What follows belongs to an exercise in optimizing a design on an open flow for small area, a short achievable clock period and few clock cycles; a production flow would make more cautious choices.
At most, simulation tests tie the RTL to the original design; equivalence was not proved.
Not every run is shown, and edits may drop behaviour that the tests do not exercise.
Only the layout flow was run in runs 2, 3 and 7; the RTL was not checked for function there.
Power is estimated from default activity; no workload was simulated.

### flow/config.mk
export PLATFORM = sky130hd
export DESIGN_NAME = conv_engine
export DESIGN_NICKNAME = conv_engine
export VERILOG_FILES = /design/flow/design.v
export SDC_FILE = /design/flow/constraint.sdc
export NUM_CORES = 4
export LEC_CHECK = 0
export CAP_MARGIN = 20
export CORE_MARGIN = 2
export CORE_UTILIZATION = 40
export SLEW_MARGIN = 20
### flow/run.sh
#!/bin/bash
# synth_recipe.tcl (not shown) runs the flow's synth.tcl, then flattens the netlist and writes it again
# the make line also repeats each setting of config.mk as NAME=value (left out here)
make -C /OpenROAD-flow-scripts/flow DESIGN_CONFIG=/design/flow/config.mk WORK_HOME=/design/flow/orfs CLKGATE_MAP_FILE= SYNTH_SCRIPT=/design/flow/synth_recipe.tcl finish
### flow/design.v
module iterator(
	clk,
	reset,
	en_ctrl, 
	i, 
	j, 
	k,
	l,
	m, 
	n,
	en_sum,
	en_save,
	fin_r,
	in_row,
	in_col
);
	parameter [8-1:0] CONV_DIM_IMG    = 32;  
	parameter [8-1:0] CONV_DIM_OUT    = 32;  
	parameter [8-1:0] CONV_DIM_KERNEL = 5;   
	parameter [8-1:0] CONV_OUT_CH     = 32;  
	parameter [8-1:0] CONV_DIM_CH     = 3;
	parameter [8-1:0] STRIDE          = 1;
	parameter [8-1:0] PADDING         = 2;
	input clk;
	input en_ctrl;
	input reset;
	output en_sum;
	output en_save;
	output reg fin_r;
	output reg [8-1:0] i;
	output reg [8-1:0] j; 
	output reg [8-1:0] k; 
	output reg [8-1:0] m; 
	output reg [8-1:0] n; 
	output reg [8-1:0] l; 
	output signed [8-1:0]  in_row, in_col;
	reg fin, finish;
	wire cond;
	assign in_row = (STRIDE * j) + m - PADDING;
	assign in_col = (STRIDE * k) + n - PADDING;
	assign cond   = en_ctrl & ~fin_r;
	assign en_sum = (en_ctrl && (l < CONV_DIM_CH) && (in_row >= 8'd0 && in_col >= 8'd0 && in_row < CONV_DIM_IMG && in_col < CONV_DIM_IMG)) ? 1'b1 : 1'b0;
	assign en_save = (m > 8'd0 || n > 8'd0) ? 1'b0 : (j < 8'd2) ? 1'd1 : (l == 8'd0) ? 1'd1 : 1'b0; 
	always @(posedge clk) begin
		if(reset) begin
			fin <= 0;
			fin_r <= 0;
		end else begin
			fin <= finish;
			fin_r <= fin;
		end
	end
	always @(posedge clk) begin
		if(reset) begin
			i <= 0;
			j <= 0;
			k <= 0;
			l <= 0;
			m <= 0;
			n <= 0;
			finish <= 0;
		end else if(cond) begin
		    if(en_sum) begin
				l <= l + 8'd1;
			end else begin
				l <= 0;
				n <= n + 8'd1;
				if(n == (CONV_DIM_KERNEL-1)) begin
			    	n <= 8'b0;
			    	m <= m + 8'b1;
			    	if(m == (CONV_DIM_KERNEL-1)) begin
			    		m <= 0;
			       		k <= k + 8'b1;
			       		if(k == (CONV_DIM_OUT-1)) begin
			           		k <= 0;
			           		j <= j + 8'b1;
			           		if(j == (CONV_DIM_OUT-1)) begin
				           		j <= 0;
				           		i <= i + 8'b1;
				           		if(i == (CONV_OUT_CH-1)) begin
				            		i <= 0;
					          		finish <= 1;
				           		end
				   	    	end
			           	end
		           	end
			    end
			end
		end
	end
endmodule
module addr_generator(
    clk,
    reset,
    enable,
    en_save,
    i,
    j,
    k,
    l,
    m,
    n,
    s_addr,
    w_addr,
    b_addr,
    save_addr
);
    parameter [8-1:0] CONV_DIM_IMG    = 32;
	parameter [8-1:0] CONV_DIM_KERNEL = 5;
	parameter [8-1:0] CONV_DIM_CH     = 3;
    parameter [8-1:0] CONV_OUT_CH     = 32;
    parameter [8-1:0] CONV_DIM_OUT    = 32;
    parameter [8-1:0] STRIDE          = 1;
    parameter [8-1:0] PADDING         = 2;
    parameter [8-1:0] KSIZE           = 4;
    input clk;
    input reset;
    input enable;
    input en_save;
    input [8-1:0] i;
    input [8-1:0] j;
    input [8-1:0] k;
    input [8-1:0] m;
    input [8-1:0] n;
    input [8-1:0] l;
    output reg [16-1:0] s_addr;
    output reg [16-1:0] w_addr;
    output reg [16-1:0] save_addr;
    output reg [16-1:0] b_addr;
    always @(posedge clk) begin
        if(reset) begin
            s_addr <= 0;
            w_addr <= 0;
            b_addr <= 0;
        end else if(enable) begin
            s_addr <= (((((STRIDE * j) + m - PADDING) * CONV_DIM_IMG) + ((STRIDE * k) + n - PADDING)) * CONV_DIM_CH) + l;
            w_addr <= (i * CONV_DIM_CH * CONV_DIM_KERNEL * CONV_DIM_KERNEL) + (((m * CONV_DIM_KERNEL) + (n)) * CONV_DIM_CH) + l;
            b_addr <= i;
        end
    end
    reg [7:0] i_r, j_r, k_r;
    reg [7:0] i_r1, j_r1, k_r1;
    always @(posedge clk) begin
        if (reset) begin
            i_r <= 0;
            j_r <= 0;
            k_r <= 0;
            i_r1 <= 0;
            j_r1 <= 0;
            k_r1 <= 0;
        end else begin
            i_r  <= i;
            i_r1 <= i_r;
            j_r <= j;
            j_r1 <= j_r;
            k_r <= k;
            k_r1 <= k_r;
        end
    end
    always @(posedge clk) begin
        if (reset) begin
            save_addr <= 0;
        end else if(en_save) begin
            if (j == 0 && k == 0) begin
                save_addr <= i_r1 + (((j_r1 * CONV_DIM_OUT) + (k_r1)) * CONV_OUT_CH);
            end else begin
                save_addr <= i + (((j * CONV_DIM_OUT) + (k[KSIZE:0]-1'b1)) * CONV_OUT_CH);
            end
        end
    end
endmodule  
module conv_ctrl(
    clk,
    reset,
    en_ctrl,
    s_addr,
    w_addr,
    b_addr,
    save_addr,
    en_sum,
    en_save,
    en_write,
    s_convout,
    en_sat,
    en_mac,
    en_mult_r,
    finish
);
    parameter [8-1:0] CONV_DIM_IMG    = 32;
    parameter [8-1:0] CONV_DIM_OUT    = 32;    
    parameter [8-1:0] CONV_DIM_KERNEL = 5;     
    parameter [8-1:0] CONV_DIM_CH     = 3;    
    parameter [8-1:0] CONV_OUT_CH     = 32;   
    parameter [8-1:0] STRIDE          = 1;    
    parameter [8-1:0] PADDING         = 2;    
    parameter [8-1:0] KSIZE           = 4;
    localparam [2:0] START     = 0;
    localparam [2:0] ITERATING = 1;
    localparam [2:0] SAVE      = 2;
    localparam [2:0] END       = 3;
    input clk;
    input reset;
    input en_ctrl;
    output [16-1:0] s_addr;
    output [16-1:0] w_addr;
    output [16-1:0] save_addr;
    output [16-1:0] b_addr;
    output finish;
    output en_sum, en_save;
    output en_mult_r;
    output reg en_write, en_mac, en_sat, s_convout;
    wire [8-1:0] i, j, k, l, m, n;
    wire signed [8-1:0] in_row, in_col;
    reg en_read;
    assign en_mult_r = (k >= 8'd2 || j == 8'd2) ? 1'b1 
                     : (k == 8'd1 || j == 8'd1) ? 1'b0 
                     : (m > 8'd0  || n > 8'd0) ? 1'b0 : 1'b1; 
    always @(posedge clk) begin
        if (reset) begin
            en_read   <= 1'b0;
            en_write  <= 1'b0;
            s_convout <= 1'b0;
            en_mac    <= 1'b0; 
            en_sat    <= 1'b0;
        end else if (en_ctrl) begin
            en_read   <= en_sum;
            en_mac    <= en_read;
            s_convout <= en_save;
            en_sat    <= en_save;
            en_write  <= en_sat;
        end
    end
    iterator #(
        .CONV_DIM_IMG(CONV_DIM_IMG),
        .CONV_DIM_OUT(CONV_DIM_OUT),
        .CONV_DIM_KERNEL(CONV_DIM_KERNEL),
        .CONV_OUT_CH(CONV_OUT_CH),
        .CONV_DIM_CH(CONV_DIM_CH),
        .STRIDE(STRIDE),
        .PADDING(PADDING)
    ) iter (
        .clk(clk),
        .reset(reset),
        .en_ctrl(en_ctrl),
        .i(i),
        .j(j),
        .k(k),
        .l(l),
        .m(m),
        .n(n),
        .en_sum(en_sum),
        .en_save(en_save),    
        .fin_r(finish),
        .in_row(in_row),
        .in_col(in_col)
    );
    addr_generator #(
        .CONV_DIM_IMG(CONV_DIM_IMG),
        .CONV_DIM_KERNEL(CONV_DIM_KERNEL),
        .CONV_DIM_CH(CONV_DIM_CH),
        .CONV_DIM_OUT(CONV_DIM_OUT),
        .CONV_OUT_CH(CONV_OUT_CH),
        .STRIDE(STRIDE),
        .PADDING(PADDING),
        .KSIZE(KSIZE)
    ) address_generator (
        .clk(clk),
        .reset(reset),
        .enable(en_sum),
        .en_save(s_convout),
        .i(i),
        .j(j),
        .k(k),
        .l(l),
        .m(m),
        .n(n),
        .s_addr(s_addr),
        .w_addr(w_addr),
        .b_addr(b_addr),
        .save_addr(save_addr)
    );
endmodule
module sig_altmult_accum
(
	input [7:0] dataa,
	input [7:0] datab,
	input clk, aclr, clken, sload,
	output signed [17:0] adder_out
);
	reg	signed [17:0] old_result;
	reg signed [17:0] accum_out;
	wire signed [17:0] multa;
	reg sload_reg;
	assign multa = $signed(dataa) * $signed(datab);
	always @ (accum_out, sload_reg)
	begin
		if (sload_reg)
			old_result <= 0;
		else
			old_result <= accum_out;
	end
	assign adder_out = accum_out;
	always @ (posedge clk)
	begin
		if (aclr)
		begin
			sload_reg <= 0;
			accum_out <= 0;
		end
		else if (clken)
		begin
			sload_reg <= sload;
			accum_out <= old_result + multa;
		end
	end
endmodule
module convolve(
    clk,
    reset,
    clken,
    s_convout,
    en_sat,
    en_mult_r,
    bias,
    signal,
    weight,
    convout
);
    parameter BIAS_SHIFT = 6;
    parameter OUT_SHIFT  = 9;
    input  clk, reset, clken, s_convout, en_sat, en_mult_r;
    input  [7:0] signal, weight;
    input  [7:0] bias;
    output wire signed [7:0] convout;
    wire signed [17:0] adder_out;
    reg signed  [17:0] conv_temp;
    sig_altmult_accum mac(
        .clk(clk),
        .aclr(reset | s_convout),
        .clken(clken),
        .sload(s_convout),
        .dataa(signal),
        .datab(weight),
        .adder_out(adder_out)
    );
    reg signed [17:0] multa_r;
    always @(posedge clk) begin
        if(reset) begin
            multa_r <= 18'b0;
        end else if(en_mult_r) begin
            if (clken && s_convout) begin
                multa_r <= $signed(signal) * $signed(weight);
            end
        end else begin
            multa_r <= 18'b0;
        end
    end
    always @(posedge clk) begin
        if(reset) begin
            conv_temp <= 18'b0;
        end else if(en_sat) begin
            conv_temp <= (adder_out + multa_r + ($signed(bias) <<< BIAS_SHIFT)) >>> OUT_SHIFT;
        end
    end
    assign convout = (conv_temp >  18'sd127) ?  8'd127  :
                     (conv_temp < -18'sd128) ? -8'd128  : conv_temp[7:0];
endmodule
module conv_engine(
    input         clk,
    input         reset,
    input         en_ctrl,
    output [15:0] s_addr,
    output [15:0] w_addr,
    output [15:0] b_addr,
    input  [7:0]  signal,
    input  [7:0]  weight,
    input  [7:0]  bias,
    output [15:0] save_addr,
    output [7:0]  convout,
    output        en_write,
    output        finish
);
    wire s_convout, en_save, en_sum;
    wire en_mac, en_sat, en_mult_r;
    conv_ctrl groundctrl (
        .clk(clk),
        .reset(reset),
        .en_ctrl(en_ctrl),
        .s_addr(s_addr),
        .w_addr(w_addr),
        .b_addr(b_addr),
        .save_addr(save_addr),
        .en_sum(en_sum),
        .en_save(en_save),
        .en_write(en_write),
        .s_convout(s_convout),
        .en_sat(en_sat),
        .en_mac(en_mac),
        .en_mult_r(en_mult_r),
        .finish(finish)
    );
    convolve conv (
        .clk(clk),
        .reset(reset),
        .clken(en_mac),
        .s_convout(en_write),
        .en_sat(en_sat),
        .en_mult_r(en_mult_r),
        .bias(bias),
        .signal(signal),
        .weight(weight),
        .convout(convout)
    );
endmodule
### flow/constraint.sdc
create_clock -name core_clock -period 10.0 [get_ports {clk}]
set_input_delay 2.0000 -clock core_clock [delete_from_list [all_inputs] [get_ports {clk}]]
set_output_delay 2.0000 -clock core_clock [all_outputs]
set_load 0.01 [all_outputs]
Run 1, signal routing as the flow saved it:
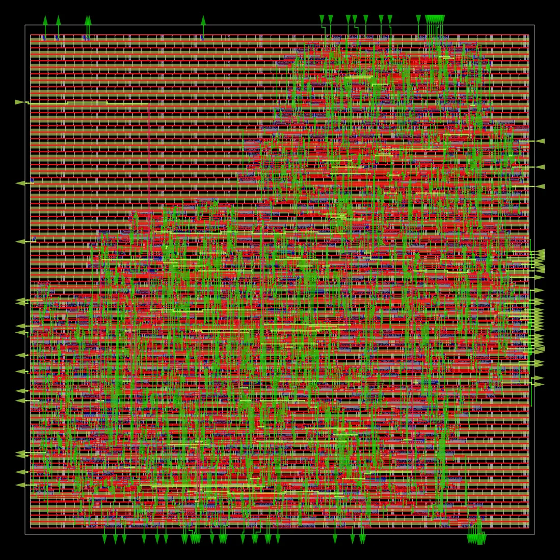
DR vias: 13,845
routed length on met2: 18,600 um

Run 1, register map, names as in the netlist:
Drawn at 2 px/um.
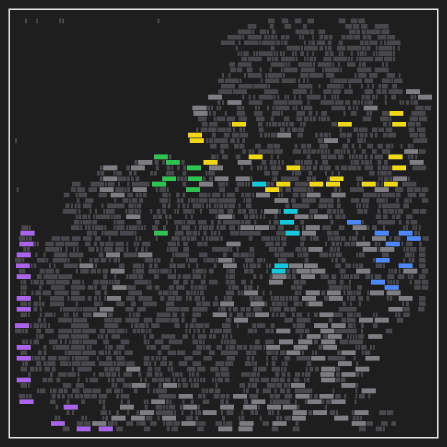
Cyan marks groundctrl.address_generator.j_r, flops 6. Yellow marks conv.mac.accum_out, flops 18. Green marks groundctrl.iter.m, flops 8. Purple marks groundctrl.address_generator.w_addr, flops 16. Blue marks conv.conv_temp, flops 9, where middle right.
Another 142 sequential cells are not colored.
sequential cell power: 810 uW
Sequential Area: 3980 um^2

Run 1, flops by top-level scope:
Drawn at 3 px/um.
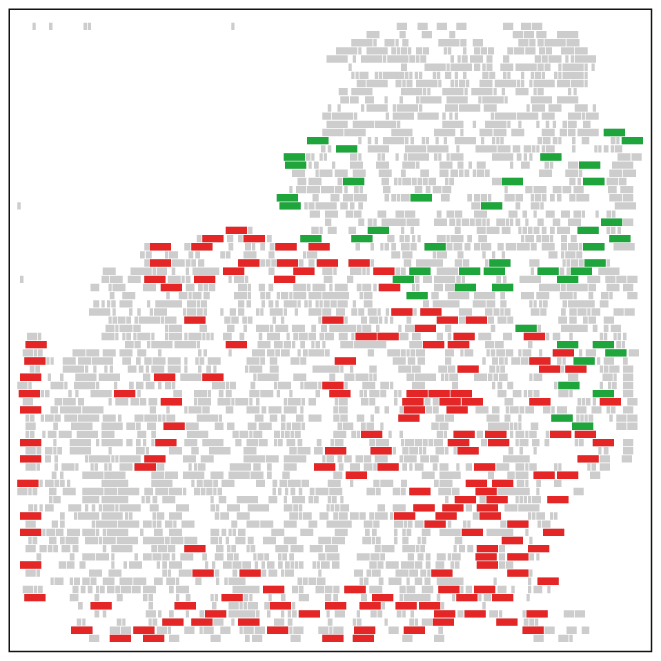
Green marks conv, flops 44. Red marks groundctrl, flops 155.
Core Util, Final: 45.4%
Die Area: 45,600 um^2
Final Non-Filler Cells: 2,705

## run 1: worst max-delay path, cell delays in order
cell and delay [ns]:
clkdlybuf4s50_1 0.65, nand2_1 0.13, fa_1 0.47, fa_1 0.57, fa_1 0.44, fa_1 0.55
inv_1 0.04, ha_1 0.33, a21o_1 0.17, a21oi_1 0.22, o21bai_1 0.09, a21oi_1 0.23
o21ai_0 0.17, a21oi_1 0.29, xnor2_1 0.11, ha_1 0.36, nand2_1 0.09, a2111oi_0 0.62
o31ai_1 0.28, o311ai_0 0.45, a21oi_1 0.12, a31o_2 0.27
## run 1: area by class of cell
type	instances	area (um^2)
sequential	199	3980
inverter	262	983
clock inverter	14	179
tap	585	732
multi-input combinational	1526	12300
timing repair buffer	101	986
fill	4305	23600
clock buffer	18	429
## run 1: power by group
part	switching (uW)	internal [uW]	leakage, uW
Sequential	10.5	799	0.00161
Combinational	754	591	0.00680
Clock	346	380	0.000292
## run 1: per-layer routing
metal,wire length (um),part of all wire (%),vias up,global-route usage (%)
met3,1310,3.2,28,2.34
li1,-,-,6966,-
met5,0,0,-,0
met4,538,1.3,0,4.65
met1,20300,50,6653,26.2
met2,18600,46,198,29.7
## run 1: cell usage in the layout, fill, tap and decap left out, types with 57 or more instances in the layout
cell type / synthesis / final
ha_1: 231 / 231
inv_1: 261 / 261
dfxtp_1: 199 / 199
clkdlybuf4s50_1: 0 / 91
nand2_1: 180 / 180
o21ai_0: 57 / 57
xnor2_1: 105 / 105
nor2_1: 161 / 161
fa_1: 119 / 119
a21oi_1: 149 / 149
## run 1: kinds of logic after synthesis
| group | Yosys count |
|---|---|
| AND/OR/NAND/NOR | 614 |
| AO/OA/AOI/OAI | 379 |
| adder cells (fa/ha/maj) | 351 |
| buffers and inverters | 331 |
| flip-flops | 199 |
| XOR/XNOR | 145 |
| multiplexers | 29 |
| other | 1 |
## run 1: per-stage QoR
step           utilization (%)  setup slack [ns]
2_1_floorplan                -              2.65
3_3_place_gp              43.9              1.55
3_5_place_dp              43.9              1.27
4_1_cts                   45.4              1.76
5_1_grt                   45.4              1.19
6_report                  45.4              1.71
==> results.yml, run 1 <==
worst_setup_path:
  cp.arrival_ns: 8.66
  path_max_fanout: 8
  r2r_start: "groundctrl.iter.i[0]$_SDFFE_PP0P_"
  required_ns: 10.37
  worstSetupPathType: "in2reg"
  crit_path_end_kind: "flip-flop"
  timing.rr.end: "groundctrl.address_generator.w_addr[15]$_SDFFE_PP0P_"
  startpoint: "weight[4]"
routing:
  post-route-drc-count: 0
  vias_per_cell: 5.12
  wire_per_inst_um: 15.0
logic_synthesis:
  synth_top_family_by_area: "adder cells"
  ys.flop_type: "dfxtp_1"
  synth_area_leaders: "dfxtp_1 23%, ha_1 16%, fa_1 14%"
  ys_types: 77
  ys_top_cells_by_count: "261 x inv_1, 231 x ha_1, 199 x dfxtp_1"
  synth_mux_area_share_pct: 1.67
  synthSimpleGateAreaFrac_pct: 16.8
  synth_edf_count: 0
  ys_ff_latch: 199
  async_reset_ff_share_pct: 0
  synth_xor_area_share_pct: 7.39
timing:
  period_share_pct: 82.9
  min_period_ns: 8.29
  finalSetupTns_ns: 0
  fmax_mhz: 121
  hold_ws_ns: 0.439
cts:
  clk_latency_ns: 0.47
  clkSinkCount: 199
  clk_pin_slew_ns: 0.09
  cts.path.max_buffers: 2
grt:
  grtUsageTotal_pct: 18.5
  antenna_found_initial: 1
  grt_pass1_wl_um: 67500
hold_path:
  hold_class: "reg2reg"
  hold_depth: 1
floorplan:
  start_util_pct: 40.7
final_layout:
  fin_area_um2: 19600
placed_design:
  dpl.hpwl_um: 32500
status:
  status: "finished clean"
power_and_ir_drop:
  power_density_nw_per_um2: 147
Testbench counts for the RTL of run 1, summed over its fixed seeds: cycles 9,287,817.
## Run 2: what changed since run 1
==> flow/design.v (replaced) <==
module conv_engine(
    input         clk,
    input         reset,
    input         en_ctrl,
    output [15:0] s_addr,
    output [15:0] w_addr,
    output [15:0] b_addr,
    input  [7:0]  signal,
    input  [7:0]  weight,
    input  [7:0]  bias,
    output [15:0] save_addr,
    output [7:0]  convout,
    output        en_write,
    output        finish
);
    reg        go;           
    reg        done;         
    reg        stall;        
    reg [11:0] sa, wa;       
    reg [3:0]  k;            
    reg [2:0]  r;            
    reg        inb;          
    reg [4:0]  o, x, y;      
    wire x0 = (x == 5'd0), x1 = (x == 5'd1), x30 = (x == 5'd30), x31 = (x == 5'd31);
    wire y0 = (y == 5'd0), y1 = (y == 5'd1), y30 = (y == 5'd30), y31 = (y == 5'd31);
    wire [3:0] klast = (x0 | x31) ? 4'd8 : (x1 | x30) ? 4'd11 : 4'd14;
    wire [2:0] rlast = (y0 | y31) ? 3'd2 : (y1 | y30) ? 3'd3 : 3'd4;
    wire kend = (k == klast);
    wire rend = (r == rlast);
    wire [11:0] ds_row = (x0 | x31) ? 12'd88 : (x1 | x30) ? 12'd85 : 12'd82;
    wire [11:0] dw_row = (x0 | x31) ? 12'd7  : (x1 | x30) ? 12'd4  : 12'd1;
    wire [11:0] ds_rows = (y0 | y31) ? 12'd192 : (y1 | y30) ? 12'd288 : 12'd384;
    wire [11:0] dw_rows = (y0 | y31) ? 12'd30  : (y1 | y30) ? 12'd45  : 12'd60;
    wire [11:0] ds_back = -(ds_rows + {8'd0, klast});
    wire [11:0] dw_back = 12'd75 - (dw_rows + {8'd0, klast});
    wire [11:0] ds_pos = x31 ? ((y0 | y1) ? -12'd87 : 12'd9) : ((x0 | x1) ? 12'd0 : 12'd3);
    wire [11:0] dw_pos = x31 ? ((y0 | y1) ? -12'd9 : 12'd6) : ((x0 | x1) ? -12'd3 : 12'd0);
    wire adv = go & ~done & ~stall;
    wire last_out = (o == 5'd31);
    wire last_pos = x31 & y31;
    reg [11:0] ds, dw;
    always @* begin
        if (inb) begin
            ds = ds_back + (last_out ? ds_pos : 12'd0);
            dw = dw_back + (last_out ? (dw_pos - 12'd2400) : 12'd0);
        end else if (~kend) begin
            ds = 12'd1;
            dw = 12'd1;
        end else if (~rend) begin
            ds = ds_row;
            dw = dw_row;
        end else begin
            ds = 12'd0;
            dw = 12'd0;
        end
    end
    reg first1, b1, first2, b2, b3, wr_en, fin;
    always @(posedge clk) begin
        if (reset) begin
            go <= 1'b0;
            done <= 1'b0;
            stall <= 1'b0;
            sa <= 12'd0;
            wa <= 12'd36;
            k <= 4'd0;
            r <= 3'd0;
            inb <= 1'b0;
        end else begin
            go <= en_ctrl;
            if (adv) begin
                sa <= sa + ds;
                wa <= wa + dw;
                if (inb) begin
                    inb <= 1'b0;
                    k <= 4'd0;
                    r <= 3'd0;
                    if (last_out) begin
                        stall <= 1'b1;
                        if (last_pos) done <= 1'b1;
                    end
                end else if (~kend) begin
                    k <= k + 4'd1;
                end else if (~rend) begin
                    k <= 4'd0;
                    r <= r + 3'd1;
                end else begin
                    inb <= 1'b1;
                end
            end
            if (wr_en & last_out) stall <= 1'b0;
        end
    end
    always @(posedge clk) begin
        if (reset) begin
            o <= 5'd0;
            x <= 5'd0;
            y <= 5'd0;
        end else if (wr_en) begin
            o <= o + 5'd1;
            if (last_out) begin
                x <= x + 5'd1;
                if (x31) y <= y + 5'd1;
            end
        end
    end
    reg  [7:0]  sr, wr;
    reg  [17:0] acc;
    reg  [7:0]  cout_r;
    wire [15:0] prod = $signed(sr) * $signed(wr);
    wire [8:0]  t = acc[17:9];
    always @(posedge clk) begin
        sr <= b1 ? bias : signal;
        wr <= b1 ? 8'd64 : weight;
        acc <= (first2 ? 18'd0 : acc) + {{2{prod[15]}}, prod};
        cout_r <= (t[8] != t[7]) ? {t[8], {7{~t[8]}}} : t[7:0];
    end
    always @(posedge clk) begin
        if (reset) begin
            first1 <= 1'b0;
            b1 <= 1'b0;
            first2 <= 1'b0;
            b2 <= 1'b0;
            b3 <= 1'b0;
            wr_en <= 1'b0;
            fin <= 1'b0;
        end else begin
            first1 <= adv & ~inb & (k == 4'd0) & (r == 3'd0);
            b1 <= adv & inb;
            first2 <= first1;
            b2 <= b1;
            b3 <= b2;
            wr_en <= b3;
            if (b3 & last_out & last_pos) fin <= 1'b1;
        end
    end
    assign s_addr = {4'd0, sa};
    assign w_addr = {4'd0, wa};
    assign b_addr = {11'd0, o};
    assign save_addr = {1'b0, y, x, o};
    assign convout = cout_r;
    assign en_write = wr_en;
    assign finish = fin;
endmodule
==> results.yml, run 2 <==
status:
  status: "finished clean"
logic_synthesis:
  synth.most_common_cell: "inv_1"
  synth_cells: 1078
  synth_edf_count: 0
  synth.largest_area_cell: "dfxtp_1"
  ys_types: 70
  syn_area_um2: 9250
  ys_warn_count: 1
  synth_area_leaders: "dfxtp_1 21%, ha_1 15%, fa_1 13%"
  async_reset_ff_share_pct: 0
  ys_top_cells_by_count: "127 x inv_1, 111 x ha_1, 99 x dfxtp_1"
  yosysTopAreaCellShare_pct: 21.4
  ys_ff_latch: 99
  ys_seq_area_share_pct: 21.4
  syn_area_per_cell_um2: 8.58
  ys.flop_type: "dfxtp_1"
floorplan:
  fp.dieH_um: 156
  die_x_um: 156
  start_util_pct: 40.9
  coreArea_um2: 22600
cts:
  cts_tree: "yes"
  postCtsSetupBuffers: 0
  clkSinkCount: 99
  cts-htree-levels: 3
  clk_latency_ns: 0.36
  cts.path.max_buffers: 2
  cts_hold_buf: 0
  cts-buffers-inserted: 9
  cts_resized: 0
  clk_pin_slew_ns: 0.08
  root_buffer: "clkbuf_16"
grt:
  grtUsageTotal_pct: 17.3
  busiest_layer: "met2"
  grt_use_met3_pct: 3.44
  use_met1_pct: 19.0
  grt_pass1_wl_um: 34400
  antenna_found_initial: 0
  use_met2_pct: 34.1
  grt_max_degree: 58
  grt_pass1_vias: 7512
  overflow: 0
routing:
  drt_first_pass_iters: 4
  vias_per_cell: 5.11
  vias: 7317
  wire_per_inst_um: 14.0
  antenna_left: 0
  drt_first_iter_violations: 335
  wl_um: 20000
  post-route-drc-count: 0
job:
  maxCapViolations: 0
worst_setup_path:
  cp_num_buf_inv: 2
  crit_path_start_kind: "flip-flop"
  crit_chain: "ha_1 > and3_1 > ha_1 > a21oi_1 > o21ai_0 > inv_1 > ha_1 > inv_1 > ha_1 > fa_1 > nor3b_4 > o21bai_1 > ha_1 > o21ai_0 > nor2_1 > a211oi_1 > ha_1 > a2111oi_0 > nor3_1 > o31ai_1 > a21oi_1 > or4_1 > a21oi_1"
  cpPeakStageDelay_ns: 0.54
  critPathSlowestCell: "a21oi_1"
  crit_family: "compound AO/OA/AOI/OAI gates"
  worstSetupPathType: "reg2reg"
  path_max_fanout: 7
  crit_path_end_kind: "flip-flop"
  path_common_cell: "ha_1"
  cp.arrival_ns: 6.48
  required_ns: 10.28
hold_path:
  hold_class: "reg2reg"
timing:
  fin_skew_ns: 0.0107
  fmax_mhz: 161
  min_period_ns: 6.20
  rsz0062_at_grt: "false"
  hold_viol_final: 0
  finalSetupTns_ns: 0
  worst_slew_margin_rel_pct: 44.9
  finalMaxSlewViolations: 0
  period_share_pct: 62.0
  tightest_slew_ns: 0.815
  setup_viol: 0
placed_design:
  place_congestion: 0.825
  portBuffers: 80
  placed_area_um2: 10200
  dpl.hpwl_um: 15500
final_layout:
  layout-drive-gt1-share_pct: 4.10
  nets: 1340
  diodes: 0
  layout_commonest_cell: "inv_1"
  area_growth_pct: 13.6
  largest-register: "acc"
  top_regs: "acc: 18 flops, sa: 12 flops, wa: 12 flops"
  fin_area_um2: 10500
  final_cell_mix: "127 x inv_1, 111 x ha_1, 99 x dfxtp_1"
  largest_register_ffs: 18
power_and_ir_drop:
  power_density_nw_per_um2: 252
  vdd_ir_drop_max_uv: 225
  p_leak_uw: 0.00472
## run 2: cell count changes in the layout (fill, tap and decap cells not counted), sizes merged, moves of 21 or more
cell   change
inv      -139
fa        -58
nor2      -89
dfxtp    -100
mux2i     -21
ha       -120
nand2    -110
nand3     -22
a21oi     -88
xnor2     -54
## run 2: kinds of logic (layout without fill, tap and decap cells)
| family | Yosys count | count (layout) | synth area share, % |
|---|---|---|---|
| muxes | 14 | 14 | 1.62 |
| and+or+nand+nor | 341 | 341 | 19.1 |
| buffers and inverters | 180 | 229 | 8.41 |
| DFF | 99 | 99 | 21.4 |
| xor gates and xnor gates | 71 | 71 | 6.72 |
| adders and majority gates | 173 | 173 | 28.3 |
| other | 1 | 20 | 0.0405 |
| AOI/OAI and AO/OA | 199 | 199 | 14.3 |
## run 2: area by class of cell
class                           instances  area, um^2
Timing Repair Buffer                   84         826
Fill cell                            2275       12100
Clock inverter                          6        71.3
Inverter                              129         484
Multi-Input combinational cell        818        6560
Tap cell                              285         357
Clock buffer                           10         229
Sequential cell                        99        1980
## run 2: worst paths after layout
check / from / end / slack [ns] / depth (start not counted)
setup reg to reg: y[0]$_SDFFE_PP0P_ / wa[11]$_SDFFE_PP0P_ / 3.80 / 23
setup / recovery: y[0]$_SDFFE_PP0P_ / wa[11]$_SDFFE_PP0P_ / 3.80 / 23
hold reg to reg: first1$_SDFF_PP0_ / first2$_SDFF_PP0_ / 0.43 / 1
hold / removal: first1$_SDFF_PP0_ / first2$_SDFF_PP0_ / 0.43 / 1
## run 2: layer usage
layer / vias up / wire, um / part of all wire [%]
met3: 18 / 536 / 2.7
li1: 3696 / - / -
met4: 0 / 262 / 1.3
met1: 3525 / 8380 / 42
met2: 78 / 10800 / 54
met5: - / 0 / 0
## run 2: where the power goes
group | switching [uW] | internal [uW]
Sequential | 28.8 | 489
Combinational | 928 | 840
Clock | 170 | 197
Total | 1130 | 1530
## run 2: through the flow
step / worst slack, ns / cells / power, uW / hold slack (ns)
2_1_floorplan: 4.56 / 1097 / 1980 / 0.414
3_3_place_gp: 4.01 / 1415 / 2280 / 0.423
3_5_place_dp: 3.82 / 1415 / 2310 / 0.424
4_1_cts: 3.77 / 1431 / 2690 / 0.440
5_1_grt: 3.17 / 1431 / 2950 / 0.468
6_report: 3.80 / 1431 / 2650 / 0.435
Run 2, placement by cell class:
Drawn at 3 px/um.
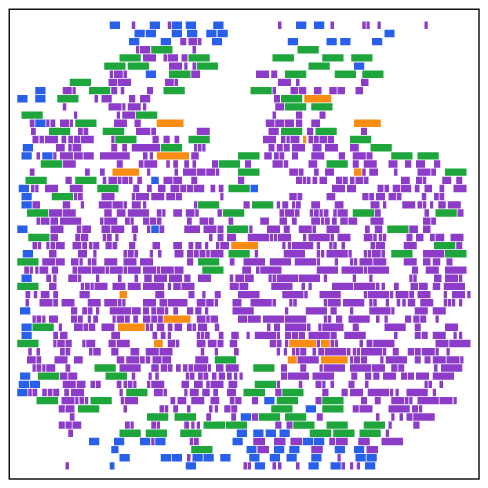
Purple marks all other logic, cells 947, share of their area 69%. Blue marks other buffers and delay cells, cells 84, share of their area 8.1%. Green marks flip-flops, cells 99, share of their area 20%. Orange marks clock drivers and dummy loads, cells 16, share of their area 3.0%.
Cell Rows: 55
Seq/total area: 18.9%

Run 2, the whole layout, all layers:
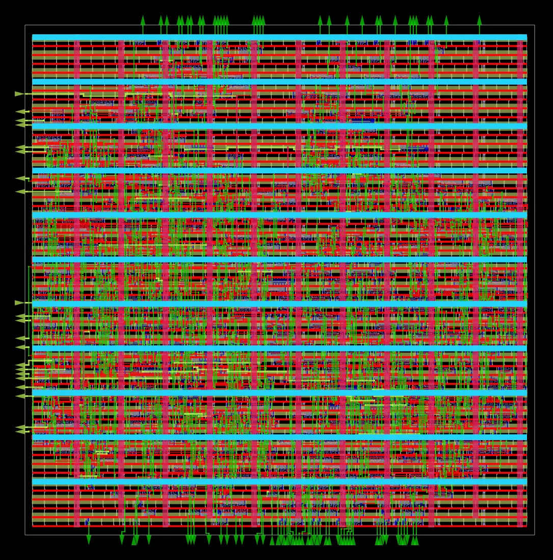
Core Util, Final: 46.4%
Boundary Pins: 101
Die Area: 24,400 um^2
Final Non-Filler Cells: 1,431

--- run 3 (changed files replaced; the others as in run 2) ---
==> flow/design.v <==
module conv_engine(
    input         clk,
    input         reset,
    input         en_ctrl,
    output [15:0] s_addr,
    output [15:0] w_addr,
    output [15:0] b_addr,
    input  [7:0]  signal,
    input  [7:0]  weight,
    input  [7:0]  bias,
    output [15:0] save_addr,
    output [7:0]  convout,
    output        en_write,
    output        finish
);
    reg        go;           
    reg        done;         
    reg        stall;        
    reg [11:0] sa, wa;       
    reg [3:0]  k;            
    reg [2:0]  r;            
    reg        inb;          
    reg [4:0]  o, x, y;      
    wire x0 = (x == 5'd0), x1 = (x == 5'd1), x30 = (x == 5'd30), x31 = (x == 5'd31);
    wire y0 = (y == 5'd0), y1 = (y == 5'd1), y30 = (y == 5'd30), y31 = (y == 5'd31);
    wire [2:0] xc = x0 ? 3'd1 : x1 ? 3'd2 : x30 ? 3'd3 : x31 ? 3'd4 : 3'd0;
    wire [2:0] yc = y0 ? 3'd1 : y1 ? 3'd2 : y30 ? 3'd3 : y31 ? 3'd4 : 3'd0;
    wire [3:0] klast = (x0 | x31) ? 4'd8 : (x1 | x30) ? 4'd11 : 4'd14;
    wire [2:0] rlast = (y0 | y31) ? 3'd2 : (y1 | y30) ? 3'd3 : 3'd4;
    wire kend = (k == klast);
    wire rend = (r == rlast);
    wire last_out = (o == 5'd31);
    wire last_pos = x31 & y31;
    wire adv = go & ~done & ~stall;
    wire [2:0] ev = inb ? (last_out ? 3'd4 : 3'd3) : ~kend ? 3'd0 : ~rend ? 3'd1 : 3'd2;
    wire [8:0] dix = {ev, xc, yc};
    wire [11:0] ds, dw;
    assign ds = ((dix == 9'd292)) ? 12'd3905 : ((dix == 9'd192)) ? 12'd3698 : ((dix == 9'd289) | (dix == 9'd291)) ? 12'd3809 : ((dix == 9'd288) | (dix == 9'd290)) ? 12'd3713 : ((dix == 9'd194) | (dix == 9'd195)) ? 12'd3794 : ((dix == 9'd193) | (dix == 9'd196)) ? 12'd3890 : ((dix == 9'd208) | (dix == 9'd216) | (dix == 9'd256) | (dix == 9'd272)) ? 12'd3701 : ((dix == 9'd200) | (dix == 9'd224) | (dix == 9'd264) | (dix == 9'd280)) ? 12'd3704 : ((dix == 9'd64) | (dix == 9'd65) | (dix == 9'd66) | (dix == 9'd67) | (dix == 9'd68)) ? 12'd82 : ((dix == 9'd210) | (dix == 9'd211) | (dix == 9'd218) | (dix == 9'd219) | (dix == 9'd258) | (dix == 9'd259) | (dix == 9'd274) | (dix == 9'd275)) ? 12'd3797 : ((dix == 9'd209) | (dix == 9'd212) | (dix == 9'd217) | (dix == 9'd220) | (dix == 9'd257) | (dix == 9'd260) | (dix == 9'd273) | (dix == 9'd276)) ? 12'd3893 : ((dix == 9'd202) | (dix == 9'd203) | (dix == 9'd226) | (dix == 9'd227) | (dix == 9'd266) | (dix == 9'd267) | (dix == 9'd282) | (dix == 9'd283)) ? 12'd3800 : ((dix == 9'd201) | (dix == 9'd204) | (dix == 9'd225) | (dix == 9'd228) | (dix == 9'd265) | (dix == 9'd268) | (dix == 9'd281) | (dix == 9'd284)) ? 12'd3896 : ((dix == 9'd80) | (dix == 9'd81) | (dix == 9'd82) | (dix == 9'd83) | (dix == 9'd84) | (dix == 9'd88) | (dix == 9'd89) | (dix == 9'd90) | (dix == 9'd91) | (dix == 9'd92)) ? 12'd85 : ((dix == 9'd72) | (dix == 9'd73) | (dix == 9'd74) | (dix == 9'd75) | (dix == 9'd76) | (dix == 9'd96) | (dix == 9'd97) | (dix == 9'd98) | (dix == 9'd99) | (dix == 9'd100)) ? 12'd88 : ((dix == 9'd128) | (dix == 9'd129) | (dix == 9'd130) | (dix == 9'd131) | (dix == 9'd132) | (dix == 9'd136) | (dix == 9'd137) | (dix == 9'd138) | (dix == 9'd139) | (dix == 9'd140) | (dix == 9'd144) | (dix == 9'd145) | (dix == 9'd146) | (dix == 9'd147) | (dix == 9'd148) | (dix == 9'd152) | (dix == 9'd153) | (dix == 9'd154) | (dix == 9'd155) | (dix == 9'd156) | (dix == 9'd160) | (dix == 9'd161) | (dix == 9'd162) | (dix == 9'd163) | (dix == 9'd164)) ? 12'd0 : 12'd1;
    assign dw = ((dix == 9'd292)) ? 12'd1739 : ((dix == 9'd289) | (dix == 9'd291)) ? 12'd1724 : ((dix == 9'd288) | (dix == 9'd290)) ? 12'd1709 : ((dix == 9'd264) | (dix == 9'd280)) ? 12'd1700 : ((dix == 9'd256) | (dix == 9'd272)) ? 12'd1697 : ((dix == 9'd194) | (dix == 9'd195)) ? 12'd16 : ((dix == 9'd193) | (dix == 9'd196)) ? 12'd31 : ((dix == 9'd266) | (dix == 9'd267) | (dix == 9'd282) | (dix == 9'd283)) ? 12'd1715 : ((dix == 9'd265) | (dix == 9'd268) | (dix == 9'd281) | (dix == 9'd284)) ? 12'd1730 : ((dix == 9'd258) | (dix == 9'd259) | (dix == 9'd274) | (dix == 9'd275)) ? 12'd1712 : ((dix == 9'd257) | (dix == 9'd260) | (dix == 9'd273) | (dix == 9'd276)) ? 12'd1727 : ((dix == 9'd210) | (dix == 9'd211) | (dix == 9'd218) | (dix == 9'd219)) ? 12'd19 : ((dix == 9'd209) | (dix == 9'd212) | (dix == 9'd217) | (dix == 9'd220)) ? 12'd34 : ((dix == 9'd202) | (dix == 9'd203) | (dix == 9'd226) | (dix == 9'd227)) ? 12'd22 : ((dix == 9'd201) | (dix == 9'd204) | (dix == 9'd225) | (dix == 9'd228)) ? 12'd37 : ((dix == 9'd80) | (dix == 9'd81) | (dix == 9'd82) | (dix == 9'd83) | (dix == 9'd84) | (dix == 9'd88) | (dix == 9'd89) | (dix == 9'd90) | (dix == 9'd91) | (dix == 9'd92) | (dix == 9'd208) | (dix == 9'd216)) ? 12'd4 : ((dix == 9'd72) | (dix == 9'd73) | (dix == 9'd74) | (dix == 9'd75) | (dix == 9'd76) | (dix == 9'd96) | (dix == 9'd97) | (dix == 9'd98) | (dix == 9'd99) | (dix == 9'd100) | (dix == 9'd200) | (dix == 9'd224)) ? 12'd7 : ((dix == 9'd128) | (dix == 9'd129) | (dix == 9'd130) | (dix == 9'd131) | (dix == 9'd132) | (dix == 9'd136) | (dix == 9'd137) | (dix == 9'd138) | (dix == 9'd139) | (dix == 9'd140) | (dix == 9'd144) | (dix == 9'd145) | (dix == 9'd146) | (dix == 9'd147) | (dix == 9'd148) | (dix == 9'd152) | (dix == 9'd153) | (dix == 9'd154) | (dix == 9'd155) | (dix == 9'd156) | (dix == 9'd160) | (dix == 9'd161) | (dix == 9'd162) | (dix == 9'd163) | (dix == 9'd164)) ? 12'd0 : 12'd1;
    reg first1, b1, first2, b2, b3, wr_en, fin;
    always @(posedge clk) begin
        if (reset) begin
            go <= 1'b0;
            done <= 1'b0;
            stall <= 1'b0;
            sa <= 12'd0;
            wa <= 12'd36;
            k <= 4'd0;
            r <= 3'd0;
            inb <= 1'b0;
        end else begin
            go <= en_ctrl;
            if (adv) begin
                sa <= sa + ds;
                wa <= wa + dw;
                if (inb) begin
                    inb <= 1'b0;
                    k <= 4'd0;
                    r <= 3'd0;
                    if (last_out) begin
                        stall <= 1'b1;
                        if (last_pos) done <= 1'b1;
                    end
                end else if (~kend) begin
                    k <= k + 4'd1;
                end else if (~rend) begin
                    k <= 4'd0;
                    r <= r + 3'd1;
                end else begin
                    inb <= 1'b1;
                end
            end
            if (wr_en & last_out) stall <= 1'b0;
        end
    end
    always @(posedge clk) begin
        if (reset) begin
            o <= 5'd0;
            x <= 5'd0;
            y <= 5'd0;
        end else if (wr_en) begin
            o <= o + 5'd1;
            if (last_out) begin
                x <= x + 5'd1;
                if (x31) y <= y + 5'd1;
            end
        end
    end
    always @(posedge clk) begin
        if (reset) begin
            first1 <= 1'b0;
            b1 <= 1'b0;
            first2 <= 1'b0;
            b2 <= 1'b0;
            b3 <= 1'b0;
            wr_en <= 1'b0;
            fin <= 1'b0;
        end else begin
            first1 <= adv & ~inb & (k == 4'd0) & (r == 3'd0);
            b1 <= adv & inb;
            first2 <= first1;
            b2 <= b1;
            b3 <= b2;
            wr_en <= b3;
            if (b3 & last_out & last_pos) fin <= 1'b1;
        end
    end
    reg  [7:0]  sr, wr;
    always @(posedge clk) begin
        sr <= b1 ? bias : signal;
        wr <= b1 ? 8'd64 : weight;
    end
    wire one0 = wr[0] ^ 1'b0;
    wire two0 = (wr[1] & ~wr[0] & ~1'b0) | (~wr[1] & wr[0] & 1'b0);
    wire neg0 = wr[1];
    wire one1 = wr[2] ^ wr[1];
    wire two1 = (wr[3] & ~wr[2] & ~wr[1]) | (~wr[3] & wr[2] & wr[1]);
    wire neg1 = wr[3];
    wire one2 = wr[4] ^ wr[3];
    wire two2 = (wr[5] & ~wr[4] & ~wr[3]) | (~wr[5] & wr[4] & wr[3]);
    wire neg2 = wr[5];
    wire one3 = wr[6] ^ wr[5];
    wire two3 = (wr[7] & ~wr[6] & ~wr[5]) | (~wr[7] & wr[6] & wr[5]);
    wire neg3 = wr[7];
    wire [9:0] sx = {{2{sr[7]}}, sr};
    wire [10:0] sx2 = {sx, 1'b0};
    wire [9:0] e0;
    assign e0[0] = ((one0 & sx[0]) | (two0 & sx2[0])) ^ neg0;
    assign e0[1] = ((one0 & sx[1]) | (two0 & sx2[1])) ^ neg0;
    assign e0[2] = ((one0 & sx[2]) | (two0 & sx2[2])) ^ neg0;
    assign e0[3] = ((one0 & sx[3]) | (two0 & sx2[3])) ^ neg0;
    assign e0[4] = ((one0 & sx[4]) | (two0 & sx2[4])) ^ neg0;
    assign e0[5] = ((one0 & sx[5]) | (two0 & sx2[5])) ^ neg0;
    assign e0[6] = ((one0 & sx[6]) | (two0 & sx2[6])) ^ neg0;
    assign e0[7] = ((one0 & sx[7]) | (two0 & sx2[7])) ^ neg0;
    assign e0[8] = ((one0 & sx[8]) | (two0 & sx2[8])) ^ neg0;
    assign e0[9] = ((one0 & sx[9]) | (two0 & sx2[9])) ^ neg0;
    wire [9:0] e1;
    assign e1[0] = ((one1 & sx[0]) | (two1 & sx2[0])) ^ neg1;
    assign e1[1] = ((one1 & sx[1]) | (two1 & sx2[1])) ^ neg1;
    assign e1[2] = ((one1 & sx[2]) | (two1 & sx2[2])) ^ neg1;
    assign e1[3] = ((one1 & sx[3]) | (two1 & sx2[3])) ^ neg1;
    assign e1[4] = ((one1 & sx[4]) | (two1 & sx2[4])) ^ neg1;
    assign e1[5] = ((one1 & sx[5]) | (two1 & sx2[5])) ^ neg1;
    assign e1[6] = ((one1 & sx[6]) | (two1 & sx2[6])) ^ neg1;
    assign e1[7] = ((one1 & sx[7]) | (two1 & sx2[7])) ^ neg1;
    assign e1[8] = ((one1 & sx[8]) | (two1 & sx2[8])) ^ neg1;
    assign e1[9] = ((one1 & sx[9]) | (two1 & sx2[9])) ^ neg1;
    wire [9:0] e2;
    assign e2[0] = ((one2 & sx[0]) | (two2 & sx2[0])) ^ neg2;
    assign e2[1] = ((one2 & sx[1]) | (two2 & sx2[1])) ^ neg2;
    assign e2[2] = ((one2 & sx[2]) | (two2 & sx2[2])) ^ neg2;
    assign e2[3] = ((one2 & sx[3]) | (two2 & sx2[3])) ^ neg2;
    assign e2[4] = ((one2 & sx[4]) | (two2 & sx2[4])) ^ neg2;
    assign e2[5] = ((one2 & sx[5]) | (two2 & sx2[5])) ^ neg2;
    assign e2[6] = ((one2 & sx[6]) | (two2 & sx2[6])) ^ neg2;
    assign e2[7] = ((one2 & sx[7]) | (two2 & sx2[7])) ^ neg2;
    assign e2[8] = ((one2 & sx[8]) | (two2 & sx2[8])) ^ neg2;
    assign e2[9] = ((one2 & sx[9]) | (two2 & sx2[9])) ^ neg2;
    wire [9:0] e3;
    assign e3[0] = ((one3 & sx[0]) | (two3 & sx2[0])) ^ neg3;
    assign e3[1] = ((one3 & sx[1]) | (two3 & sx2[1])) ^ neg3;
    assign e3[2] = ((one3 & sx[2]) | (two3 & sx2[2])) ^ neg3;
    assign e3[3] = ((one3 & sx[3]) | (two3 & sx2[3])) ^ neg3;
    assign e3[4] = ((one3 & sx[4]) | (two3 & sx2[4])) ^ neg3;
    assign e3[5] = ((one3 & sx[5]) | (two3 & sx2[5])) ^ neg3;
    assign e3[6] = ((one3 & sx[6]) | (two3 & sx2[6])) ^ neg3;
    assign e3[7] = ((one3 & sx[7]) | (two3 & sx2[7])) ^ neg3;
    assign e3[8] = ((one3 & sx[8]) | (two3 & sx2[8])) ^ neg3;
    assign e3[9] = ((one3 & sx[9]) | (two3 & sx2[9])) ^ neg3;
    reg  [17:0] S, C;
    wire [17:0] Sg = first2 ? 18'd0 : S;
    wire [17:0] Cg = first2 ? 18'd0 : C;
    wire fs0 = neg0 ^ Sg[0] ^ e0[0];
    wire fc0 = (neg0 & Sg[0]) | (neg0 & e0[0]) | (Sg[0] & e0[0]);
    wire fs1 = Sg[1] ^ Cg[1] ^ e0[1];
    wire fc1 = (Sg[1] & Cg[1]) | (Sg[1] & e0[1]) | (Cg[1] & e0[1]);
    wire fs2 = neg1 ^ Sg[2] ^ Cg[2];
    wire fc2 = (neg1 & Sg[2]) | (neg1 & Cg[2]) | (Sg[2] & Cg[2]);
    wire fs3 = e0[2] ^ e1[0] ^ fs2;
    wire fc3 = (e0[2] & e1[0]) | (e0[2] & fs2) | (e1[0] & fs2);
    wire fs4 = Sg[3] ^ Cg[3] ^ e0[3];
    wire fc4 = (Sg[3] & Cg[3]) | (Sg[3] & e0[3]) | (Cg[3] & e0[3]);
    wire fs5 = e1[1] ^ fc2 ^ fc3;
    wire fc5 = (e1[1] & fc2) | (e1[1] & fc3) | (fc2 & fc3);
    wire fs6 = neg2 ^ Sg[4] ^ Cg[4];
    wire fc6 = (neg2 & Sg[4]) | (neg2 & Cg[4]) | (Sg[4] & Cg[4]);
    wire fs7 = e0[4] ^ e1[2] ^ e2[0];
    wire fc7 = (e0[4] & e1[2]) | (e0[4] & e2[0]) | (e1[2] & e2[0]);
    wire fs8 = fs6 ^ fc4 ^ fs7;
    wire fc8 = (fs6 & fc4) | (fs6 & fs7) | (fc4 & fs7);
    wire fs9 = Sg[5] ^ Cg[5] ^ e0[5];
    wire fc9 = (Sg[5] & Cg[5]) | (Sg[5] & e0[5]) | (Cg[5] & e0[5]);
    wire fs10 = e1[3] ^ e2[1] ^ fc6;
    wire fc10 = (e1[3] & e2[1]) | (e1[3] & fc6) | (e2[1] & fc6);
    wire fs11 = fc7 ^ fs9 ^ fs10;
    wire fc11 = (fc7 & fs9) | (fc7 & fs10) | (fs9 & fs10);
    wire fs12 = neg3 ^ Sg[6] ^ Cg[6];
    wire fc12 = (neg3 & Sg[6]) | (neg3 & Cg[6]) | (Sg[6] & Cg[6]);
    wire fs13 = e0[6] ^ e1[4] ^ e2[2];
    wire fc13 = (e0[6] & e1[4]) | (e0[6] & e2[2]) | (e1[4] & e2[2]);
    wire fs14 = e3[0] ^ fs12 ^ fc9;
    wire fc14 = (e3[0] & fs12) | (e3[0] & fc9) | (fs12 & fc9);
    wire fs15 = fc10 ^ fs13 ^ fc11;
    wire fc15 = (fc10 & fs13) | (fc10 & fc11) | (fs13 & fc11);
    wire fs16 = Sg[7] ^ Cg[7] ^ e0[7];
    wire fc16 = (Sg[7] & Cg[7]) | (Sg[7] & e0[7]) | (Cg[7] & e0[7]);
    wire fs17 = e1[5] ^ e2[3] ^ e3[1];
    wire fc17 = (e1[5] & e2[3]) | (e1[5] & e3[1]) | (e2[3] & e3[1]);
    wire fs18 = fc12 ^ fc13 ^ fs16;
    wire fc18 = (fc12 & fc13) | (fc12 & fs16) | (fc13 & fs16);
    wire fs19 = fs17 ^ fc14 ^ fs18;
    wire fc19 = (fs17 & fc14) | (fs17 & fs18) | (fc14 & fs18);
    wire fs20 = Sg[8] ^ Cg[8] ^ e0[8];
    wire fc20 = (Sg[8] & Cg[8]) | (Sg[8] & e0[8]) | (Cg[8] & e0[8]);
    wire fs21 = e1[6] ^ e2[4] ^ e3[2];
    wire fc21 = (e1[6] & e2[4]) | (e1[6] & e3[2]) | (e2[4] & e3[2]);
    wire fs22 = fc16 ^ fc17 ^ fs20;
    wire fc22 = (fc16 & fc17) | (fc16 & fs20) | (fc17 & fs20);
    wire fs23 = fs21 ^ fc18 ^ fs22;
    wire fc23 = (fs21 & fc18) | (fs21 & fs22) | (fc18 & fs22);
    wire fs24 = ~(Sg[9] ^ Cg[9]);
    wire fc24 = Sg[9] | Cg[9];
    wire fs25 = ~e0[9] ^ e1[7] ^ e2[5];
    wire fc25 = (~e0[9] & e1[7]) | (~e0[9] & e2[5]) | (e1[7] & e2[5]);
    wire fs26 = e3[3] ^ fs24 ^ fc20;
    wire fc26 = (e3[3] & fs24) | (e3[3] & fc20) | (fs24 & fc20);
    wire fs27 = fc21 ^ fs25 ^ fc22;
    wire fc27 = (fc21 & fs25) | (fc21 & fc22) | (fs25 & fc22);
    wire fs28 = fs26 ^ fc23 ^ fs27;
    wire fc28 = (fs26 & fc23) | (fs26 & fs27) | (fc23 & fs27);
    wire fs29 = ~(Sg[10] ^ Cg[10]);
    wire fc29 = Sg[10] | Cg[10];
    wire fs30 = e1[8] ^ e2[6] ^ e3[4];
    wire fc30 = (e1[8] & e2[6]) | (e1[8] & e3[4]) | (e2[6] & e3[4]);
    wire fs31 = fc24 ^ fs29 ^ fc25;
    wire fc31 = (fc24 & fs29) | (fc24 & fc25) | (fs29 & fc25);
    wire fs32 = fs30 ^ fc26 ^ fs31;
    wire fc32 = (fs30 & fc26) | (fs30 & fs31) | (fc26 & fs31);
    wire fs33 = fc27 ^ fs32 ^ fc28;
    wire fc33 = (fc27 & fs32) | (fc27 & fc28) | (fs32 & fc28);
    wire fs34 = Sg[11] ^ Cg[11] ^ ~e1[9];
    wire fc34 = (Sg[11] & Cg[11]) | (Sg[11] & ~e1[9]) | (Cg[11] & ~e1[9]);
    wire fs35 = e2[7] ^ e3[5] ^ fc29;
    wire fc35 = (e2[7] & e3[5]) | (e2[7] & fc29) | (e3[5] & fc29);
    wire fs36 = fc30 ^ fs34 ^ fs35;
    wire fc36 = (fc30 & fs34) | (fc30 & fs35) | (fs34 & fs35);
    wire fs37 = fc31 ^ fs36 ^ fc32;
    wire fc37 = (fc31 & fs36) | (fc31 & fc32) | (fs36 & fc32);
    wire fs38 = ~(Sg[12] ^ Cg[12]);
    wire fc38 = Sg[12] | Cg[12];
    wire fs39 = e2[8] ^ e3[6] ^ fs38;
    wire fc39 = (e2[8] & e3[6]) | (e2[8] & fs38) | (e3[6] & fs38);
    wire fs40 = fc34 ^ fc35 ^ fs39;
    wire fc40 = (fc34 & fc35) | (fc34 & fs39) | (fc35 & fs39);
    wire fs41 = fc36 ^ fs40 ^ fc37;
    wire fc41 = (fc36 & fs40) | (fc36 & fc37) | (fs40 & fc37);
    wire fs42 = Sg[13] ^ Cg[13] ^ ~e2[9];
    wire fc42 = (Sg[13] & Cg[13]) | (Sg[13] & ~e2[9]) | (Cg[13] & ~e2[9]);
    wire fs43 = e3[7] ^ fc38 ^ fc39;
    wire fc43 = (e3[7] & fc38) | (e3[7] & fc39) | (fc38 & fc39);
    wire fs44 = fs42 ^ fc40 ^ fs43;
    wire fc44 = (fs42 & fc40) | (fs42 & fs43) | (fc40 & fs43);
    wire fs45 = ~(Sg[14] ^ Cg[14]);
    wire fc45 = Sg[14] | Cg[14];
    wire fs46 = e3[8] ^ fs45 ^ fc42;
    wire fc46 = (e3[8] & fs45) | (e3[8] & fc42) | (fs45 & fc42);
    wire fs47 = fc43 ^ fs46 ^ fc44;
    wire fc47 = (fc43 & fs46) | (fc43 & fc44) | (fs46 & fc44);
    wire fs48 = Sg[15] ^ Cg[15] ^ ~e3[9];
    wire fc48 = (Sg[15] & Cg[15]) | (Sg[15] & ~e3[9]) | (Cg[15] & ~e3[9]);
    wire fs49 = fc45 ^ fs48 ^ fc46;
    wire fc49 = (fc45 & fs48) | (fc45 & fc46) | (fs48 & fc46);
    wire fs50 = ~(Sg[16] ^ Cg[16]);
    wire fc50 = Sg[16] | Cg[16];
    wire fs51 = fs50 ^ fc48 ^ fc49;
    wire fc51 = (fs50 & fc48) | (fs50 & fc49) | (fc48 & fc49);
    wire fs52 = ~(Sg[17] ^ Cg[17]);
    wire fc52 = Sg[17] | Cg[17];
    wire fs53 = fc50 ^ fs52 ^ fc51;
    wire fc53 = (fc50 & fs52) | (fc50 & fc51) | (fs52 & fc51);
    wire sn0 = fs0;
    wire cn0 = 1'b0;
    wire sn1 = fc0;
    wire cn1 = fs1;
    wire sn2 = fc1;
    wire cn2 = fs3;
    wire sn3 = fs4;
    wire cn3 = fs5;
    wire sn4 = fc5;
    wire cn4 = fs8;
    wire sn5 = fc8;
    wire cn5 = fs11;
    wire sn6 = fs14;
    wire cn6 = fs15;
    wire sn7 = fc15;
    wire cn7 = fs19;
    wire sn8 = fc19;
    wire cn8 = fs23;
    wire sn9 = fs28;
    wire cn9 = 1'b0;
    wire sn10 = fs33;
    wire cn10 = 1'b0;
    wire sn11 = fc33;
    wire cn11 = fs37;
    wire sn12 = fs41;
    wire cn12 = 1'b0;
    wire sn13 = fc41;
    wire cn13 = fs44;
    wire sn14 = fs47;
    wire cn14 = 1'b0;
    wire sn15 = fc47;
    wire cn15 = fs49;
    wire sn16 = fs51;
    wire cn16 = 1'b0;
    wire sn17 = fs53;
    wire cn17 = 1'b0;
    always @(posedge clk) begin
        S <= {sn17, sn16, sn15, sn14, sn13, sn12, sn11, sn10, sn9, sn8, sn7, sn6, sn5, sn4, sn3, sn2, sn1, sn0};
        C <= {cn17, cn16, cn15, cn14, cn13, cn12, cn11, cn10, cn9, cn8, cn7, cn6, cn5, cn4, cn3, cn2, cn1, cn0};
    end
    wire [17:0] acc = S + C;
    wire [8:0]  t = acc[17:9];
    reg  [7:0]  cout_r;
    always @(posedge clk)
        cout_r <= (t[8] != t[7]) ? {t[8], {7{~t[8]}}} : t[7:0];
    assign s_addr = {4'd0, sa};
    assign w_addr = {4'd0, wa};
    assign b_addr = {11'd0, o};
    assign save_addr = {1'b0, y, x, o};
    assign convout = cout_r;
    assign en_write = wr_en;
    assign finish = fin;
endmodule
==> flow/config.mk <==
export PLATFORM = sky130hd
export DESIGN_NAME = conv_engine
export DESIGN_NICKNAME = conv_engine
export VERILOG_FILES = /design/flow/design.v
export SDC_FILE = /design/flow/constraint.sdc
export NUM_CORES = 4
export LEC_CHECK = 0
export CAP_MARGIN = 20
export CORE_MARGIN = 2
export CORE_UTILIZATION = 40
export SETUP_SLACK_MARGIN = 5
export SLEW_MARGIN = 20
==> results.yml, run 3 <==
cts:
  postCtsSetupBuffers: 0
  cts-buffers-inserted: 9
  cts_resized: 0
  cts_tree: "yes"
  clk_pin_slew_ns: 0.08
placed_design:
  placed_area_um2: 9230
  dpl.hpwl_um: 14300
  place_congestion: 0.922
  portBuffers: 80
  place_inst: 1313
floorplan:
  die_x_um: 149
  fp.dieH_um: 149
  die_area_um2: 22200
power_and_ir_drop:
  switching_power_uw: 675
  p_comb_share_pct: 44.4
  switching_share_pct: 36.7
  intPower_uw: 1170
logic_synthesis:
  yosysTopAreaCellShare_pct: 26.2
  synth.largest_area_cell: "dfxtp_1"
  async_reset_ff_share_pct: 0
  synth_area_leaders: "dfxtp_1 26%, fa_1 11%, ha_1 7.0%"
  ys_seq_area_share_pct: 26.2
  syn_area_per_cell_um2: 8.24
  synth_edf_count: 0
  ys_types: 73
  ys_top_cells_by_count: "110 x dfxtp_1, 93 x nand2_1, 77 x nor2_1"
  ys_warn_count: 1
worst_setup_path:
  rrSetupSlack_ns: 5.63
  required_ns: 10.31
  critPathSlowestCell: "a211oi_2"
  worstSetupPathType: "reg2reg"
  path_max_fanout: 10
  cp.arrival_ns: 4.68
  crit_path_end_kind: "flip-flop"
  crit_chain: "inv_1 > ha_1 > nand4_1 > o31a_2 > nor2_1 > a211oi_2 > nor2_2 > o41ai_1 > ha_1 > inv_1 > fa_1 > nor2b_1 > o21a_1 > o21a_1 > o31a_1 > o2111ai_1 > a2111o_1 > nand3_1"
  crit_path_start_kind: "flip-flop"
  reg2reg_depth: 18
timing:
  finalSetupTns_ns: 0
  period_share_pct: 43.7
  tightest_slew_ns: 0.911
  rsz0062_at_grt: "false"
  min_period_ns: 4.37
  worst_slew_margin_rel_pct: 39.2
final_layout:
  largest_register_ffs: 18
  nets: 1171
hold_path:
  hold_depth: 1
grt:
  grtUsageTotal_pct: 18.1
  overflow: 0
status:
  status: "finished clean"
routing:
  post-route-drc-count: 0
  drt_first_iter_violations: 491
  wire_per_inst_um: 14.5
[run 3: cell types whose count changed in the layout (fill, tap and decap cells not counted), moves of 14 or more]
cell	delta
o22ai_1	+15
and2_1	-44
inv_1	-58
o21ai_0	+14
a21o_1	-14
nand2_1	+22
maj3_1	+14
xnor2_1	-32
ha_1	-64
[run 3: final timing paths]
kind | end
min reg2reg | first2$_SDFF_PP0_
max | wa[10]$_SDFFE_PP0P_
min | first2$_SDFF_PP0_
max reg2reg | wa[10]$_SDFFE_PP0P_
[run 3: layer usage]
layer / global-route usage (%) / vias up / routed length (um)
met1: 24.1 / 3261 / 9030
met3: 2.87 / 18 / 707
met5: 0 / - / 0
met2: 30.5 / 133 / 9280
met4: 5.05 / 0 / 294
li1: - / 3541 / -
[run 3: cells by family (layout without fill, tap and decap cells)]
family                     Yosys count  count (layout)  synth area share, %
and+or+nand+nor                    344             344                 20.6
other                                1              20               0.0445
adders and majority gates          110             110                 20.2
muxes                               18              18                 2.30
xor gates and xnor gates            36              36                 3.74
AOI/OAI and AO/OA                  245             245                 18.7
DFF                                110             110                 26.2
buffers and inverters              158             171                 8.29
[run 3: through the flow]
stage	utilization, %	setup WS [ns]	hold WS, ns	total power (uW)
after floorplan	-	5.90	0.414	1240
after global placement	44.3	5.74	0.422	1410
after detailed placement	44.3	5.65	0.424	1450
after CTS	45.9	5.63	0.444	1870
after global routing	45.9	5.26	0.470	2050
final	45.9	5.63	0.439	1840
[run 3: area by class of cell]
type                    count  area, um^2  area share (%)
inverters                  70         263            2.75
repair buffers             85         833            8.71
well taps                 275         344            3.60
flip-flops and latches    110        2200            23.0
clock buffers              12         256            2.68
multi-input cells         773        5590            58.4
clock inverters             4        77.6           0.811
[run 3: worst max-delay path, delay by kind of cell (launching register included)]
family / cells / cell delay [ns]
AND/OR/NAND/NOR: 5 / 0.58
buffers and inverters: 2 / 0.17
AO/OA/AOI/OAI: 8 / 2.36
adder cells (fa/ha/maj): 3 / 0.80
flip-flops: 1 / 0.41
[run 3: power by group through the flow]
| stage | Sequential (uW) | Clock (uW) | Combinational [uW] |
|---|---|---|---|
| floorplan | 603 | 0 | 640 |
| global placement | 624 | 0 | 789 |
| detailed placement | 626 | 0 | 829 |
| CTS | 616 | 421 | 838 |
| global route | 630 | 434 | 983 |
| finish | 615 | 409 | 817 |
Run 3, placement by cell class:
Drawn at 3 px/um.
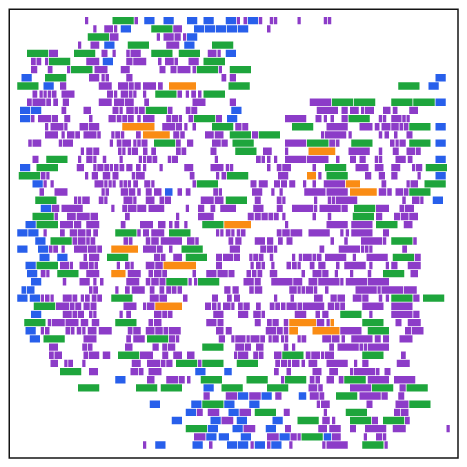
Green marks flip-flops, cells 110, share of their area 24%. Blue marks other buffers and delay cells, cells 85, share of their area 9.0%. Orange marks clock drivers and dummy loads, cells 16, share of their area 3.6%. Purple marks all other logic, cells 843, share of their area 63%.
post-route cell area: 9570 um^2
Cell Rows: 53
Std-Cell Core Area: 20,800 um^2
Core Util, Final: 45.9%
Seq/total area: 23.0%

Run 3, register map, names as in the netlist:
Drawn at 2 px/um.
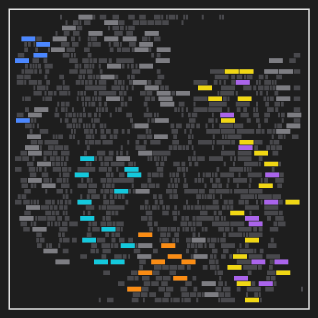
sequential cell power: 615 uW
Sequential Area: 2200 um^2

Run 3, the whole layout, all layers:
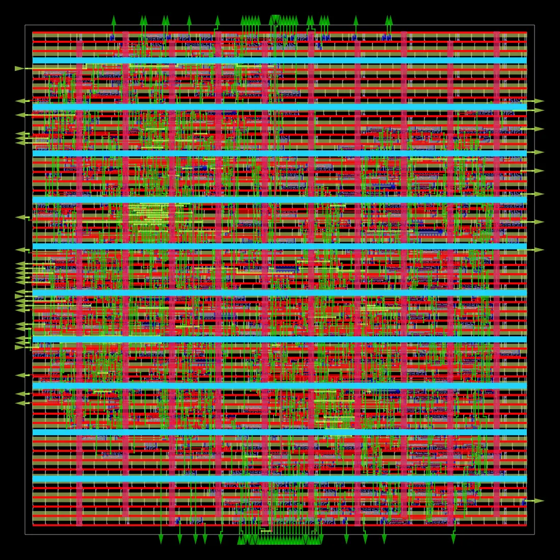

==> run 4: a larger rewrite; changed files in full <==
==> flow/design.v <==
module conv_engine(
    input         clk,
    input         reset,
    input         en_ctrl,
    output [15:0] s_addr,
    output [15:0] w_addr,
    output [15:0] b_addr,
    input  [7:0]  signal,
    input  [7:0]  weight,
    input  [7:0]  bias,
    output [15:0] save_addr,
    output [7:0]  convout,
    output        en_write,
    output        finish
);
    reg        go;           
    reg        done;         
    reg        stall;        
    reg [11:0] sa, wa;       
    reg [3:0]  k;            
    reg [2:0]  r;            
    reg        inb;          
    reg [4:0]  o, x, y;      
    wire x0 = (x == 5'd0), x1 = (x == 5'd1), x30 = (x == 5'd30), x31 = (x == 5'd31);
    wire y0 = (y == 5'd0), y1 = (y == 5'd1), y30 = (y == 5'd30), y31 = (y == 5'd31);
    reg xa, xb, x31r, x01, ya, yb, y01;    
    always @(posedge clk) begin
        xa <= x0 | x31;
        xb <= x1 | x30;
        x31r <= x31;
        x01 <= x0 | x1;
        ya <= y0 | y31;
        yb <= y1 | y30;
        y01 <= y0 | y1;
    end
    wire [3:0] kpen = xa ? 4'd7 : xb ? 4'd10 : 4'd13;
    wire [2:0] rpen = ya ? 3'd1 : yb ? 3'd2 : 3'd3;
    reg kend, rend;          
    reg  last_out;           
    wire last_pos = x31r & ya & ~y01;
    wire adv = go & ~done & ~stall;
    wire ev_inc = ~inb & ~kend;
    wire ev_row = ~inb & kend & ~rend;
    wire ev_back = inb & ~last_out;
    wire ev_pos = inb & last_out;
    wire [11:0] ds, dw;
    assign ds = ({12{ev_inc}} & 12'd1)
        | ({12{ev_row & ~xa & ~xb}} & 12'd82)
        | ({12{ev_row & xa}} & 12'd88)
        | ({12{ev_row & xb}} & 12'd85)
        | ({12{ev_back & (~xa & ~xb) & (~ya & ~yb)}} & 12'd3698)
        | ({12{ev_back & (~xa & ~xb) & (ya)}} & 12'd3890)
        | ({12{ev_back & (~xa & ~xb) & (yb)}} & 12'd3794)
        | ({12{ev_back & (xa) & (~ya & ~yb)}} & 12'd3704)
        | ({12{ev_back & (xa) & (ya)}} & 12'd3896)
        | ({12{ev_back & (xa) & (yb)}} & 12'd3800)
        | ({12{ev_back & (xb) & (~ya & ~yb)}} & 12'd3701)
        | ({12{ev_back & (xb) & (ya)}} & 12'd3893)
        | ({12{ev_back & (xb) & (yb)}} & 12'd3797)
        | ({12{ev_pos & (~xa & ~xb) & (~ya & ~yb)}} & 12'd3701)
        | ({12{ev_pos & (~xa & ~xb) & (ya & y01)}} & 12'd3893)
        | ({12{ev_pos & (~xa & ~xb) & (yb & y01)}} & 12'd3797)
        | ({12{ev_pos & (~xa & ~xb) & (yb & ~y01)}} & 12'd3797)
        | ({12{ev_pos & (~xa & ~xb) & (ya & ~y01)}} & 12'd3893)
        | ({12{ev_pos & (xa & ~x31r) & (~ya & ~yb)}} & 12'd3704)
        | ({12{ev_pos & (xa & ~x31r) & (ya & y01)}} & 12'd3896)
        | ({12{ev_pos & (xa & ~x31r) & (yb & y01)}} & 12'd3800)
        | ({12{ev_pos & (xa & ~x31r) & (yb & ~y01)}} & 12'd3800)
        | ({12{ev_pos & (xa & ~x31r) & (ya & ~y01)}} & 12'd3896)
        | ({12{ev_pos & (xb & x01) & (~ya & ~yb)}} & 12'd3701)
        | ({12{ev_pos & (xb & x01) & (ya & y01)}} & 12'd3893)
        | ({12{ev_pos & (xb & x01) & (yb & y01)}} & 12'd3797)
        | ({12{ev_pos & (xb & x01) & (yb & ~y01)}} & 12'd3797)
        | ({12{ev_pos & (xb & x01) & (ya & ~y01)}} & 12'd3893)
        | ({12{ev_pos & (xb & ~x01) & (~ya & ~yb)}} & 12'd3704)
        | ({12{ev_pos & (xb & ~x01) & (ya & y01)}} & 12'd3896)
        | ({12{ev_pos & (xb & ~x01) & (yb & y01)}} & 12'd3800)
        | ({12{ev_pos & (xb & ~x01) & (yb & ~y01)}} & 12'd3800)
        | ({12{ev_pos & (xb & ~x01) & (ya & ~y01)}} & 12'd3896)
        | ({12{ev_pos & (xa & x31r) & (~ya & ~yb)}} & 12'd3713)
        | ({12{ev_pos & (xa & x31r) & (ya & y01)}} & 12'd3809)
        | ({12{ev_pos & (xa & x31r) & (yb & y01)}} & 12'd3713)
        | ({12{ev_pos & (xa & x31r) & (yb & ~y01)}} & 12'd3809)
        | ({12{ev_pos & (xa & x31r) & (ya & ~y01)}} & 12'd3905);
    assign dw = ({12{ev_inc}} & 12'd1)
        | ({12{ev_row & ~xa & ~xb}} & 12'd1)
        | ({12{ev_row & xa}} & 12'd7)
        | ({12{ev_row & xb}} & 12'd4)
        | ({12{ev_back & (~xa & ~xb) & (~ya & ~yb)}} & 12'd1)
        | ({12{ev_back & (~xa & ~xb) & (ya)}} & 12'd31)
        | ({12{ev_back & (~xa & ~xb) & (yb)}} & 12'd16)
        | ({12{ev_back & (xa) & (~ya & ~yb)}} & 12'd7)
        | ({12{ev_back & (xa) & (ya)}} & 12'd37)
        | ({12{ev_back & (xa) & (yb)}} & 12'd22)
        | ({12{ev_back & (xb) & (~ya & ~yb)}} & 12'd4)
        | ({12{ev_back & (xb) & (ya)}} & 12'd34)
        | ({12{ev_back & (xb) & (yb)}} & 12'd19)
        | ({12{ev_pos & (~xa & ~xb) & (~ya & ~yb)}} & 12'd1697)
        | ({12{ev_pos & (~xa & ~xb) & (ya & y01)}} & 12'd1727)
        | ({12{ev_pos & (~xa & ~xb) & (yb & y01)}} & 12'd1712)
        | ({12{ev_pos & (~xa & ~xb) & (yb & ~y01)}} & 12'd1712)
        | ({12{ev_pos & (~xa & ~xb) & (ya & ~y01)}} & 12'd1727)
        | ({12{ev_pos & (xa & ~x31r) & (~ya & ~yb)}} & 12'd1700)
        | ({12{ev_pos & (xa & ~x31r) & (ya & y01)}} & 12'd1730)
        | ({12{ev_pos & (xa & ~x31r) & (yb & y01)}} & 12'd1715)
        | ({12{ev_pos & (xa & ~x31r) & (yb & ~y01)}} & 12'd1715)
        | ({12{ev_pos & (xa & ~x31r) & (ya & ~y01)}} & 12'd1730)
        | ({12{ev_pos & (xb & x01) & (~ya & ~yb)}} & 12'd1697)
        | ({12{ev_pos & (xb & x01) & (ya & y01)}} & 12'd1727)
        | ({12{ev_pos & (xb & x01) & (yb & y01)}} & 12'd1712)
        | ({12{ev_pos & (xb & x01) & (yb & ~y01)}} & 12'd1712)
        | ({12{ev_pos & (xb & x01) & (ya & ~y01)}} & 12'd1727)
        | ({12{ev_pos & (xb & ~x01) & (~ya & ~yb)}} & 12'd1700)
        | ({12{ev_pos & (xb & ~x01) & (ya & y01)}} & 12'd1730)
        | ({12{ev_pos & (xb & ~x01) & (yb & y01)}} & 12'd1715)
        | ({12{ev_pos & (xb & ~x01) & (yb & ~y01)}} & 12'd1715)
        | ({12{ev_pos & (xb & ~x01) & (ya & ~y01)}} & 12'd1730)
        | ({12{ev_pos & (xa & x31r) & (~ya & ~yb)}} & 12'd1709)
        | ({12{ev_pos & (xa & x31r) & (ya & y01)}} & 12'd1724)
        | ({12{ev_pos & (xa & x31r) & (yb & y01)}} & 12'd1709)
        | ({12{ev_pos & (xa & x31r) & (yb & ~y01)}} & 12'd1724)
        | ({12{ev_pos & (xa & x31r) & (ya & ~y01)}} & 12'd1739);
    reg first1, b1, first2, b2, b3, wr_en, fin;
    always @(posedge clk) begin
        if (reset) begin
            go <= 1'b0;
            done <= 1'b0;
            stall <= 1'b0;
            sa <= 12'd0;
            wa <= 12'd36;
            k <= 4'd0;
            r <= 3'd0;
            inb <= 1'b0;
            kend <= 1'b0;
            rend <= 1'b0;
        end else begin
            go <= en_ctrl;
            sa <= sa + (ds & {12{adv}});
            wa <= wa + (dw & {12{adv}});
            if (adv) begin
                if (inb) begin
                    inb <= 1'b0;
                    k <= 4'd0;
                    r <= 3'd0;
                    kend <= 1'b0;
                    rend <= 1'b0;
                    if (last_out) begin
                        stall <= 1'b1;
                        if (last_pos) done <= 1'b1;
                    end
                end else if (~kend) begin
                    k <= k + 4'd1;
                    kend <= (k == kpen);
                end else if (~rend) begin
                    k <= 4'd0;
                    r <= r + 3'd1;
                    kend <= 1'b0;
                    rend <= (r == rpen);
                end else begin
                    inb <= 1'b1;
                end
            end
            if (wr_en & last_out) stall <= 1'b0;
        end
    end
    always @(posedge clk) begin
        if (reset) begin
            o <= 5'd0;
            x <= 5'd0;
            y <= 5'd0;
            last_out <= 1'b0;
        end else if (wr_en) begin
            o <= o + 5'd1;
            last_out <= (o == 5'd30);
            if (last_out) begin
                x <= x + 5'd1;
                if (x31) y <= y + 5'd1;
            end
        end
    end
    always @(posedge clk) begin
        if (reset) begin
            first1 <= 1'b0;
            b1 <= 1'b0;
            first2 <= 1'b0;
            b2 <= 1'b0;
            b3 <= 1'b0;
            wr_en <= 1'b0;
            fin <= 1'b0;
        end else begin
            first1 <= adv & ~inb & (k == 4'd0) & (r == 3'd0);
            b1 <= adv & inb;
            first2 <= first1;
            b2 <= b1;
            b3 <= b2;
            wr_en <= b3;
            if (b3 & last_out & last_pos) fin <= 1'b1;
        end
    end
    reg  [7:0]  sr;
    wire [7:0]  wd = b1 ? 8'd64 : weight;
    reg  [3:0]  one, two, neg;    
    always @(posedge clk) begin
        sr <= b1 ? bias : signal;
        one <= {wd[6] ^ wd[5], wd[4] ^ wd[3], wd[2] ^ wd[1], wd[0]};
        two <= {(wd[7] & ~wd[6] & ~wd[5]) | (~wd[7] & wd[6] & wd[5]),
                (wd[5] & ~wd[4] & ~wd[3]) | (~wd[5] & wd[4] & wd[3]),
                (wd[3] & ~wd[2] & ~wd[1]) | (~wd[3] & wd[2] & wd[1]),
                (wd[1] & ~wd[0])};
        neg <= {wd[7], wd[5], wd[3], wd[1]};
    end
    wire [9:0] sx = {{2{sr[7]}}, sr};
    wire [10:0] sx2 = {sx, 1'b0};
    wire [9:0] e0;
    assign e0[0] = ((one[0] & sx[0]) | (two[0] & sx2[0])) ^ neg[0];
    assign e0[1] = ((one[0] & sx[1]) | (two[0] & sx2[1])) ^ neg[0];
    assign e0[2] = ((one[0] & sx[2]) | (two[0] & sx2[2])) ^ neg[0];
    assign e0[3] = ((one[0] & sx[3]) | (two[0] & sx2[3])) ^ neg[0];
    assign e0[4] = ((one[0] & sx[4]) | (two[0] & sx2[4])) ^ neg[0];
    assign e0[5] = ((one[0] & sx[5]) | (two[0] & sx2[5])) ^ neg[0];
    assign e0[6] = ((one[0] & sx[6]) | (two[0] & sx2[6])) ^ neg[0];
    assign e0[7] = ((one[0] & sx[7]) | (two[0] & sx2[7])) ^ neg[0];
    assign e0[8] = ((one[0] & sx[8]) | (two[0] & sx2[8])) ^ neg[0];
    assign e0[9] = ((one[0] & sx[9]) | (two[0] & sx2[9])) ^ neg[0];
    wire [9:0] e1;
    assign e1[0] = ((one[1] & sx[0]) | (two[1] & sx2[0])) ^ neg[1];
    assign e1[1] = ((one[1] & sx[1]) | (two[1] & sx2[1])) ^ neg[1];
    assign e1[2] = ((one[1] & sx[2]) | (two[1] & sx2[2])) ^ neg[1];
    assign e1[3] = ((one[1] & sx[3]) | (two[1] & sx2[3])) ^ neg[1];
    assign e1[4] = ((one[1] & sx[4]) | (two[1] & sx2[4])) ^ neg[1];
    assign e1[5] = ((one[1] & sx[5]) | (two[1] & sx2[5])) ^ neg[1];
    assign e1[6] = ((one[1] & sx[6]) | (two[1] & sx2[6])) ^ neg[1];
    assign e1[7] = ((one[1] & sx[7]) | (two[1] & sx2[7])) ^ neg[1];
    assign e1[8] = ((one[1] & sx[8]) | (two[1] & sx2[8])) ^ neg[1];
    assign e1[9] = ((one[1] & sx[9]) | (two[1] & sx2[9])) ^ neg[1];
    wire [9:0] e2;
    assign e2[0] = ((one[2] & sx[0]) | (two[2] & sx2[0])) ^ neg[2];
    assign e2[1] = ((one[2] & sx[1]) | (two[2] & sx2[1])) ^ neg[2];
    assign e2[2] = ((one[2] & sx[2]) | (two[2] & sx2[2])) ^ neg[2];
    assign e2[3] = ((one[2] & sx[3]) | (two[2] & sx2[3])) ^ neg[2];
    assign e2[4] = ((one[2] & sx[4]) | (two[2] & sx2[4])) ^ neg[2];
    assign e2[5] = ((one[2] & sx[5]) | (two[2] & sx2[5])) ^ neg[2];
    assign e2[6] = ((one[2] & sx[6]) | (two[2] & sx2[6])) ^ neg[2];
    assign e2[7] = ((one[2] & sx[7]) | (two[2] & sx2[7])) ^ neg[2];
    assign e2[8] = ((one[2] & sx[8]) | (two[2] & sx2[8])) ^ neg[2];
    assign e2[9] = ((one[2] & sx[9]) | (two[2] & sx2[9])) ^ neg[2];
    wire [9:0] e3;
    assign e3[0] = ((one[3] & sx[0]) | (two[3] & sx2[0])) ^ neg[3];
    assign e3[1] = ((one[3] & sx[1]) | (two[3] & sx2[1])) ^ neg[3];
    assign e3[2] = ((one[3] & sx[2]) | (two[3] & sx2[2])) ^ neg[3];
    assign e3[3] = ((one[3] & sx[3]) | (two[3] & sx2[3])) ^ neg[3];
    assign e3[4] = ((one[3] & sx[4]) | (two[3] & sx2[4])) ^ neg[3];
    assign e3[5] = ((one[3] & sx[5]) | (two[3] & sx2[5])) ^ neg[3];
    assign e3[6] = ((one[3] & sx[6]) | (two[3] & sx2[6])) ^ neg[3];
    assign e3[7] = ((one[3] & sx[7]) | (two[3] & sx2[7])) ^ neg[3];
    assign e3[8] = ((one[3] & sx[8]) | (two[3] & sx2[8])) ^ neg[3];
    assign e3[9] = ((one[3] & sx[9]) | (two[3] & sx2[9])) ^ neg[3];
    reg  [17:0] S, C;
    wire [17:0] Sg = first2 ? 18'd0 : S;
    wire [17:0] Cg = first2 ? 18'd0 : C;
    wire fs0 = neg[0] ^ Sg[0] ^ e0[0];
    wire fc0 = (neg[0] & Sg[0]) | (neg[0] & e0[0]) | (Sg[0] & e0[0]);
    wire fs1 = Sg[1] ^ Cg[1] ^ e0[1];
    wire fc1 = (Sg[1] & Cg[1]) | (Sg[1] & e0[1]) | (Cg[1] & e0[1]);
    wire fs2 = neg[1] ^ Sg[2] ^ Cg[2];
    wire fc2 = (neg[1] & Sg[2]) | (neg[1] & Cg[2]) | (Sg[2] & Cg[2]);
    wire fs3 = e0[2] ^ e1[0] ^ fs2;
    wire fc3 = (e0[2] & e1[0]) | (e0[2] & fs2) | (e1[0] & fs2);
    wire fs4 = Sg[3] ^ Cg[3] ^ e0[3];
    wire fc4 = (Sg[3] & Cg[3]) | (Sg[3] & e0[3]) | (Cg[3] & e0[3]);
    wire fs5 = e1[1] ^ fc2 ^ fs4;
    wire fc5 = (e1[1] & fc2) | (e1[1] & fs4) | (fc2 & fs4);
    wire fs6 = neg[2] ^ Sg[4] ^ Cg[4];
    wire fc6 = (neg[2] & Sg[4]) | (neg[2] & Cg[4]) | (Sg[4] & Cg[4]);
    wire fs7 = e0[4] ^ e1[2] ^ e2[0];
    wire fc7 = (e0[4] & e1[2]) | (e0[4] & e2[0]) | (e1[2] & e2[0]);
    wire fs8 = fs6 ^ fc4 ^ fs7;
    wire fc8 = (fs6 & fc4) | (fs6 & fs7) | (fc4 & fs7);
    wire fs9 = Sg[5] ^ Cg[5] ^ e0[5];
    wire fc9 = (Sg[5] & Cg[5]) | (Sg[5] & e0[5]) | (Cg[5] & e0[5]);
    wire fs10 = e1[3] ^ e2[1] ^ fc6;
    wire fc10 = (e1[3] & e2[1]) | (e1[3] & fc6) | (e2[1] & fc6);
    wire fs11 = fc7 ^ fs9 ^ fs10;
    wire fc11 = (fc7 & fs9) | (fc7 & fs10) | (fs9 & fs10);
    wire fs12 = neg[3] ^ Sg[6] ^ Cg[6];
    wire fc12 = (neg[3] & Sg[6]) | (neg[3] & Cg[6]) | (Sg[6] & Cg[6]);
    wire fs13 = e0[6] ^ e1[4] ^ e2[2];
    wire fc13 = (e0[6] & e1[4]) | (e0[6] & e2[2]) | (e1[4] & e2[2]);
    wire fs14 = e3[0] ^ fs12 ^ fc9;
    wire fc14 = (e3[0] & fs12) | (e3[0] & fc9) | (fs12 & fc9);
    wire fs15 = fs13 ^ fc10 ^ fs14;
    wire fc15 = (fs13 & fc10) | (fs13 & fs14) | (fc10 & fs14);
    wire fs16 = Sg[7] ^ Cg[7] ^ e0[7];
    wire fc16 = (Sg[7] & Cg[7]) | (Sg[7] & e0[7]) | (Cg[7] & e0[7]);
    wire fs17 = e1[5] ^ e2[3] ^ e3[1];
    wire fc17 = (e1[5] & e2[3]) | (e1[5] & e3[1]) | (e2[3] & e3[1]);
    wire fs18 = fc12 ^ fc13 ^ fs16;
    wire fc18 = (fc12 & fc13) | (fc12 & fs16) | (fc13 & fs16);
    wire fs19 = fs17 ^ fc14 ^ fs18;
    wire fc19 = (fs17 & fc14) | (fs17 & fs18) | (fc14 & fs18);
    wire fs20 = Sg[8] ^ Cg[8] ^ e0[8];
    wire fc20 = (Sg[8] & Cg[8]) | (Sg[8] & e0[8]) | (Cg[8] & e0[8]);
    wire fs21 = e1[6] ^ e2[4] ^ e3[2];
    wire fc21 = (e1[6] & e2[4]) | (e1[6] & e3[2]) | (e2[4] & e3[2]);
    wire fs22 = fc16 ^ fc17 ^ fs20;
    wire fc22 = (fc16 & fc17) | (fc16 & fs20) | (fc17 & fs20);
    wire fs23 = fs21 ^ fc18 ^ fs22;
    wire fc23 = (fs21 & fc18) | (fs21 & fs22) | (fc18 & fs22);
    wire fs24 = ~(Sg[9] ^ Cg[9]);
    wire fc24 = Sg[9] | Cg[9];
    wire fs25 = ~e0[9] ^ e1[7] ^ e2[5];
    wire fc25 = (~e0[9] & e1[7]) | (~e0[9] & e2[5]) | (e1[7] & e2[5]);
    wire fs26 = e3[3] ^ fs24 ^ fc20;
    wire fc26 = (e3[3] & fs24) | (e3[3] & fc20) | (fs24 & fc20);
    wire fs27 = fc21 ^ fs25 ^ fc22;
    wire fc27 = (fc21 & fs25) | (fc21 & fc22) | (fs25 & fc22);
    wire fs28 = fs26 ^ fc23 ^ fs27;
    wire fc28 = (fs26 & fc23) | (fs26 & fs27) | (fc23 & fs27);
    wire fs29 = ~(Sg[10] ^ Cg[10]);
    wire fc29 = Sg[10] | Cg[10];
    wire fs30 = e1[8] ^ e2[6] ^ e3[4];
    wire fc30 = (e1[8] & e2[6]) | (e1[8] & e3[4]) | (e2[6] & e3[4]);
    wire fs31 = fc24 ^ fs29 ^ fc25;
    wire fc31 = (fc24 & fs29) | (fc24 & fc25) | (fs29 & fc25);
    wire fs32 = fs30 ^ fc26 ^ fs31;
    wire fc32 = (fs30 & fc26) | (fs30 & fs31) | (fc26 & fs31);
    wire fs33 = fc27 ^ fs32 ^ fc28;
    wire fc33 = (fc27 & fs32) | (fc27 & fc28) | (fs32 & fc28);
    wire fs34 = Sg[11] ^ Cg[11] ^ ~e1[9];
    wire fc34 = (Sg[11] & Cg[11]) | (Sg[11] & ~e1[9]) | (Cg[11] & ~e1[9]);
    wire fs35 = e2[7] ^ e3[5] ^ fc29;
    wire fc35 = (e2[7] & e3[5]) | (e2[7] & fc29) | (e3[5] & fc29);
    wire fs36 = fc30 ^ fs34 ^ fs35;
    wire fc36 = (fc30 & fs34) | (fc30 & fs35) | (fs34 & fs35);
    wire fs37 = fc31 ^ fs36 ^ fc32;
    wire fc37 = (fc31 & fs36) | (fc31 & fc32) | (fs36 & fc32);
    wire fs38 = ~(Sg[12] ^ Cg[12]);
    wire fc38 = Sg[12] | Cg[12];
    wire fs39 = e2[8] ^ e3[6] ^ fs38;
    wire fc39 = (e2[8] & e3[6]) | (e2[8] & fs38) | (e3[6] & fs38);
    wire fs40 = fc34 ^ fc35 ^ fs39;
    wire fc40 = (fc34 & fc35) | (fc34 & fs39) | (fc35 & fs39);
    wire fs41 = fc36 ^ fs40 ^ fc37;
    wire fc41 = (fc36 & fs40) | (fc36 & fc37) | (fs40 & fc37);
    wire fs42 = Sg[13] ^ Cg[13] ^ ~e2[9];
    wire fc42 = (Sg[13] & Cg[13]) | (Sg[13] & ~e2[9]) | (Cg[13] & ~e2[9]);
    wire fs43 = e3[7] ^ fc38 ^ fs42;
    wire fc43 = (e3[7] & fc38) | (e3[7] & fs42) | (fc38 & fs42);
    wire fs44 = fc39 ^ fs43 ^ fc40;
    wire fc44 = (fc39 & fs43) | (fc39 & fc40) | (fs43 & fc40);
    wire fs45 = ~(Sg[14] ^ Cg[14]);
    wire fc45 = Sg[14] | Cg[14];
    wire fs46 = e3[8] ^ fs45 ^ fc42;
    wire fc46 = (e3[8] & fs45) | (e3[8] & fc42) | (fs45 & fc42);
    wire fs47 = fc43 ^ fs46 ^ fc44;
    wire fc47 = (fc43 & fs46) | (fc43 & fc44) | (fs46 & fc44);
    wire fs48 = Sg[15] ^ Cg[15] ^ ~e3[9];
    wire fc48 = (Sg[15] & Cg[15]) | (Sg[15] & ~e3[9]) | (Cg[15] & ~e3[9]);
    wire fs49 = fc45 ^ fs48 ^ fc46;
    wire fc49 = (fc45 & fs48) | (fc45 & fc46) | (fs48 & fc46);
    wire fs50 = ~(Sg[16] ^ Cg[16]);
    wire fc50 = Sg[16] | Cg[16];
    wire fs51 = fs50 ^ fc48 ^ fc49;
    wire fc51 = (fs50 & fc48) | (fs50 & fc49) | (fc48 & fc49);
    wire fs52 = ~(Sg[17] ^ Cg[17]);
    wire fc52 = Sg[17] | Cg[17];
    wire fs53 = fc50 ^ fs52 ^ fc51;
    wire fc53 = (fc50 & fs52) | (fc50 & fc51) | (fs52 & fc51);
    wire sn0 = fs0;
    wire cn0 = 1'b0;
    wire sn1 = fc0;
    wire cn1 = fs1;
    wire sn2 = fc1;
    wire cn2 = fs3;
    wire sn3 = fc3;
    wire cn3 = fs5;
    wire sn4 = fc5;
    wire cn4 = fs8;
    wire sn5 = fc8;
    wire cn5 = fs11;
    wire sn6 = fc11;
    wire cn6 = fs15;
    wire sn7 = fc15;
    wire cn7 = fs19;
    wire sn8 = fc19;
    wire cn8 = fs23;
    wire sn9 = fs28;
    wire cn9 = 1'b0;
    wire sn10 = fs33;
    wire cn10 = 1'b0;
    wire sn11 = fc33;
    wire cn11 = fs37;
    wire sn12 = fs41;
    wire cn12 = 1'b0;
    wire sn13 = fc41;
    wire cn13 = fs44;
    wire sn14 = fs47;
    wire cn14 = 1'b0;
    wire sn15 = fc47;
    wire cn15 = fs49;
    wire sn16 = fs51;
    wire cn16 = 1'b0;
    wire sn17 = fs53;
    wire cn17 = 1'b0;
    always @(posedge clk) begin
        S <= {sn17, sn16, sn15, sn14, sn13, sn12, sn11, sn10, sn9, sn8, sn7, sn6, sn5, sn4, sn3, sn2, sn1, sn0};
        C <= {cn17, cn16, cn15, cn14, cn13, cn12, cn11, cn10, cn9, cn8, cn7, cn6, cn5, cn4, cn3, cn2, cn1, cn0};
    end
    wire [17:0] acc = S + C;
    wire [8:0]  t = acc[17:9];
    reg  [7:0]  cout_r;
    always @(posedge clk)
        cout_r <= (t[8] != t[7]) ? {t[8], {7{~t[8]}}} : t[7:0];
    assign s_addr = {4'd0, sa};
    assign w_addr = {4'd0, wa};
    assign b_addr = {11'd0, o};
    assign save_addr = {1'b0, y, x, o};
    assign convout = cout_r;
    assign en_write = wr_en;
    assign finish = fin;
endmodule
Run 4, the whole layout, all layers:
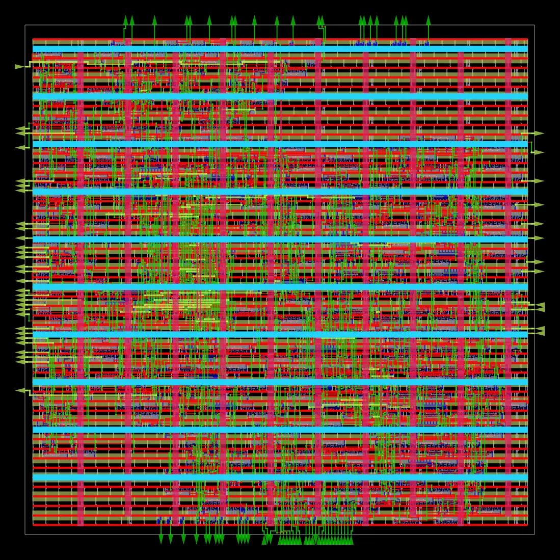
wirelength, routed: 17,800 um
Core Util, Final: 48.6%

Run 4, register map, names as in the netlist:
Drawn at 2 px/um.
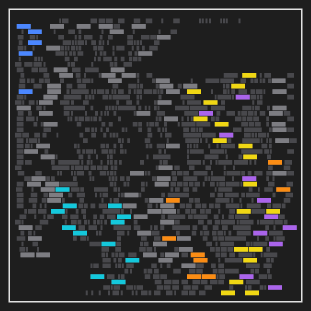
Cyan marks wa, flops 12. Orange marks sr, flops 8. Blue marks y, flops 5, where upper left. Yellow marks S, flops 18. Purple marks C, flops 11.
Another 70 sequential cells are not colored.
Seq/total area: 26.1%
sequential cell power: 678 uW
Sequential Area: 2480 um^2

==> results.yml, run 4 <==
status:
  status: "finished clean"
logic_synthesis:
  ys_warn_count: 1
  synth.most_common_cell: "dfxtp_1"
  syn_area_per_cell_um2: 8.83
  ys_types: 64
  yosysTopAreaCellShare_pct: 31.0
  ys_ff_latch: 124
placed_design:
  portBuffers: 80
  dpl.hpwl_um: 13100
final_layout:
  layout-drive-gt1-share_pct: 7.04
  area_growth_pct: 18.8
  nets: 1074
  largest_register_ffs: 18
  diodes: 0
  n_fill_cell: 1892
power_and_ir_drop:
  p_leak_uw: 0.00399
  vdd_ir_drop_max_uv: 119
worst_setup_path:
  rrSetupSlack_ns: 6.27
  cp_num_cells: 13
  startpoint: "inb$_SDFFE_PP0P_"
  cp.arrival_ns: 4.04
  endpoint: "wa[10]$_SDFF_PP0_"
  critPathSlowestCell: "dfxtp_1"
  crit_path_start_kind: "flip-flop"
routing:
  drt_first_iter_violations: 472
  vias: 6141
  drt_first_pass_iters: 8
grt:
  grt_pass1_wl_um: 30300
  grt_max_degree: 65
  overflow: 0
floorplan:
  start_util_pct: 40.9
  rows: 51
  fp.dieH_um: 146
timing:
  min_period_ns: 3.73
  rsz0062_at_grt: "false"
  timing.final.ws_setup_ns: 6.27
  fin_skew_ns: 0.00985
  hold_viol_final: 0
job:
  maxCapViolations: 0
cts:
  clk_latency_ns: 0.41
  cts-htree-levels: 4
  cts_resized: 0
  clk_pin_slew_ns: 0.06
Testbench counts for the RTL of run 4, summed over its fixed seeds: cycles 6,940,803.
run 4: how the worst min path moves through the flow:
stage | start | end | slack [ns] | cells past startpoint
after floorplan | b1$_SDFF_PP0_ | neg[0]$_DFF_P_ | 0.40 | 1
after global placement | b2$_SDFF_PP0_ | b3$_SDFF_PP0_ | 0.43 | 1
after detailed placement | first1$_SDFF_PP0_ | first2$_SDFF_PP0_ | 0.43 | 1
after CTS | first1$_SDFF_PP0_ | first2$_SDFF_PP0_ | 0.44 | 1
after global routing | first1$_SDFF_PP0_ | first2$_SDFF_PP0_ | 0.44 | 1
final | first1$_SDFF_PP0_ | first2$_SDFF_PP0_ | 0.43 | 1
run 4: logic make-up after synthesis:
logic type	synth area share (%)
other	0.0468
buffers and inverters	8.24
multiplexers	3.01
AO/OA/AOI/OAI	15.4
adder cells (fa/ha/maj)	19.2
XOR/XNOR	7.00
flip-flops	31.0
AND/OR/NAND/NOR	16.2
run 4: worst register-to-register path: stages (launching register included):
cell and delay [ns]:
dfxtp_1 0.71, nand2_1 0.24, nor2_1 0.26, nand2_1 0.13, o22a_1 0.22, a21boi_0 0.16, a21oi_1 0.24, ha_1 0.31
nor2b_1 0.16, o21a_1 0.17, o21ai_0 0.21, a21oi_1 0.15, o41ai_1 0.29, mux2_2 0.37
run 4: report_power, final:
group | total [uW] | switching (uW) | internal (uW) | leakage [uW]
clock | 690 | 233 | 457 | 0.000324
sequential | 678 | 67.5 | 610 | 0.00102
combinational | 867 | 469 | 397 | 0.00265
total | 2230 | 770 | 1460 | 0.00399
run 4: area by class of cell:
cell class / instances / share of cell area, %
clock buffers: 19 / 4.76
clock inverters: 13 / 2.22
inverters: 78 / 3.08
multi-input cells: 651 / 51.9
flip-flops and latches: 124 / 26.1
well taps: 265 / 3.48
repair buffers: 81 / 8.44
run 4: stage by stage:
| stage | hold slack (ns) | util (%) |
|---|---|---|
| finish | 0.434 | 48.6 |
| detailed placement | 0.426 | 45.2 |
| CTS | 0.439 | 48.6 |
| global route | 0.445 | 48.6 |
| floorplan | 0.397 | - |
| global placement | 0.426 | 45.2 |
run 4: layer usage:
layer	vias up	global-route usage, %	share of wire [%]
met5	-	0	0
met4	0	6.37	1.8
met3	20	4.26	4.1
met2	137	29.7	49
met1	2883	21.7	45
li1	3101	-	-
## Run 5: what changed since run 4
==> flow/flow/run.sh (new file) <==
#!/bin/bash
set -uo pipefail
MARGIN=$(cat flow/margin 2>/dev/null || echo 7)
bash standard.sh "SETUP_SLACK_MARGIN=$MARGIN" \
    "BUFFER_PORTS_ARGS=-buffer_cell sky130_fd_sc_hd__buf_1" finish > run_make.log 2>&1
status=$?
tail -5 run_make.log
exit $status
==> flow/flow/margin (new file) <==
7
==> flow/standard.sh (new file) <==
#!/bin/bash
# synth_recipe.tcl (not shown) runs the flow's synth.tcl, then flattens the netlist and writes it again
# the make line also repeats each setting of config.mk as NAME=value (left out here)
make -C /OpenROAD-flow-scripts/flow DESIGN_CONFIG=/design/flow/config.mk WORK_HOME=/design/flow/orfs CLKGATE_MAP_FILE= SYNTH_SCRIPT=/design/flow/synth_recipe.tcl "${@:-finish}"
--- a/flow/config.mk
+++ b/flow/config.mk
@@ -8,5 +8,4 @@
 export CAP_MARGIN = 20
 export CORE_MARGIN = 2
 export CORE_UTILIZATION = 40
-export SETUP_SLACK_MARGIN = 5
 export SLEW_MARGIN = 20
removed: flow/run.sh
Run 5, placement by cell class:
Drawn at 3 px/um.
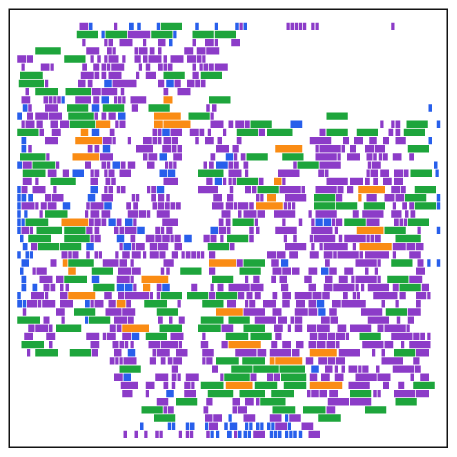
Seq/total area: 26.8%
Std-Cell Core Area: 19,600 um^2
Cell Rows: 51
post-route cell area: 9680 um^2

==> results.yml, run 5 <==
cts:
  cts.path.max_buffers: 2
  cts-buffers-inserted: 17
  cts_hold_buf: 0
  clk_pin_slew_ns: 0.06
  clkSinkCount: 124
  root_buffer: "clkbuf_16"
  cts_tree: "yes"
power_and_ir_drop:
  power_uw: 2170
  p_leak_uw: 0.00409
  power_density_nw_per_um2: 224
  vdd_ir_drop_max_uv: 130
logic_synthesis:
  synth_area_leaders: "dfxtp_1 31%, fa_1 12%, ha_1 7.2%"
  ys_top_cells_by_count: "124 x dfxtp_1, 80 x nor2_1, 78 x inv_1"
  ys_seq_area_share_pct: 31.0
  ys.flop_type: "dfxtp_1"
  synth_edf_count: 0
  synth_cells: 907
  synth.most_common_cell: "dfxtp_1"
  synth.largest_area_cell: "dfxtp_1"
  ys_ff_latch: 124
  ys_warn_count: 1
  async_reset_ff_share_pct: 0
  ys_types: 64
  syn_area_per_cell_um2: 8.83
final_layout:
  largest-register: "S"
  area_growth_pct: 20.8
  nets: 1120
  final_cell_mix: "78 x dfxtp_1, 76 x inv_1, 74 x nor2_1"
  top_regs: "S: 18 flops, sa: 12 flops, wa: 12 flops"
  layout-drive-gt1-share_pct: 22.5
worst_setup_path:
  critPathSlowestCell: "dfxtp_4"
  cpPeakStageDelay_ns: 0.38
  required_ns: 10.30
  cp.arrival_ns: 3.35
  path_common_cell: "o21a_1"
  crit_path_start_kind: "flip-flop"
  reg2reg_depth: 15
  r2r_start: "last_out$_SDFFE_PP0P_"
  path_max_fanout: 5
  rrSetupSlack_ns: 6.95
  startpoint: "last_out$_SDFFE_PP0P_"
  crit_chain: "buf_6 > nand4_1 > nor2_2 > nor2_1 > o211ai_1 > o21a_1 > ha_2 > inv_2 > fa_2 > nor2b_2 > o21a_1 > o21ai_2 > a21oi_2 > o31ai_2 > mux2_2"
  worstSetupPathType: "reg2reg"
placed_design:
  place_congestion: 0.854
  portBuffers: 80
timing:
  finalMaxSlewViolations: 0
  fmax_mhz: 328
  hold_ws_ns: 0.432
  min_period_ns: 3.05
  tightest_slew_ns: 0.839
  worst_slew_margin_rel_pct: 44.0
  hold_viol_final: 0
  period_share_pct: 30.5
  fin_skew_ns: 0.00862
  finalSetupTns_ns: 0
floorplan:
  start_util_pct: 40.9
  die_x_um: 146
  fp.dieH_um: 146
  ios: 101
hold_path:
  hold_depth: 1
  hold_end: "first2$_SDFF_PP0_"
  hp-start: "first1$_SDFF_PP0_"
grt:
  antenna_found_initial: 0
  grt_pass1_vias: 6416
  grt_pass1_wl_um: 31300
  grt_max_degree: 65
  use_met1_pct: 22.2
  busiest_layer: "met2"
routing:
  post-route-drc-count: 0
  vias_per_cell: 5.05
  vias: 6454
  antenna_left: 0
  drt_first_pass_iters: 5
  drt_first_iter_violations: 393
job:
  maxCapViolations: 0
status:
  status: "finished clean"
Run 5, routed metal, one color a layer:
Drawn at 3 px/um. Two of the layers only.
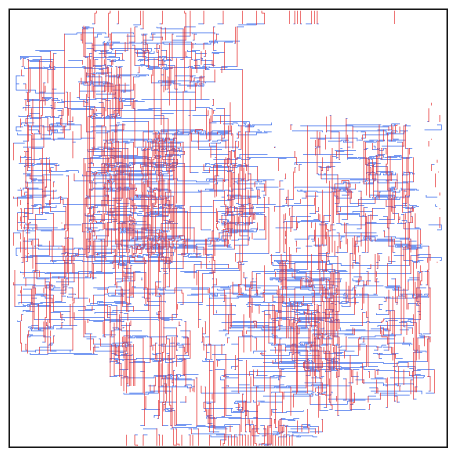
Red marks met2, wire length 9,200 um. Blue marks met1, wire length 8,570 um.
All-Layer GR Usage: 18.2%
wirelength, routed: 18,900 um
routed length per instance: 14.8 um

[run 5: critical path: cells and delay by family (launching register included)]
kind / cells / cell delay (ns)
AOI/OAI and AO/OA: 6 / 0.96
and+or+nand+nor: 4 / 0.63
adders and majority gates: 2 / 0.54
DFF: 1 / 0.38
muxes: 1 / 0.27
buffers and inverters: 2 / 0.14
[run 5: through the flow]
stage          instance area (um^2)  util, %  std cells  worst slack (ns)
2_1_floorplan                  8100        -        926              6.99
3_3_place_gp                   8360     42.7       1199              6.33
3_5_place_dp                   8360     42.7       1199              6.27
4_1_cts                        9390     48.0       1265              6.94
5_1_grt                        9680     49.4       1277              6.83
6_report                       9680     49.4       1277              6.95
[run 5: how the worst max path moves through the flow]
stage | slack, ns | to | cells after the start
CTS | 6.94 | wa[10]$_SDFF_PP0_ | 13
global route | 6.83 | wa[8]$_SDFF_PP0_ | 15
global placement | 6.33 | wa[10]$_SDFF_PP0_ | 13
detailed placement | 6.27 | sa[10]$_SDFF_PP0_ | 15
floorplan | 6.99 | S[12]$_DFF_P_ | 10
finish | 6.95 | wa[8]$_SDFF_PP0_ | 15
[run 5: area by class of cell]
cell class / instances / area [um^2] / area share (%)
clock buffers: 19 / 443 / 4.58
inverters: 78 / 293 / 3.02
well taps: 265 / 332 / 3.43
flip-flops and latches: 124 / 2590 / 26.8
clock inverters: 13 / 165 / 1.71
multi-input cells: 651 / 5170 / 53.4
repair buffers: 127 / 684 / 7.07
[run 5: what timing repair did]
action / in CTS / in global routing
resized for setup: 85 / 71
endpoints found under the setup margin: 45 / 36
buffers inserted: 34 / 12
pin swaps: 20 / 26
[run 5: metal layers]
layer | wire (um) | vias up
met1 | 8570 | 3090
met4 | 365 | 0
li1 | - | 3198
met3 | 784 | 28
met5 | 0 | -
met2 | 9200 | 138
[run 5: power by group]
group / leakage, uW / switching (uW) / total (uW) / internal [uW]
Sequential: 0.00104 / 69.5 / 677 / 607
Clock: 0.000286 / 229 / 628 / 399
Combinational: 0.00276 / 485 / 865 / 381
Total: 0.00409 / 783 / 2170 / 1390
[run 5: cells by family (layout without fill, tap and decap cells)]
logic type	after synthesis	after routing	share of synthesized area (%)
xor+xnor	64	64	7.00
fa+ha+maj	94	94	19.2
flops	124	124	31.0
simple gates	266	266	16.2
other cells	1	20	0.0468
mux	22	22	3.01
buf+inv	151	237	8.24
compound gates	185	185	15.4
## Run 6: what changed since run 5
--- a/flow/config.mk
+++ b/flow/config.mk
@@ -8,4 +8,5 @@
 export CAP_MARGIN = 20
 export CORE_MARGIN = 2
 export CORE_UTILIZATION = 40
+export CTS_BUF_LIST = sky130_fd_sc_hd__clkbuf_4 sky130_fd_sc_hd__clkbuf_8
 export SLEW_MARGIN = 20
Run 6, placement by cell class:
Drawn at 3 px/um.
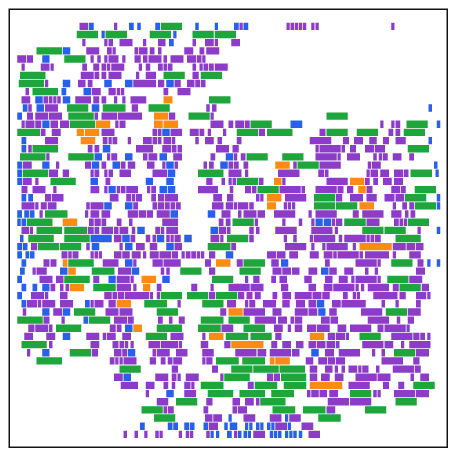
Green marks flip-flops, cells 124, share of their area 28%. Orange marks clock drivers and dummy loads, cells 32, share of their area 4.5%. Blue marks other buffers and delay cells, cells 147, share of their area 9.2%. Purple marks all other logic, cells 729, share of their area 58%.
post-route cell area: 9730 um^2
Seq/total area: 27.0%
Core Util, Final: 49.7%

==> results.yml, run 6 <==
cts:
  cts_resized: 117
  cts.path.max_buffers: 2
  cts_tree: "yes"
  postCtsSetupBuffers: 32
  clk_pin_slew_ns: 0.07
  cts-buffers-inserted: 17
  clk_latency_ns: 0.44
  clkSinkCount: 124
  cts-htree-levels: 4
hold_path:
  hold_class: "reg2reg"
  hp-start: "first1$_SDFF_PP0_"
final_layout:
  top_regs: "S: 18 flops, sa: 12 flops, wa: 12 flops"
  nets: 1140
  area_growth_pct: 21.5
  diodes: 0
  layout-drive-gt1-share_pct: 26.9
  largest-register: "S"
logic_synthesis:
  synth_cells: 907
  synth_area_leaders: "dfxtp_1 31%, fa_1 12%, ha_1 7.2%"
  ys_ff_latch: 124
  ys_types: 64
  syn_area_um2: 8010
  synth_edf_count: 0
  ys_warn_count: 1
  ys_seq_area_share_pct: 31.0
  yosysTopAreaCellShare_pct: 31.0
  synth.largest_area_cell: "dfxtp_1"
  async_reset_ff_share_pct: 0
  ys_top_cells_by_count: "124 x dfxtp_1, 80 x nor2_1, 78 x inv_1"
floorplan:
  ios: 101
  die_x_um: 146
  rows: 51
placed_design:
  portBuffers: 80
  dp_slack_ns: 6.27
  place_congestion: 0.854
power_and_ir_drop:
  clkPwrFrac_pct: 23.2
  switching_share_pct: 38.0
  p_leak_uw: 0.00423
  intPower_uw: 1240
  power_frac_seq_pct: 33.6
  vdd_ir_drop_max_uv: 104
  switching_power_uw: 762
  p_comb_share_pct: 43.2
timing:
  tightest_slew_ns: 0.840
  min_period_ns: 3.02
  fin_skew_ns: 0.0117
  period_share_pct: 30.2
  finalSetupTns_ns: 0
  rsz0062_at_grt: "true"
  setup_viol: 0
  worst_slew_margin_rel_pct: 43.9
  fmax_mhz: 331
worst_setup_path:
  required_ns: 10.36
  path_max_fanout: 8
  crit_path_end_kind: "flip-flop"
  startpoint: "last_out$_SDFFE_PP0P_"
  cp.arrival_ns: 3.38
  r2r_start: "last_out$_SDFFE_PP0P_"
  worstSetupPathType: "reg2reg"
grt:
  grt_pass1_wl_um: 31400
  grt_max_degree: 65
  antenna_found_initial: 0
  grt_pass1_vias: 6424
routing:
  drt_first_pass_iters: 5
  vias_per_cell: 5.06
  wire_per_inst_um: 14.7
  post-route-drc-count: 0
  vias: 6567
  wl_um: 19100
  drt_first_iter_violations: 377
status:
  status: "finished clean"
job:
  maxCapViolations: 0
Run 6, gate-type map:
Drawn at 4 px/um.
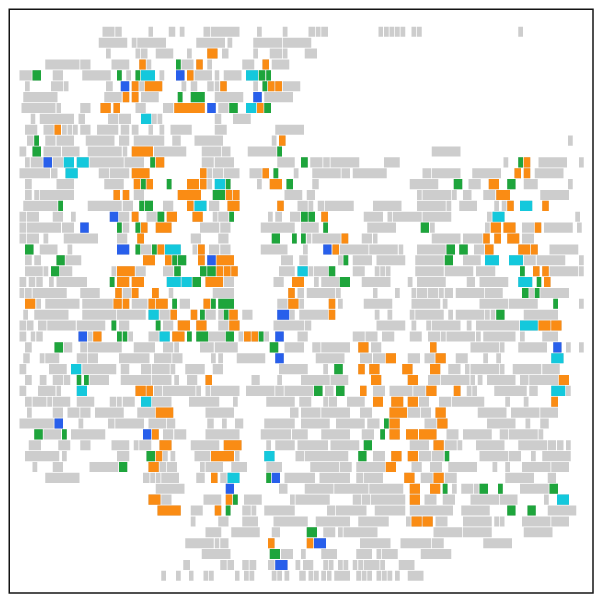
Cyan marks AND-OR and OR-AND gates, cells 29, most used a21o_1. Green marks NAND gates, cells 103, most used nand2_1, where all over the die. Orange marks inverting AOI/OAI gates, cells 156, most used a21oi_1. Blue marks AND and OR gates, cells 21, most used and3_1.
commonest non-fill, non-tap cell in the layout: inv_1
Final Non-Filler Cells: 1,297
multi-input combinational area share: 53.3%

## run 6: cell count changes in the layout (fill, tap and decap cells not counted), moves of 5 or more
cell       previous run  this run
dfxtp_4              21        32
dfxtp_2              25        20
clkbuf_16            17         0
buf_2                 3        24
clkbuf_8              1        18
dfxtp_1              78        72
buf_1                64        40
buf_4                44        65
## run 6: cell type report
class / instances / area [um^2]
Tap cell: 265 / 332
Inverter: 78 / 297
Multi-Input combinational cell: 651 / 5190
Timing Repair Buffer: 147 / 870
Sequential cell: 124 / 2630
Clock buffer: 19 / 255
Clock inverter: 13 / 165
Fill cell: 1907 / 9860
## run 6: power by group through the flow
stage,Sequential [uW],Clock [uW],Combinational (uW)
floorplan,669,0,679
global placement,688,0,823
detailed placement,690,0,854
CTS,675,480,873
global route,685,503,1050
finish,673,465,865
## run 6: cell families (layout without fill, tap and decap cells)
logic type,Yosys count,count (layout),synth area share [%]
multiplexers,22,22,3.01
buffers and inverters,151,257,8.24
AND/OR/NAND/NOR,266,266,16.2
other,1,20,0.0468
flip-flops,124,124,31.0
AO/OA/AOI/OAI,185,185,15.4
adder cells (fa/ha/maj),94,94,19.2
XOR/XNOR,64,64,7.00
## run 6: path summary, 6_finish.rpt
check	slack, ns	end	depth (start not counted)
setup reg to reg	6.98	sa[10]$_SDFF_PP0_	14
hold reg to reg	0.44	first2$_SDFF_PP0_	1
setup / recovery	6.98	sa[10]$_SDFF_PP0_	14
hold / removal	0.44	first2$_SDFF_PP0_	1
## run 6: metrics by stage
step           instances  area [um^2]
2_1_floorplan        926         8100
3_3_place_gp        1199         8360
3_5_place_dp        1199         8360
4_1_cts             1263         9260
5_1_grt             1297         9730
6_report            1297         9730
## run 6: critical path, stage by stage (launching register included)
cell and delay (ns):
dfxtp_4 0.41, nand4_1 0.24, buf_4 0.22, o22a_1 0.20, a21boi_2 0.19, a41oi_2 0.15, ha_2 0.22, inv_1 0.06
fa_2 0.37, nor2b_2 0.16, o2111ai_2 0.16, nand3_2 0.12, nand4_1 0.12, a21o_1 0.20, a21oi_1 0.11
## run 6: layer usage
| metal | wire length [um] | vias to the layer above | global-route usage, % |
|---|---|---|---|
| met5 | 0 | - | 0 |
| met4 | 575 | 0 | 7.75 |
| met3 | 748 | 42 | 4.14 |
| met2 | 9250 | 155 | 30.5 |
| met1 | 8540 | 3122 | 22.4 |
| li1 | - | 3248 | - |
## Run 7: large edit since run 6, in outline
flow/design.v: 421 -> 550 lines; modules unchanged: 0
  conv_engine: edited, 421 -> 550 lines
--- a/flow/config.mk
+++ b/flow/config.mk
@@ -9,4 +9,3 @@
 export CORE_MARGIN = 2
 export CORE_UTILIZATION = 40
-export CTS_BUF_LIST = sky130_fd_sc_hd__clkbuf_4 sky130_fd_sc_hd__clkbuf_8
 export SLEW_MARGIN = 20
Run 7, signal routing as the flow saved it:
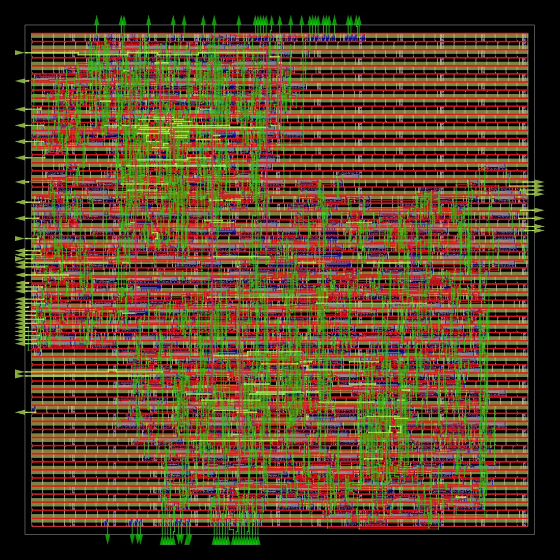
wirelength, routed: 25,300 um
wire length on met1: 11,400 um

==> results.yml, run 7 <==
placed_design:
  dp_slack_ns: 6.36
  place_inst: 1594
  placed_area_um2: 11700
  portBuffers: 80
  place_congestion: 0.865
final_layout:
  final_cell_mix: "128 x inv_1, 108 x dfxtp_1, 79 x nor2_1"
  nets: 1500
  seq_area_um2: 3540
  top_regs: "Sa: 18 flops, Sb: 18 flops"
  fin_area_um2: 13500
  multi_input_area_um2: 7320
  n_fill_cell: 2559
logic_synthesis:
  syn_area_um2: 11200
  yosysTopAreaCellShare_pct: 30.1
  ys_ff_latch: 169
  synth_area_leaders: "dfxtp_1 30%, fa_1 17%, ha_1 6.0%"
  syn_area_per_cell_um2: 9.24
  synth.largest_area_cell: "dfxtp_1"
  synth_top_family_by_area: "adder cells"
  ys_warn_count: 1
  ys_top_cells_by_count: "169 x dfxtp_1, 137 x inv_1, 94 x fa_1"
  synth_xor_area_share_pct: 9.05
  synth_edf_count: 0
  synth_mux_area_share_pct: 0.769
  synth_compound_area_share_pct: 13.3
  synth_fa_ha_area_share_pct: 23.4
cts:
  clkSinkCount: 169
  clk_pin_slew_ns: 0.09
  cts_tree: "yes"
  cts.path.max_buffers: 2
  cts-htree-levels: 4
  root_buffer: "clkbuf_16"
  cts-buffers-inserted: 17
grt:
  grt_max_degree: 53
  grt_pass1_vias: 8620
  grtUsageTotal_pct: 17.8
worst_setup_path:
  crit_path_start_kind: "flip-flop"
  path_common_cell: "buf_4"
  crit_chain: "and3b_2 > nor3b_4 > buf_6 > buf_6 > a221oi_4 > a31oi_2 > ha_1 > a21oi_2 > buf_4 > buf_4 > buf_4 > buf_4 > buf_4 > buf_4 > buf_4 > buf_4 > buf_4 > xnor2_1 > nor2_1"
  cp_num_buf_inv: 11
  worstSetupPathType: "reg2reg"
  crit_family: "buffers and inverters"
  cp.arrival_ns: 3.60
  required_ns: 10.33
  crit_path_end_kind: "flip-flop"
  path_max_fanout: 5
timing:
  min_period_ns: 3.27
  hold_ws_ns: 0.433
  rsz0062_at_grt: "true"
  tightest_slew_ns: 0.795
  hold_viol_final: 0
  fmax_mhz: 306
  timing.final.ws_setup_ns: 6.73
  worst_slew_margin_rel_pct: 46.9
  finalMaxSlewViolations: 0
  fin_skew_ns: 0.0186
status:
  status: "finished clean"
floorplan:
  coreArea_um2: 27700
  die_area_um2: 29400
  rows: 61
power_and_ir_drop:
  p_leak_uw: 0.00580
  power_density_nw_per_um2: 215
routing:
  vias: 8467
  post-route-drc-count: 0
  vias_per_cell: 4.93
  wire_per_inst_um: 14.7
  antenna_left: 0
  drt_first_iter_violations: 508
  drt_first_pass_iters: 7
hold_path:
  hold_class: "reg2reg"
Run 7, the whole layout, all layers:
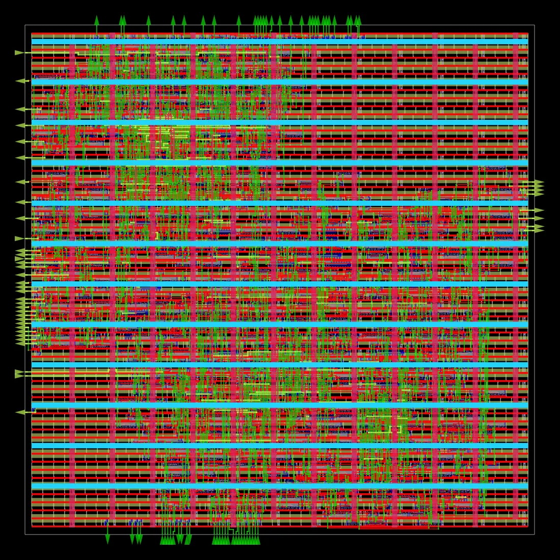
Die Span X: 172 um
Final Non-Filler Cells: 1,716
Core Util, Final: 48.8%

run 7: changes by cell type in the layout (fill, tap and decap cells not counted), moves of 16 or more:
cell       delta
xor2_1       +19
a22oi_1      +26
xnor2_1      +29
inv_1        +53
clkbuf_8     -17
nand2b_1     +17
and2_1       +20
fa_1         +35
dfxtp_1      +36
clkbuf_16    +17
buf_6        +16
run 7: repair_timing:
item / CTS / global route
setup endpoints to repair: 55 / 66
endpoints found under the hold margin: 0 / 0
gates resized for setup: 126 / 115
pin swaps: 40 / 42
setup buffers: 59 / 31
run 7: power by group:
part	internal (uW)	switching (uW)
registers	841	106
clock network	335	315
logic	590	719
total	1770	1140
run 7: kinds of logic (layout without fill, tap and decap cells):
logic type / Yosys count / after routing
AOI/OAI and AO/OA: 220 / 220
muxes: 7 / 7
other: 1 / 20
xor gates and xnor gates: 116 / 116
and+or+nand+nor: 311 / 311
adders and majority gates: 155 / 155
DFF: 169 / 169
buffers and inverters: 236 / 340
run 7: metal layers:
layer / share of wire (%) / routed length, um / global-route usage, %
met5: 0 / 0 / 0
met4: 2.1 / 525 / 6.26
met3: 4.2 / 1060 / 3.27
met2: 49 / 12300 / 30.0
met1: 45 / 11400 / 22.9
run 7: final timing paths:
kind / from / end / slack, ns / cells past startpoint
setup / recovery: jend$_SDFFE_PP0P_ / wa[3]$_SDFF_PP0_ / 6.73 / 19
setup reg to reg: jend$_SDFFE_PP0P_ / wa[3]$_SDFF_PP0_ / 6.73 / 19
hold reg to reg: first1$_SDFF_PP0_ / first2$_SDFF_PP0_ / 0.43 / 1
hold / removal: first1$_SDFF_PP0_ / first2$_SDFF_PP0_ / 0.43 / 1
run 7: layout make-up:
cell class	count	share of cell area, %
Multi-Input combinational cell	829	54.2
Sequential cell	169	26.2
Timing Repair Buffer	171	8.18
Inverter	137	3.81
Tap cell	378	3.50
Clock buffer	18	3.25
Clock inverter	14	0.944
run 7: stage by stage:
stage               power, uW  util (%)
floorplan                1900         -
global placement         2160      42.1
detailed placement       2200      42.1
CTS                      2900      46.7
global route             3210      48.8
finish                   2910      48.8
## Run 8: large edit since run 7, in outline
flow/design.v: 550 -> 554 lines; modules unchanged: 0
  conv_engine: edited, 550 -> 554 lines
Run 8, routed metal, one color a layer:
Drawn at 3 px/um. Two of the layers only.
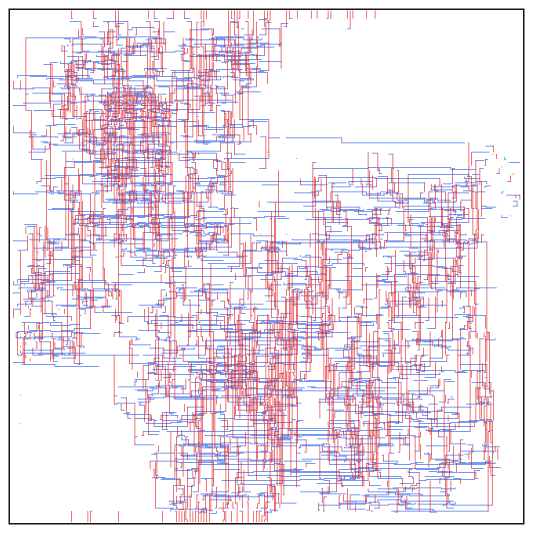
Blue marks met1, wire length 11,500 um. Red marks met2, wire length 11,700 um.
wirelength, routed: 24,600 um
DR vias: 8,190
All-Layer GR Usage: 17.1%
routed length per instance: 14.7 um

Run 8, the whole layout, all layers:
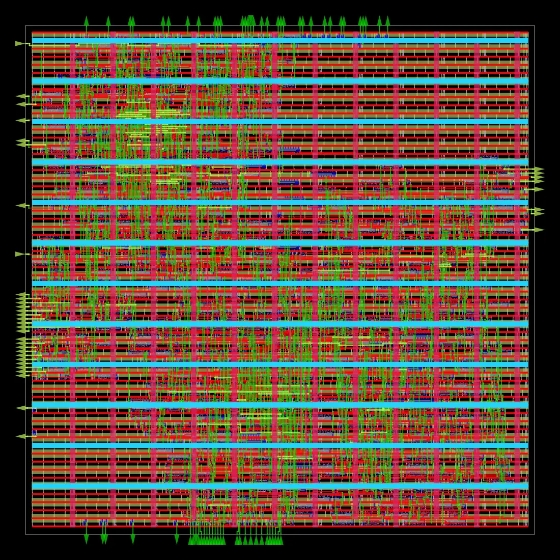
Cell Rows: 61
Final Non-Filler Cells: 1,667
Die Span Y: 171 um

==> results.yml, run 8 <==
timing:
  fmax_mhz: 332
  worst_slew_margin_rel_pct: 54.4
  finalSetupTns_ns: 0
  min_period_ns: 3.01
  timing.final.ws_setup_ns: 6.99
grt:
  busiest_layer: "met2"
  grt_use_met3_pct: 2.85
  overflow: 0
  grt_pass1_wl_um: 40000
status:
  status: "finished clean"
final_layout:
  nets: 1444
  final_cell_mix: "126 x inv_1, 118 x dfxtp_1, 83 x fa_1"
  fin_util_pct: 47.0
  fin_area_um2: 13000
  area_growth_pct: 16.4
power_and_ir_drop:
  switching_share_pct: 37.6
  switching_power_uw: 1130
  p_leak_uw: 0.00561
  power_density_nw_per_um2: 231
  power_leader: "combinational cells"
  vdd_ir_drop_max_uv: 106
worst_setup_path:
  path_max_fanout: 2
  cp.arrival_ns: 1.01
  crit_path_end_kind: "output pin"
routing:
  drt_first_pass_iters: 5
  post-route-drc-count: 0
  drt_first_iter_violations: 410
  antenna_left: 0
  wl_met3_um: 946
  dr_wl_met2_um: 11700
cts:
  cts-htree-levels: 4
  clkSinkCount: 172
  cts-buffers-inserted: 17
  clk_pin_slew_ns: 0.07
logic_synthesis:
  yosysTopAreaCellShare_pct: 30.9
  ys.flop_type: "dfxtp_1"
  synth_area_leaders: "dfxtp_1 31%, fa_1 16%, xnor2_1 6.0%"
  synth_cells: 1211
  synth_edf_count: 0
  syn_area_um2: 11200
  async_reset_ff_share_pct: 0
  ys_top_cells_by_count: "172 x dfxtp_1, 130 x inv_1, 88 x fa_1"
  ys_types: 71
floorplan:
  die_area_um2: 29200
  coreArea_um2: 27600
  ios: 101
  die_x_um: 171
placed_design:
  dp_slack_ns: 6.43
  placed_area_um2: 11600
  portBuffers: 80
job:
  maxCapViolations: 0
Testbench counts for the RTL of run 8, summed over its fixed seeds: cycles 4,181,571.
-- run 8: changes by cell type after synthesis, moves of 5 or more --
| cell | previous run | this run |
|---|---|---|
| and2_1 | 26 | 19 |
| nand3_1 | 12 | 19 |
| o21ai_0 | 31 | 40 |
| inv_1 | 137 | 130 |
| maj3_1 | 6 | 0 |
| nor2_1 | 82 | 76 |
| nand2_1 | 50 | 56 |
| fa_1 | 94 | 88 |
| a41oi_1 | 5 | 0 |
| a31oi_1 | 12 | 6 |
| nand2b_1 | 38 | 45 |
-- run 8: through the flow --
step / std cells / hold WS [ns] / total power, uW
floorplan: 1230 / 0.414 / 1940
global placement: 1593 / 0.435 / 2230
detailed placement: 1593 / 0.427 / 2270
CTS: 1638 / 0.440 / 3020
global route: 1667 / 0.462 / 3320
finish: 1667 / 0.436 / 3000
-- run 8: cell type report --
cell class | instances | area (um^2)
Clock inverter | 12 | 183
Fill cell | 2697 | 14600
Sequential cell | 172 | 3570
Multi-Input combinational cell | 829 | 7120
Timing Repair inverter | 1 | 7.51
Clock buffer | 19 | 453
Tap cell | 378 | 473
Timing Repair Buffer | 123 | 666
Inverter | 133 | 507
-- run 8: logic make-up (layout without fill, tap and decap cells) --
group | count (synthesis) | count (layout) | share of synthesized area, %
buf+inv | 229 | 288 | 8.62
compound gates | 221 | 221 | 13.4
other cells | 1 | 20 | 0.0336
flops | 172 | 172 | 30.9
mux | 11 | 11 | 1.07
simple gates | 315 | 315 | 14.8
fa+ha+maj | 144 | 144 | 22.0
xor+xnor | 118 | 118 | 9.27
-- run 8: worst paths after layout --
check | slack (ns) | start | endpoint | cells after the start
setup / recovery | 6.99 | wa[2]$_SDFF_PP0_ | w_addr[2] | 1
hold / removal | 0.44 | first1$_SDFF_PP0_ | first2$_SDFF_PP0_ | 1
hold reg to reg | 0.44 | first1$_SDFF_PP0_ | first2$_SDFF_PP0_ | 1
setup reg to reg | 7.07 | oneb[0]$_SDFF_PP0_ | Sb[9]$_DFF_P_ | 10
-- run 8: worst reg2reg max path, delay by kind of cell, from the launching register on --
kind / cells / cell delay [ns]
xor gates and xnor gates: 1 / 0.19
AOI/OAI and AO/OA: 1 / 0.23
buffers and inverters: 3 / 0.17
DFF: 1 / 0.37
adders and majority gates: 5 / 1.86
Run 8, signal routing as the flow saved it:
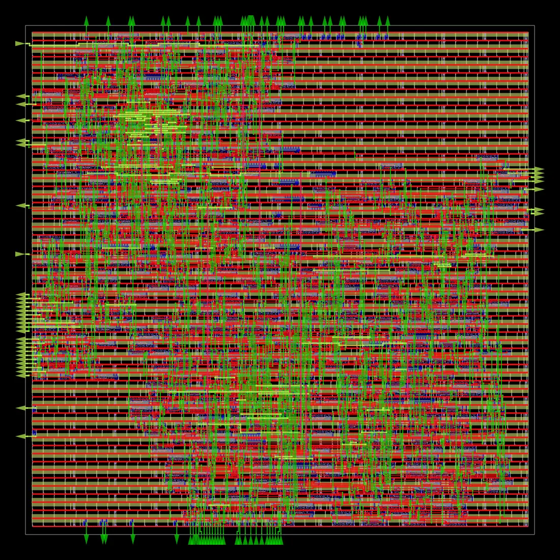

==> run 9: too many edits to list; what changed since run 8 <==
flow/design.v: 554 -> 557 lines; modules unchanged: 0
  conv_engine: edited, 554 -> 557 lines
--- a/flow/config.mk
+++ b/flow/config.mk
@@ -9,3 +9,5 @@
 export CORE_MARGIN = 2
 export CORE_UTILIZATION = 40
+export CTS_CLUSTER_DIAMETER = 200
+export CTS_CLUSTER_SIZE = 50
 export SLEW_MARGIN = 20
Run 9, signal routing as the flow saved it:
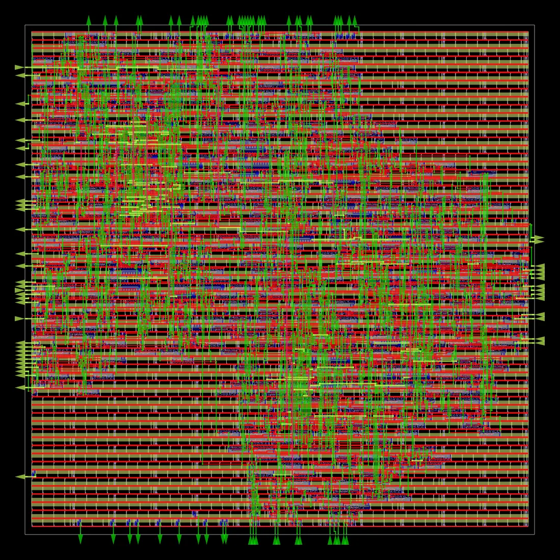
top sig layer: met4
DR vias: 8,084
wirelength, routed: 23,400 um
wire length on met1: 10,500 um
routed length per instance: 14.1 um

Run 9, routed metal, one color a layer:
Drawn at 3 px/um. Two of the layers only.
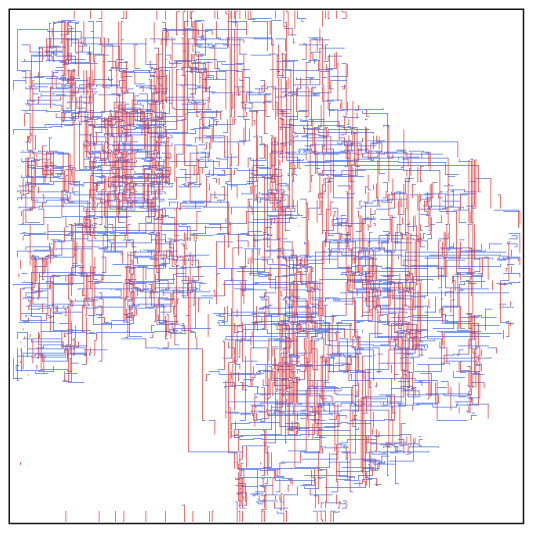
Blue marks met1, wire length 10,500 um. Red marks met2, wire length 11,800 um.
All-Layer GR Usage: 16.4%

==> results.yml, run 9 <==
routing:
  antenna_left: 0
  vias_per_cell: 4.87
  drt_first_iter_violations: 436
  post-route-drc-count: 0
cts:
  cts-buffers-inserted: 17
  cts_tree: "yes"
  clkSinkCount: 172
  clk_latency_ns: 0.43
  root_buffer: "clkbuf_16"
final_layout:
  clk_share_pct: 4.56
  nets: 1437
  top_regs: "Sa: 18 flops, Sb: 18 flops"
  seq_area_um2: 3570
  dominant_cells: "multi-input combinational cells"
  n_all_buffers: 128
  layout-drive-gt1-share_pct: 19.4
  multi_input_area_um2: 7130
  area_growth_pct: 16.0
  design.seq.count: 172
  final_cell_mix: "119 x dfxtp_1, 116 x inv_1, 87 x xnor2_1"
  clock_buffers: 21
  multi_input_cells: 827
  diodes: 0
  multi_input_area_share_pct: 55.1
  n_fill_cell: 2664
logic_synthesis:
  ys_seq_area_share_pct: 30.9
  ys_warn_count: 1
  synth_cells: 1204
  synth.most_common_cell: "dfxtp_1"
  syn_area_per_cell_um2: 9.26
  ys_ff_latch: 172
  ys_types: 62
  async_reset_ff_share_pct: 0
  yosysTopAreaCellShare_pct: 30.9
  syn_area_um2: 11100
  ys_top_cells_by_count: "172 x dfxtp_1, 120 x inv_1, 90 x nor2_1"
  synth.largest_area_cell: "dfxtp_1"
timing:
  setup_viol: 0
  fin_skew_ns: 0.0128
  fmax_mhz: 335
  hold_viol_final: 0
  min_period_ns: 2.99
  rsz0062_at_grt: "true"
  finalSetupTns_ns: 0
  worst_slew_margin_rel_pct: 46.5
grt:
  grt_max_degree: 69
  grt_pass1_wl_um: 38800
  overflow: 0
  antenna_found_initial: 0
  grt_pass1_vias: 8041
floorplan:
  die_area_um2: 29200
  rows: 61
  coreArea_um2: 27600
  taps: 378
  ios: 101
  fp.dieH_um: 171
worst_setup_path:
  path_max_fanout: 6
  cp.arrival_ns: 3.29
  rrSetupSlack_ns: 7.01
  required_ns: 10.30
  worstSetupPathType: "reg2reg"
  crit_path_end_kind: "flip-flop"
  cpPeakStageDelay_ns: 0.42
  critPathSlowestCell: "or3_4"
  crit_chain: "buf_6 > nand2b_4 > nand2_2 > a21oi_1 > or3_4 > ha_4 > a21o_1 > a21oi_2 > o21bai_2 > a2111oi_4 > o31ai_2 > a21o_1 > a21oi_2 > xnor2_1 > nor2_1"
  cp_num_buf_inv: 1
job:
  maxCapViolations: 0
power_and_ir_drop:
  vdd_ir_drop_max_uv: 144
  power_density_nw_per_um2: 228
  power_uw: 2950
status:
  status: "finished clean"
placed_design:
  placed_area_um2: 11600
  dpl.hpwl_um: 16400
hold_path:
  hold_class: "reg2reg"
Testbench counts for the RTL of run 9, summed over its fixed seeds: cycles 4,137,219.
run 9: changes by cell type after synthesis, sizes merged, moves of 4 or more:
cell,change
nand4,+4
a22o,-10
and3,-6
nor2,+14
xnor2,+12
inv,-10
a21oi,-7
nand3,-11
o22ai,+7
nor2b,+4
o211ai,+4
o21ai,-7
mux2,+6
run 9: metal layers:
metal / global-route usage [%] / up-vias / wire, um
li1: - / 4005 / -
met1: 21.0 / 3880 / 10500
met2: 28.7 / 170 / 11800
met3: 2.57 / 29 / 787
met4: 4.27 / 0 / 362
met5: 0 / - / 0
run 9: cells by family after synthesis:
| group | synth area share (%) |
|---|---|
| AND/OR/NAND/NOR | 14.2 |
| adder cells (fa/ha/maj) | 22.2 |
| buffers and inverters | 8.42 |
| XOR/XNOR | 10.2 |
| multiplexers | 1.69 |
| flip-flops | 30.9 |
| other | 0.0336 |
| AO/OA/AOI/OAI | 12.3 |
run 9: repair_timing:
action / in CTS / in global routing
hold buffers: 0 / 0
pin swaps: 5 / 45
endpoints found under the setup margin: 54 / 49
hold endpoints to repair: 0 / 0
buffers inserted: 10 / 37
gates resized for setup: 73 / 93
run 9: report_power, final:
group / internal, uW / switching, uW / total (uW)
clock network: 373 / 294 / 667
registers: 862 / 117 / 979
logic: 583 / 726 / 1310
total: 1820 / 1140 / 2950
run 9: per-stage QoR:
step                instances  setup slack (ns)  hold WS [ns]
floorplan                1223              6.97         0.414
global placement         1582              6.28         0.417
detailed placement       1582              6.22         0.427
CTS                      1624              6.88         0.439
global route             1661              6.84         0.455
finish                   1661              7.01         0.435
run 9: final timing paths:
path                           from           endpoint  cells after the start
setup reg to reg   p15$_SDFFE_PP0P_  wa[11]$_SDFF_PP0_                     15
hold reg to reg   first1$_SDFF_PP0_  first2$_SDFF_PP0_                      1
hold / removal    first1$_SDFF_PP0_  first2$_SDFF_PP0_                      1
setup / recovery   p15$_SDFFE_PP0P_  wa[11]$_SDFF_PP0_                     15
run 9: worst register-to-register path, cell delays in order (launching register included):
cell and delay, ns:
dfxtp_4 0.40, buf_6 0.13, nand2b_4 0.08, nand2_2 0.07
a21oi_1 0.08, or3_4 0.42, ha_4 0.22, a21o_1 0.18
a21oi_2 0.16, o21bai_2 0.12, a2111oi_4 0.39, o31ai_2 0.14
a21o_1 0.18, a21oi_2 0.13, xnor2_1 0.13, nor2_1 0.05

## afterwards: timing with drivers on the ports
The results above use ideal ports. As a check the final layouts listed here were re-extracted and re-timed, cells and wires unchanged.
Step 1 assumes that a clkbuf_16 drives the clock port and a buf_2 every other input.
Step 2 also shifts input and output timing later by t, the mid clock arrival at the registers, as if the neighbouring blocks saw the same clock.
a / b / c = ideal / step 1 / step 2; a / b = the first two.
run | shift t [ns] | setup WS [ns] | hold WS [ns] | slew at the worst register clock pin (ns)
run 1 | 0.511 | 1.709 / 1.738 / 1.227 | 0.439 / 0.439 / 0.439 | 0.09 / 0.09
run 2 | 0.395 | 3.799 / 3.799 / 3.799 | 0.435 / 0.435 / 0.435 | 0.08 / 0.08
run 3 | 0.401 | 5.628 / 5.628 / 5.628 | 0.439 / 0.439 / 0.439 | 0.08 / 0.08
run 4 | 0.456 | 6.268 / 6.268 / 6.268 | 0.434 / 0.434 / 0.434 | 0.06 / 0.06
run 5 | 0.460 | 6.952 / 6.952 / 6.830 | 0.432 / 0.432 / 0.432 | 0.06 / 0.06
run 6 | 0.479 | 6.983 / 6.983 / 6.839 | 0.436 / 0.436 / 0.436 | 0.08 / 0.08
run 7 | 0.488 | 6.731 / 6.731 / 6.713 | 0.433 / 0.433 / 0.433 | 0.09 / 0.09
run 8 | 0.476 | 6.992 / 6.946 / 6.793 | 0.436 / 0.436 / 0.436 | 0.07 / 0.07
run 9 | 0.474 | 7.013 / 6.979 / 6.711 | 0.435 / 0.435 / 0.435 | 0.07 / 0.07
After both steps every run listed still meets setup and hold. For run 1, which loses most, drivers alone change the setup slack by +0.029 ns; drivers and shift together by -0.482 ns.
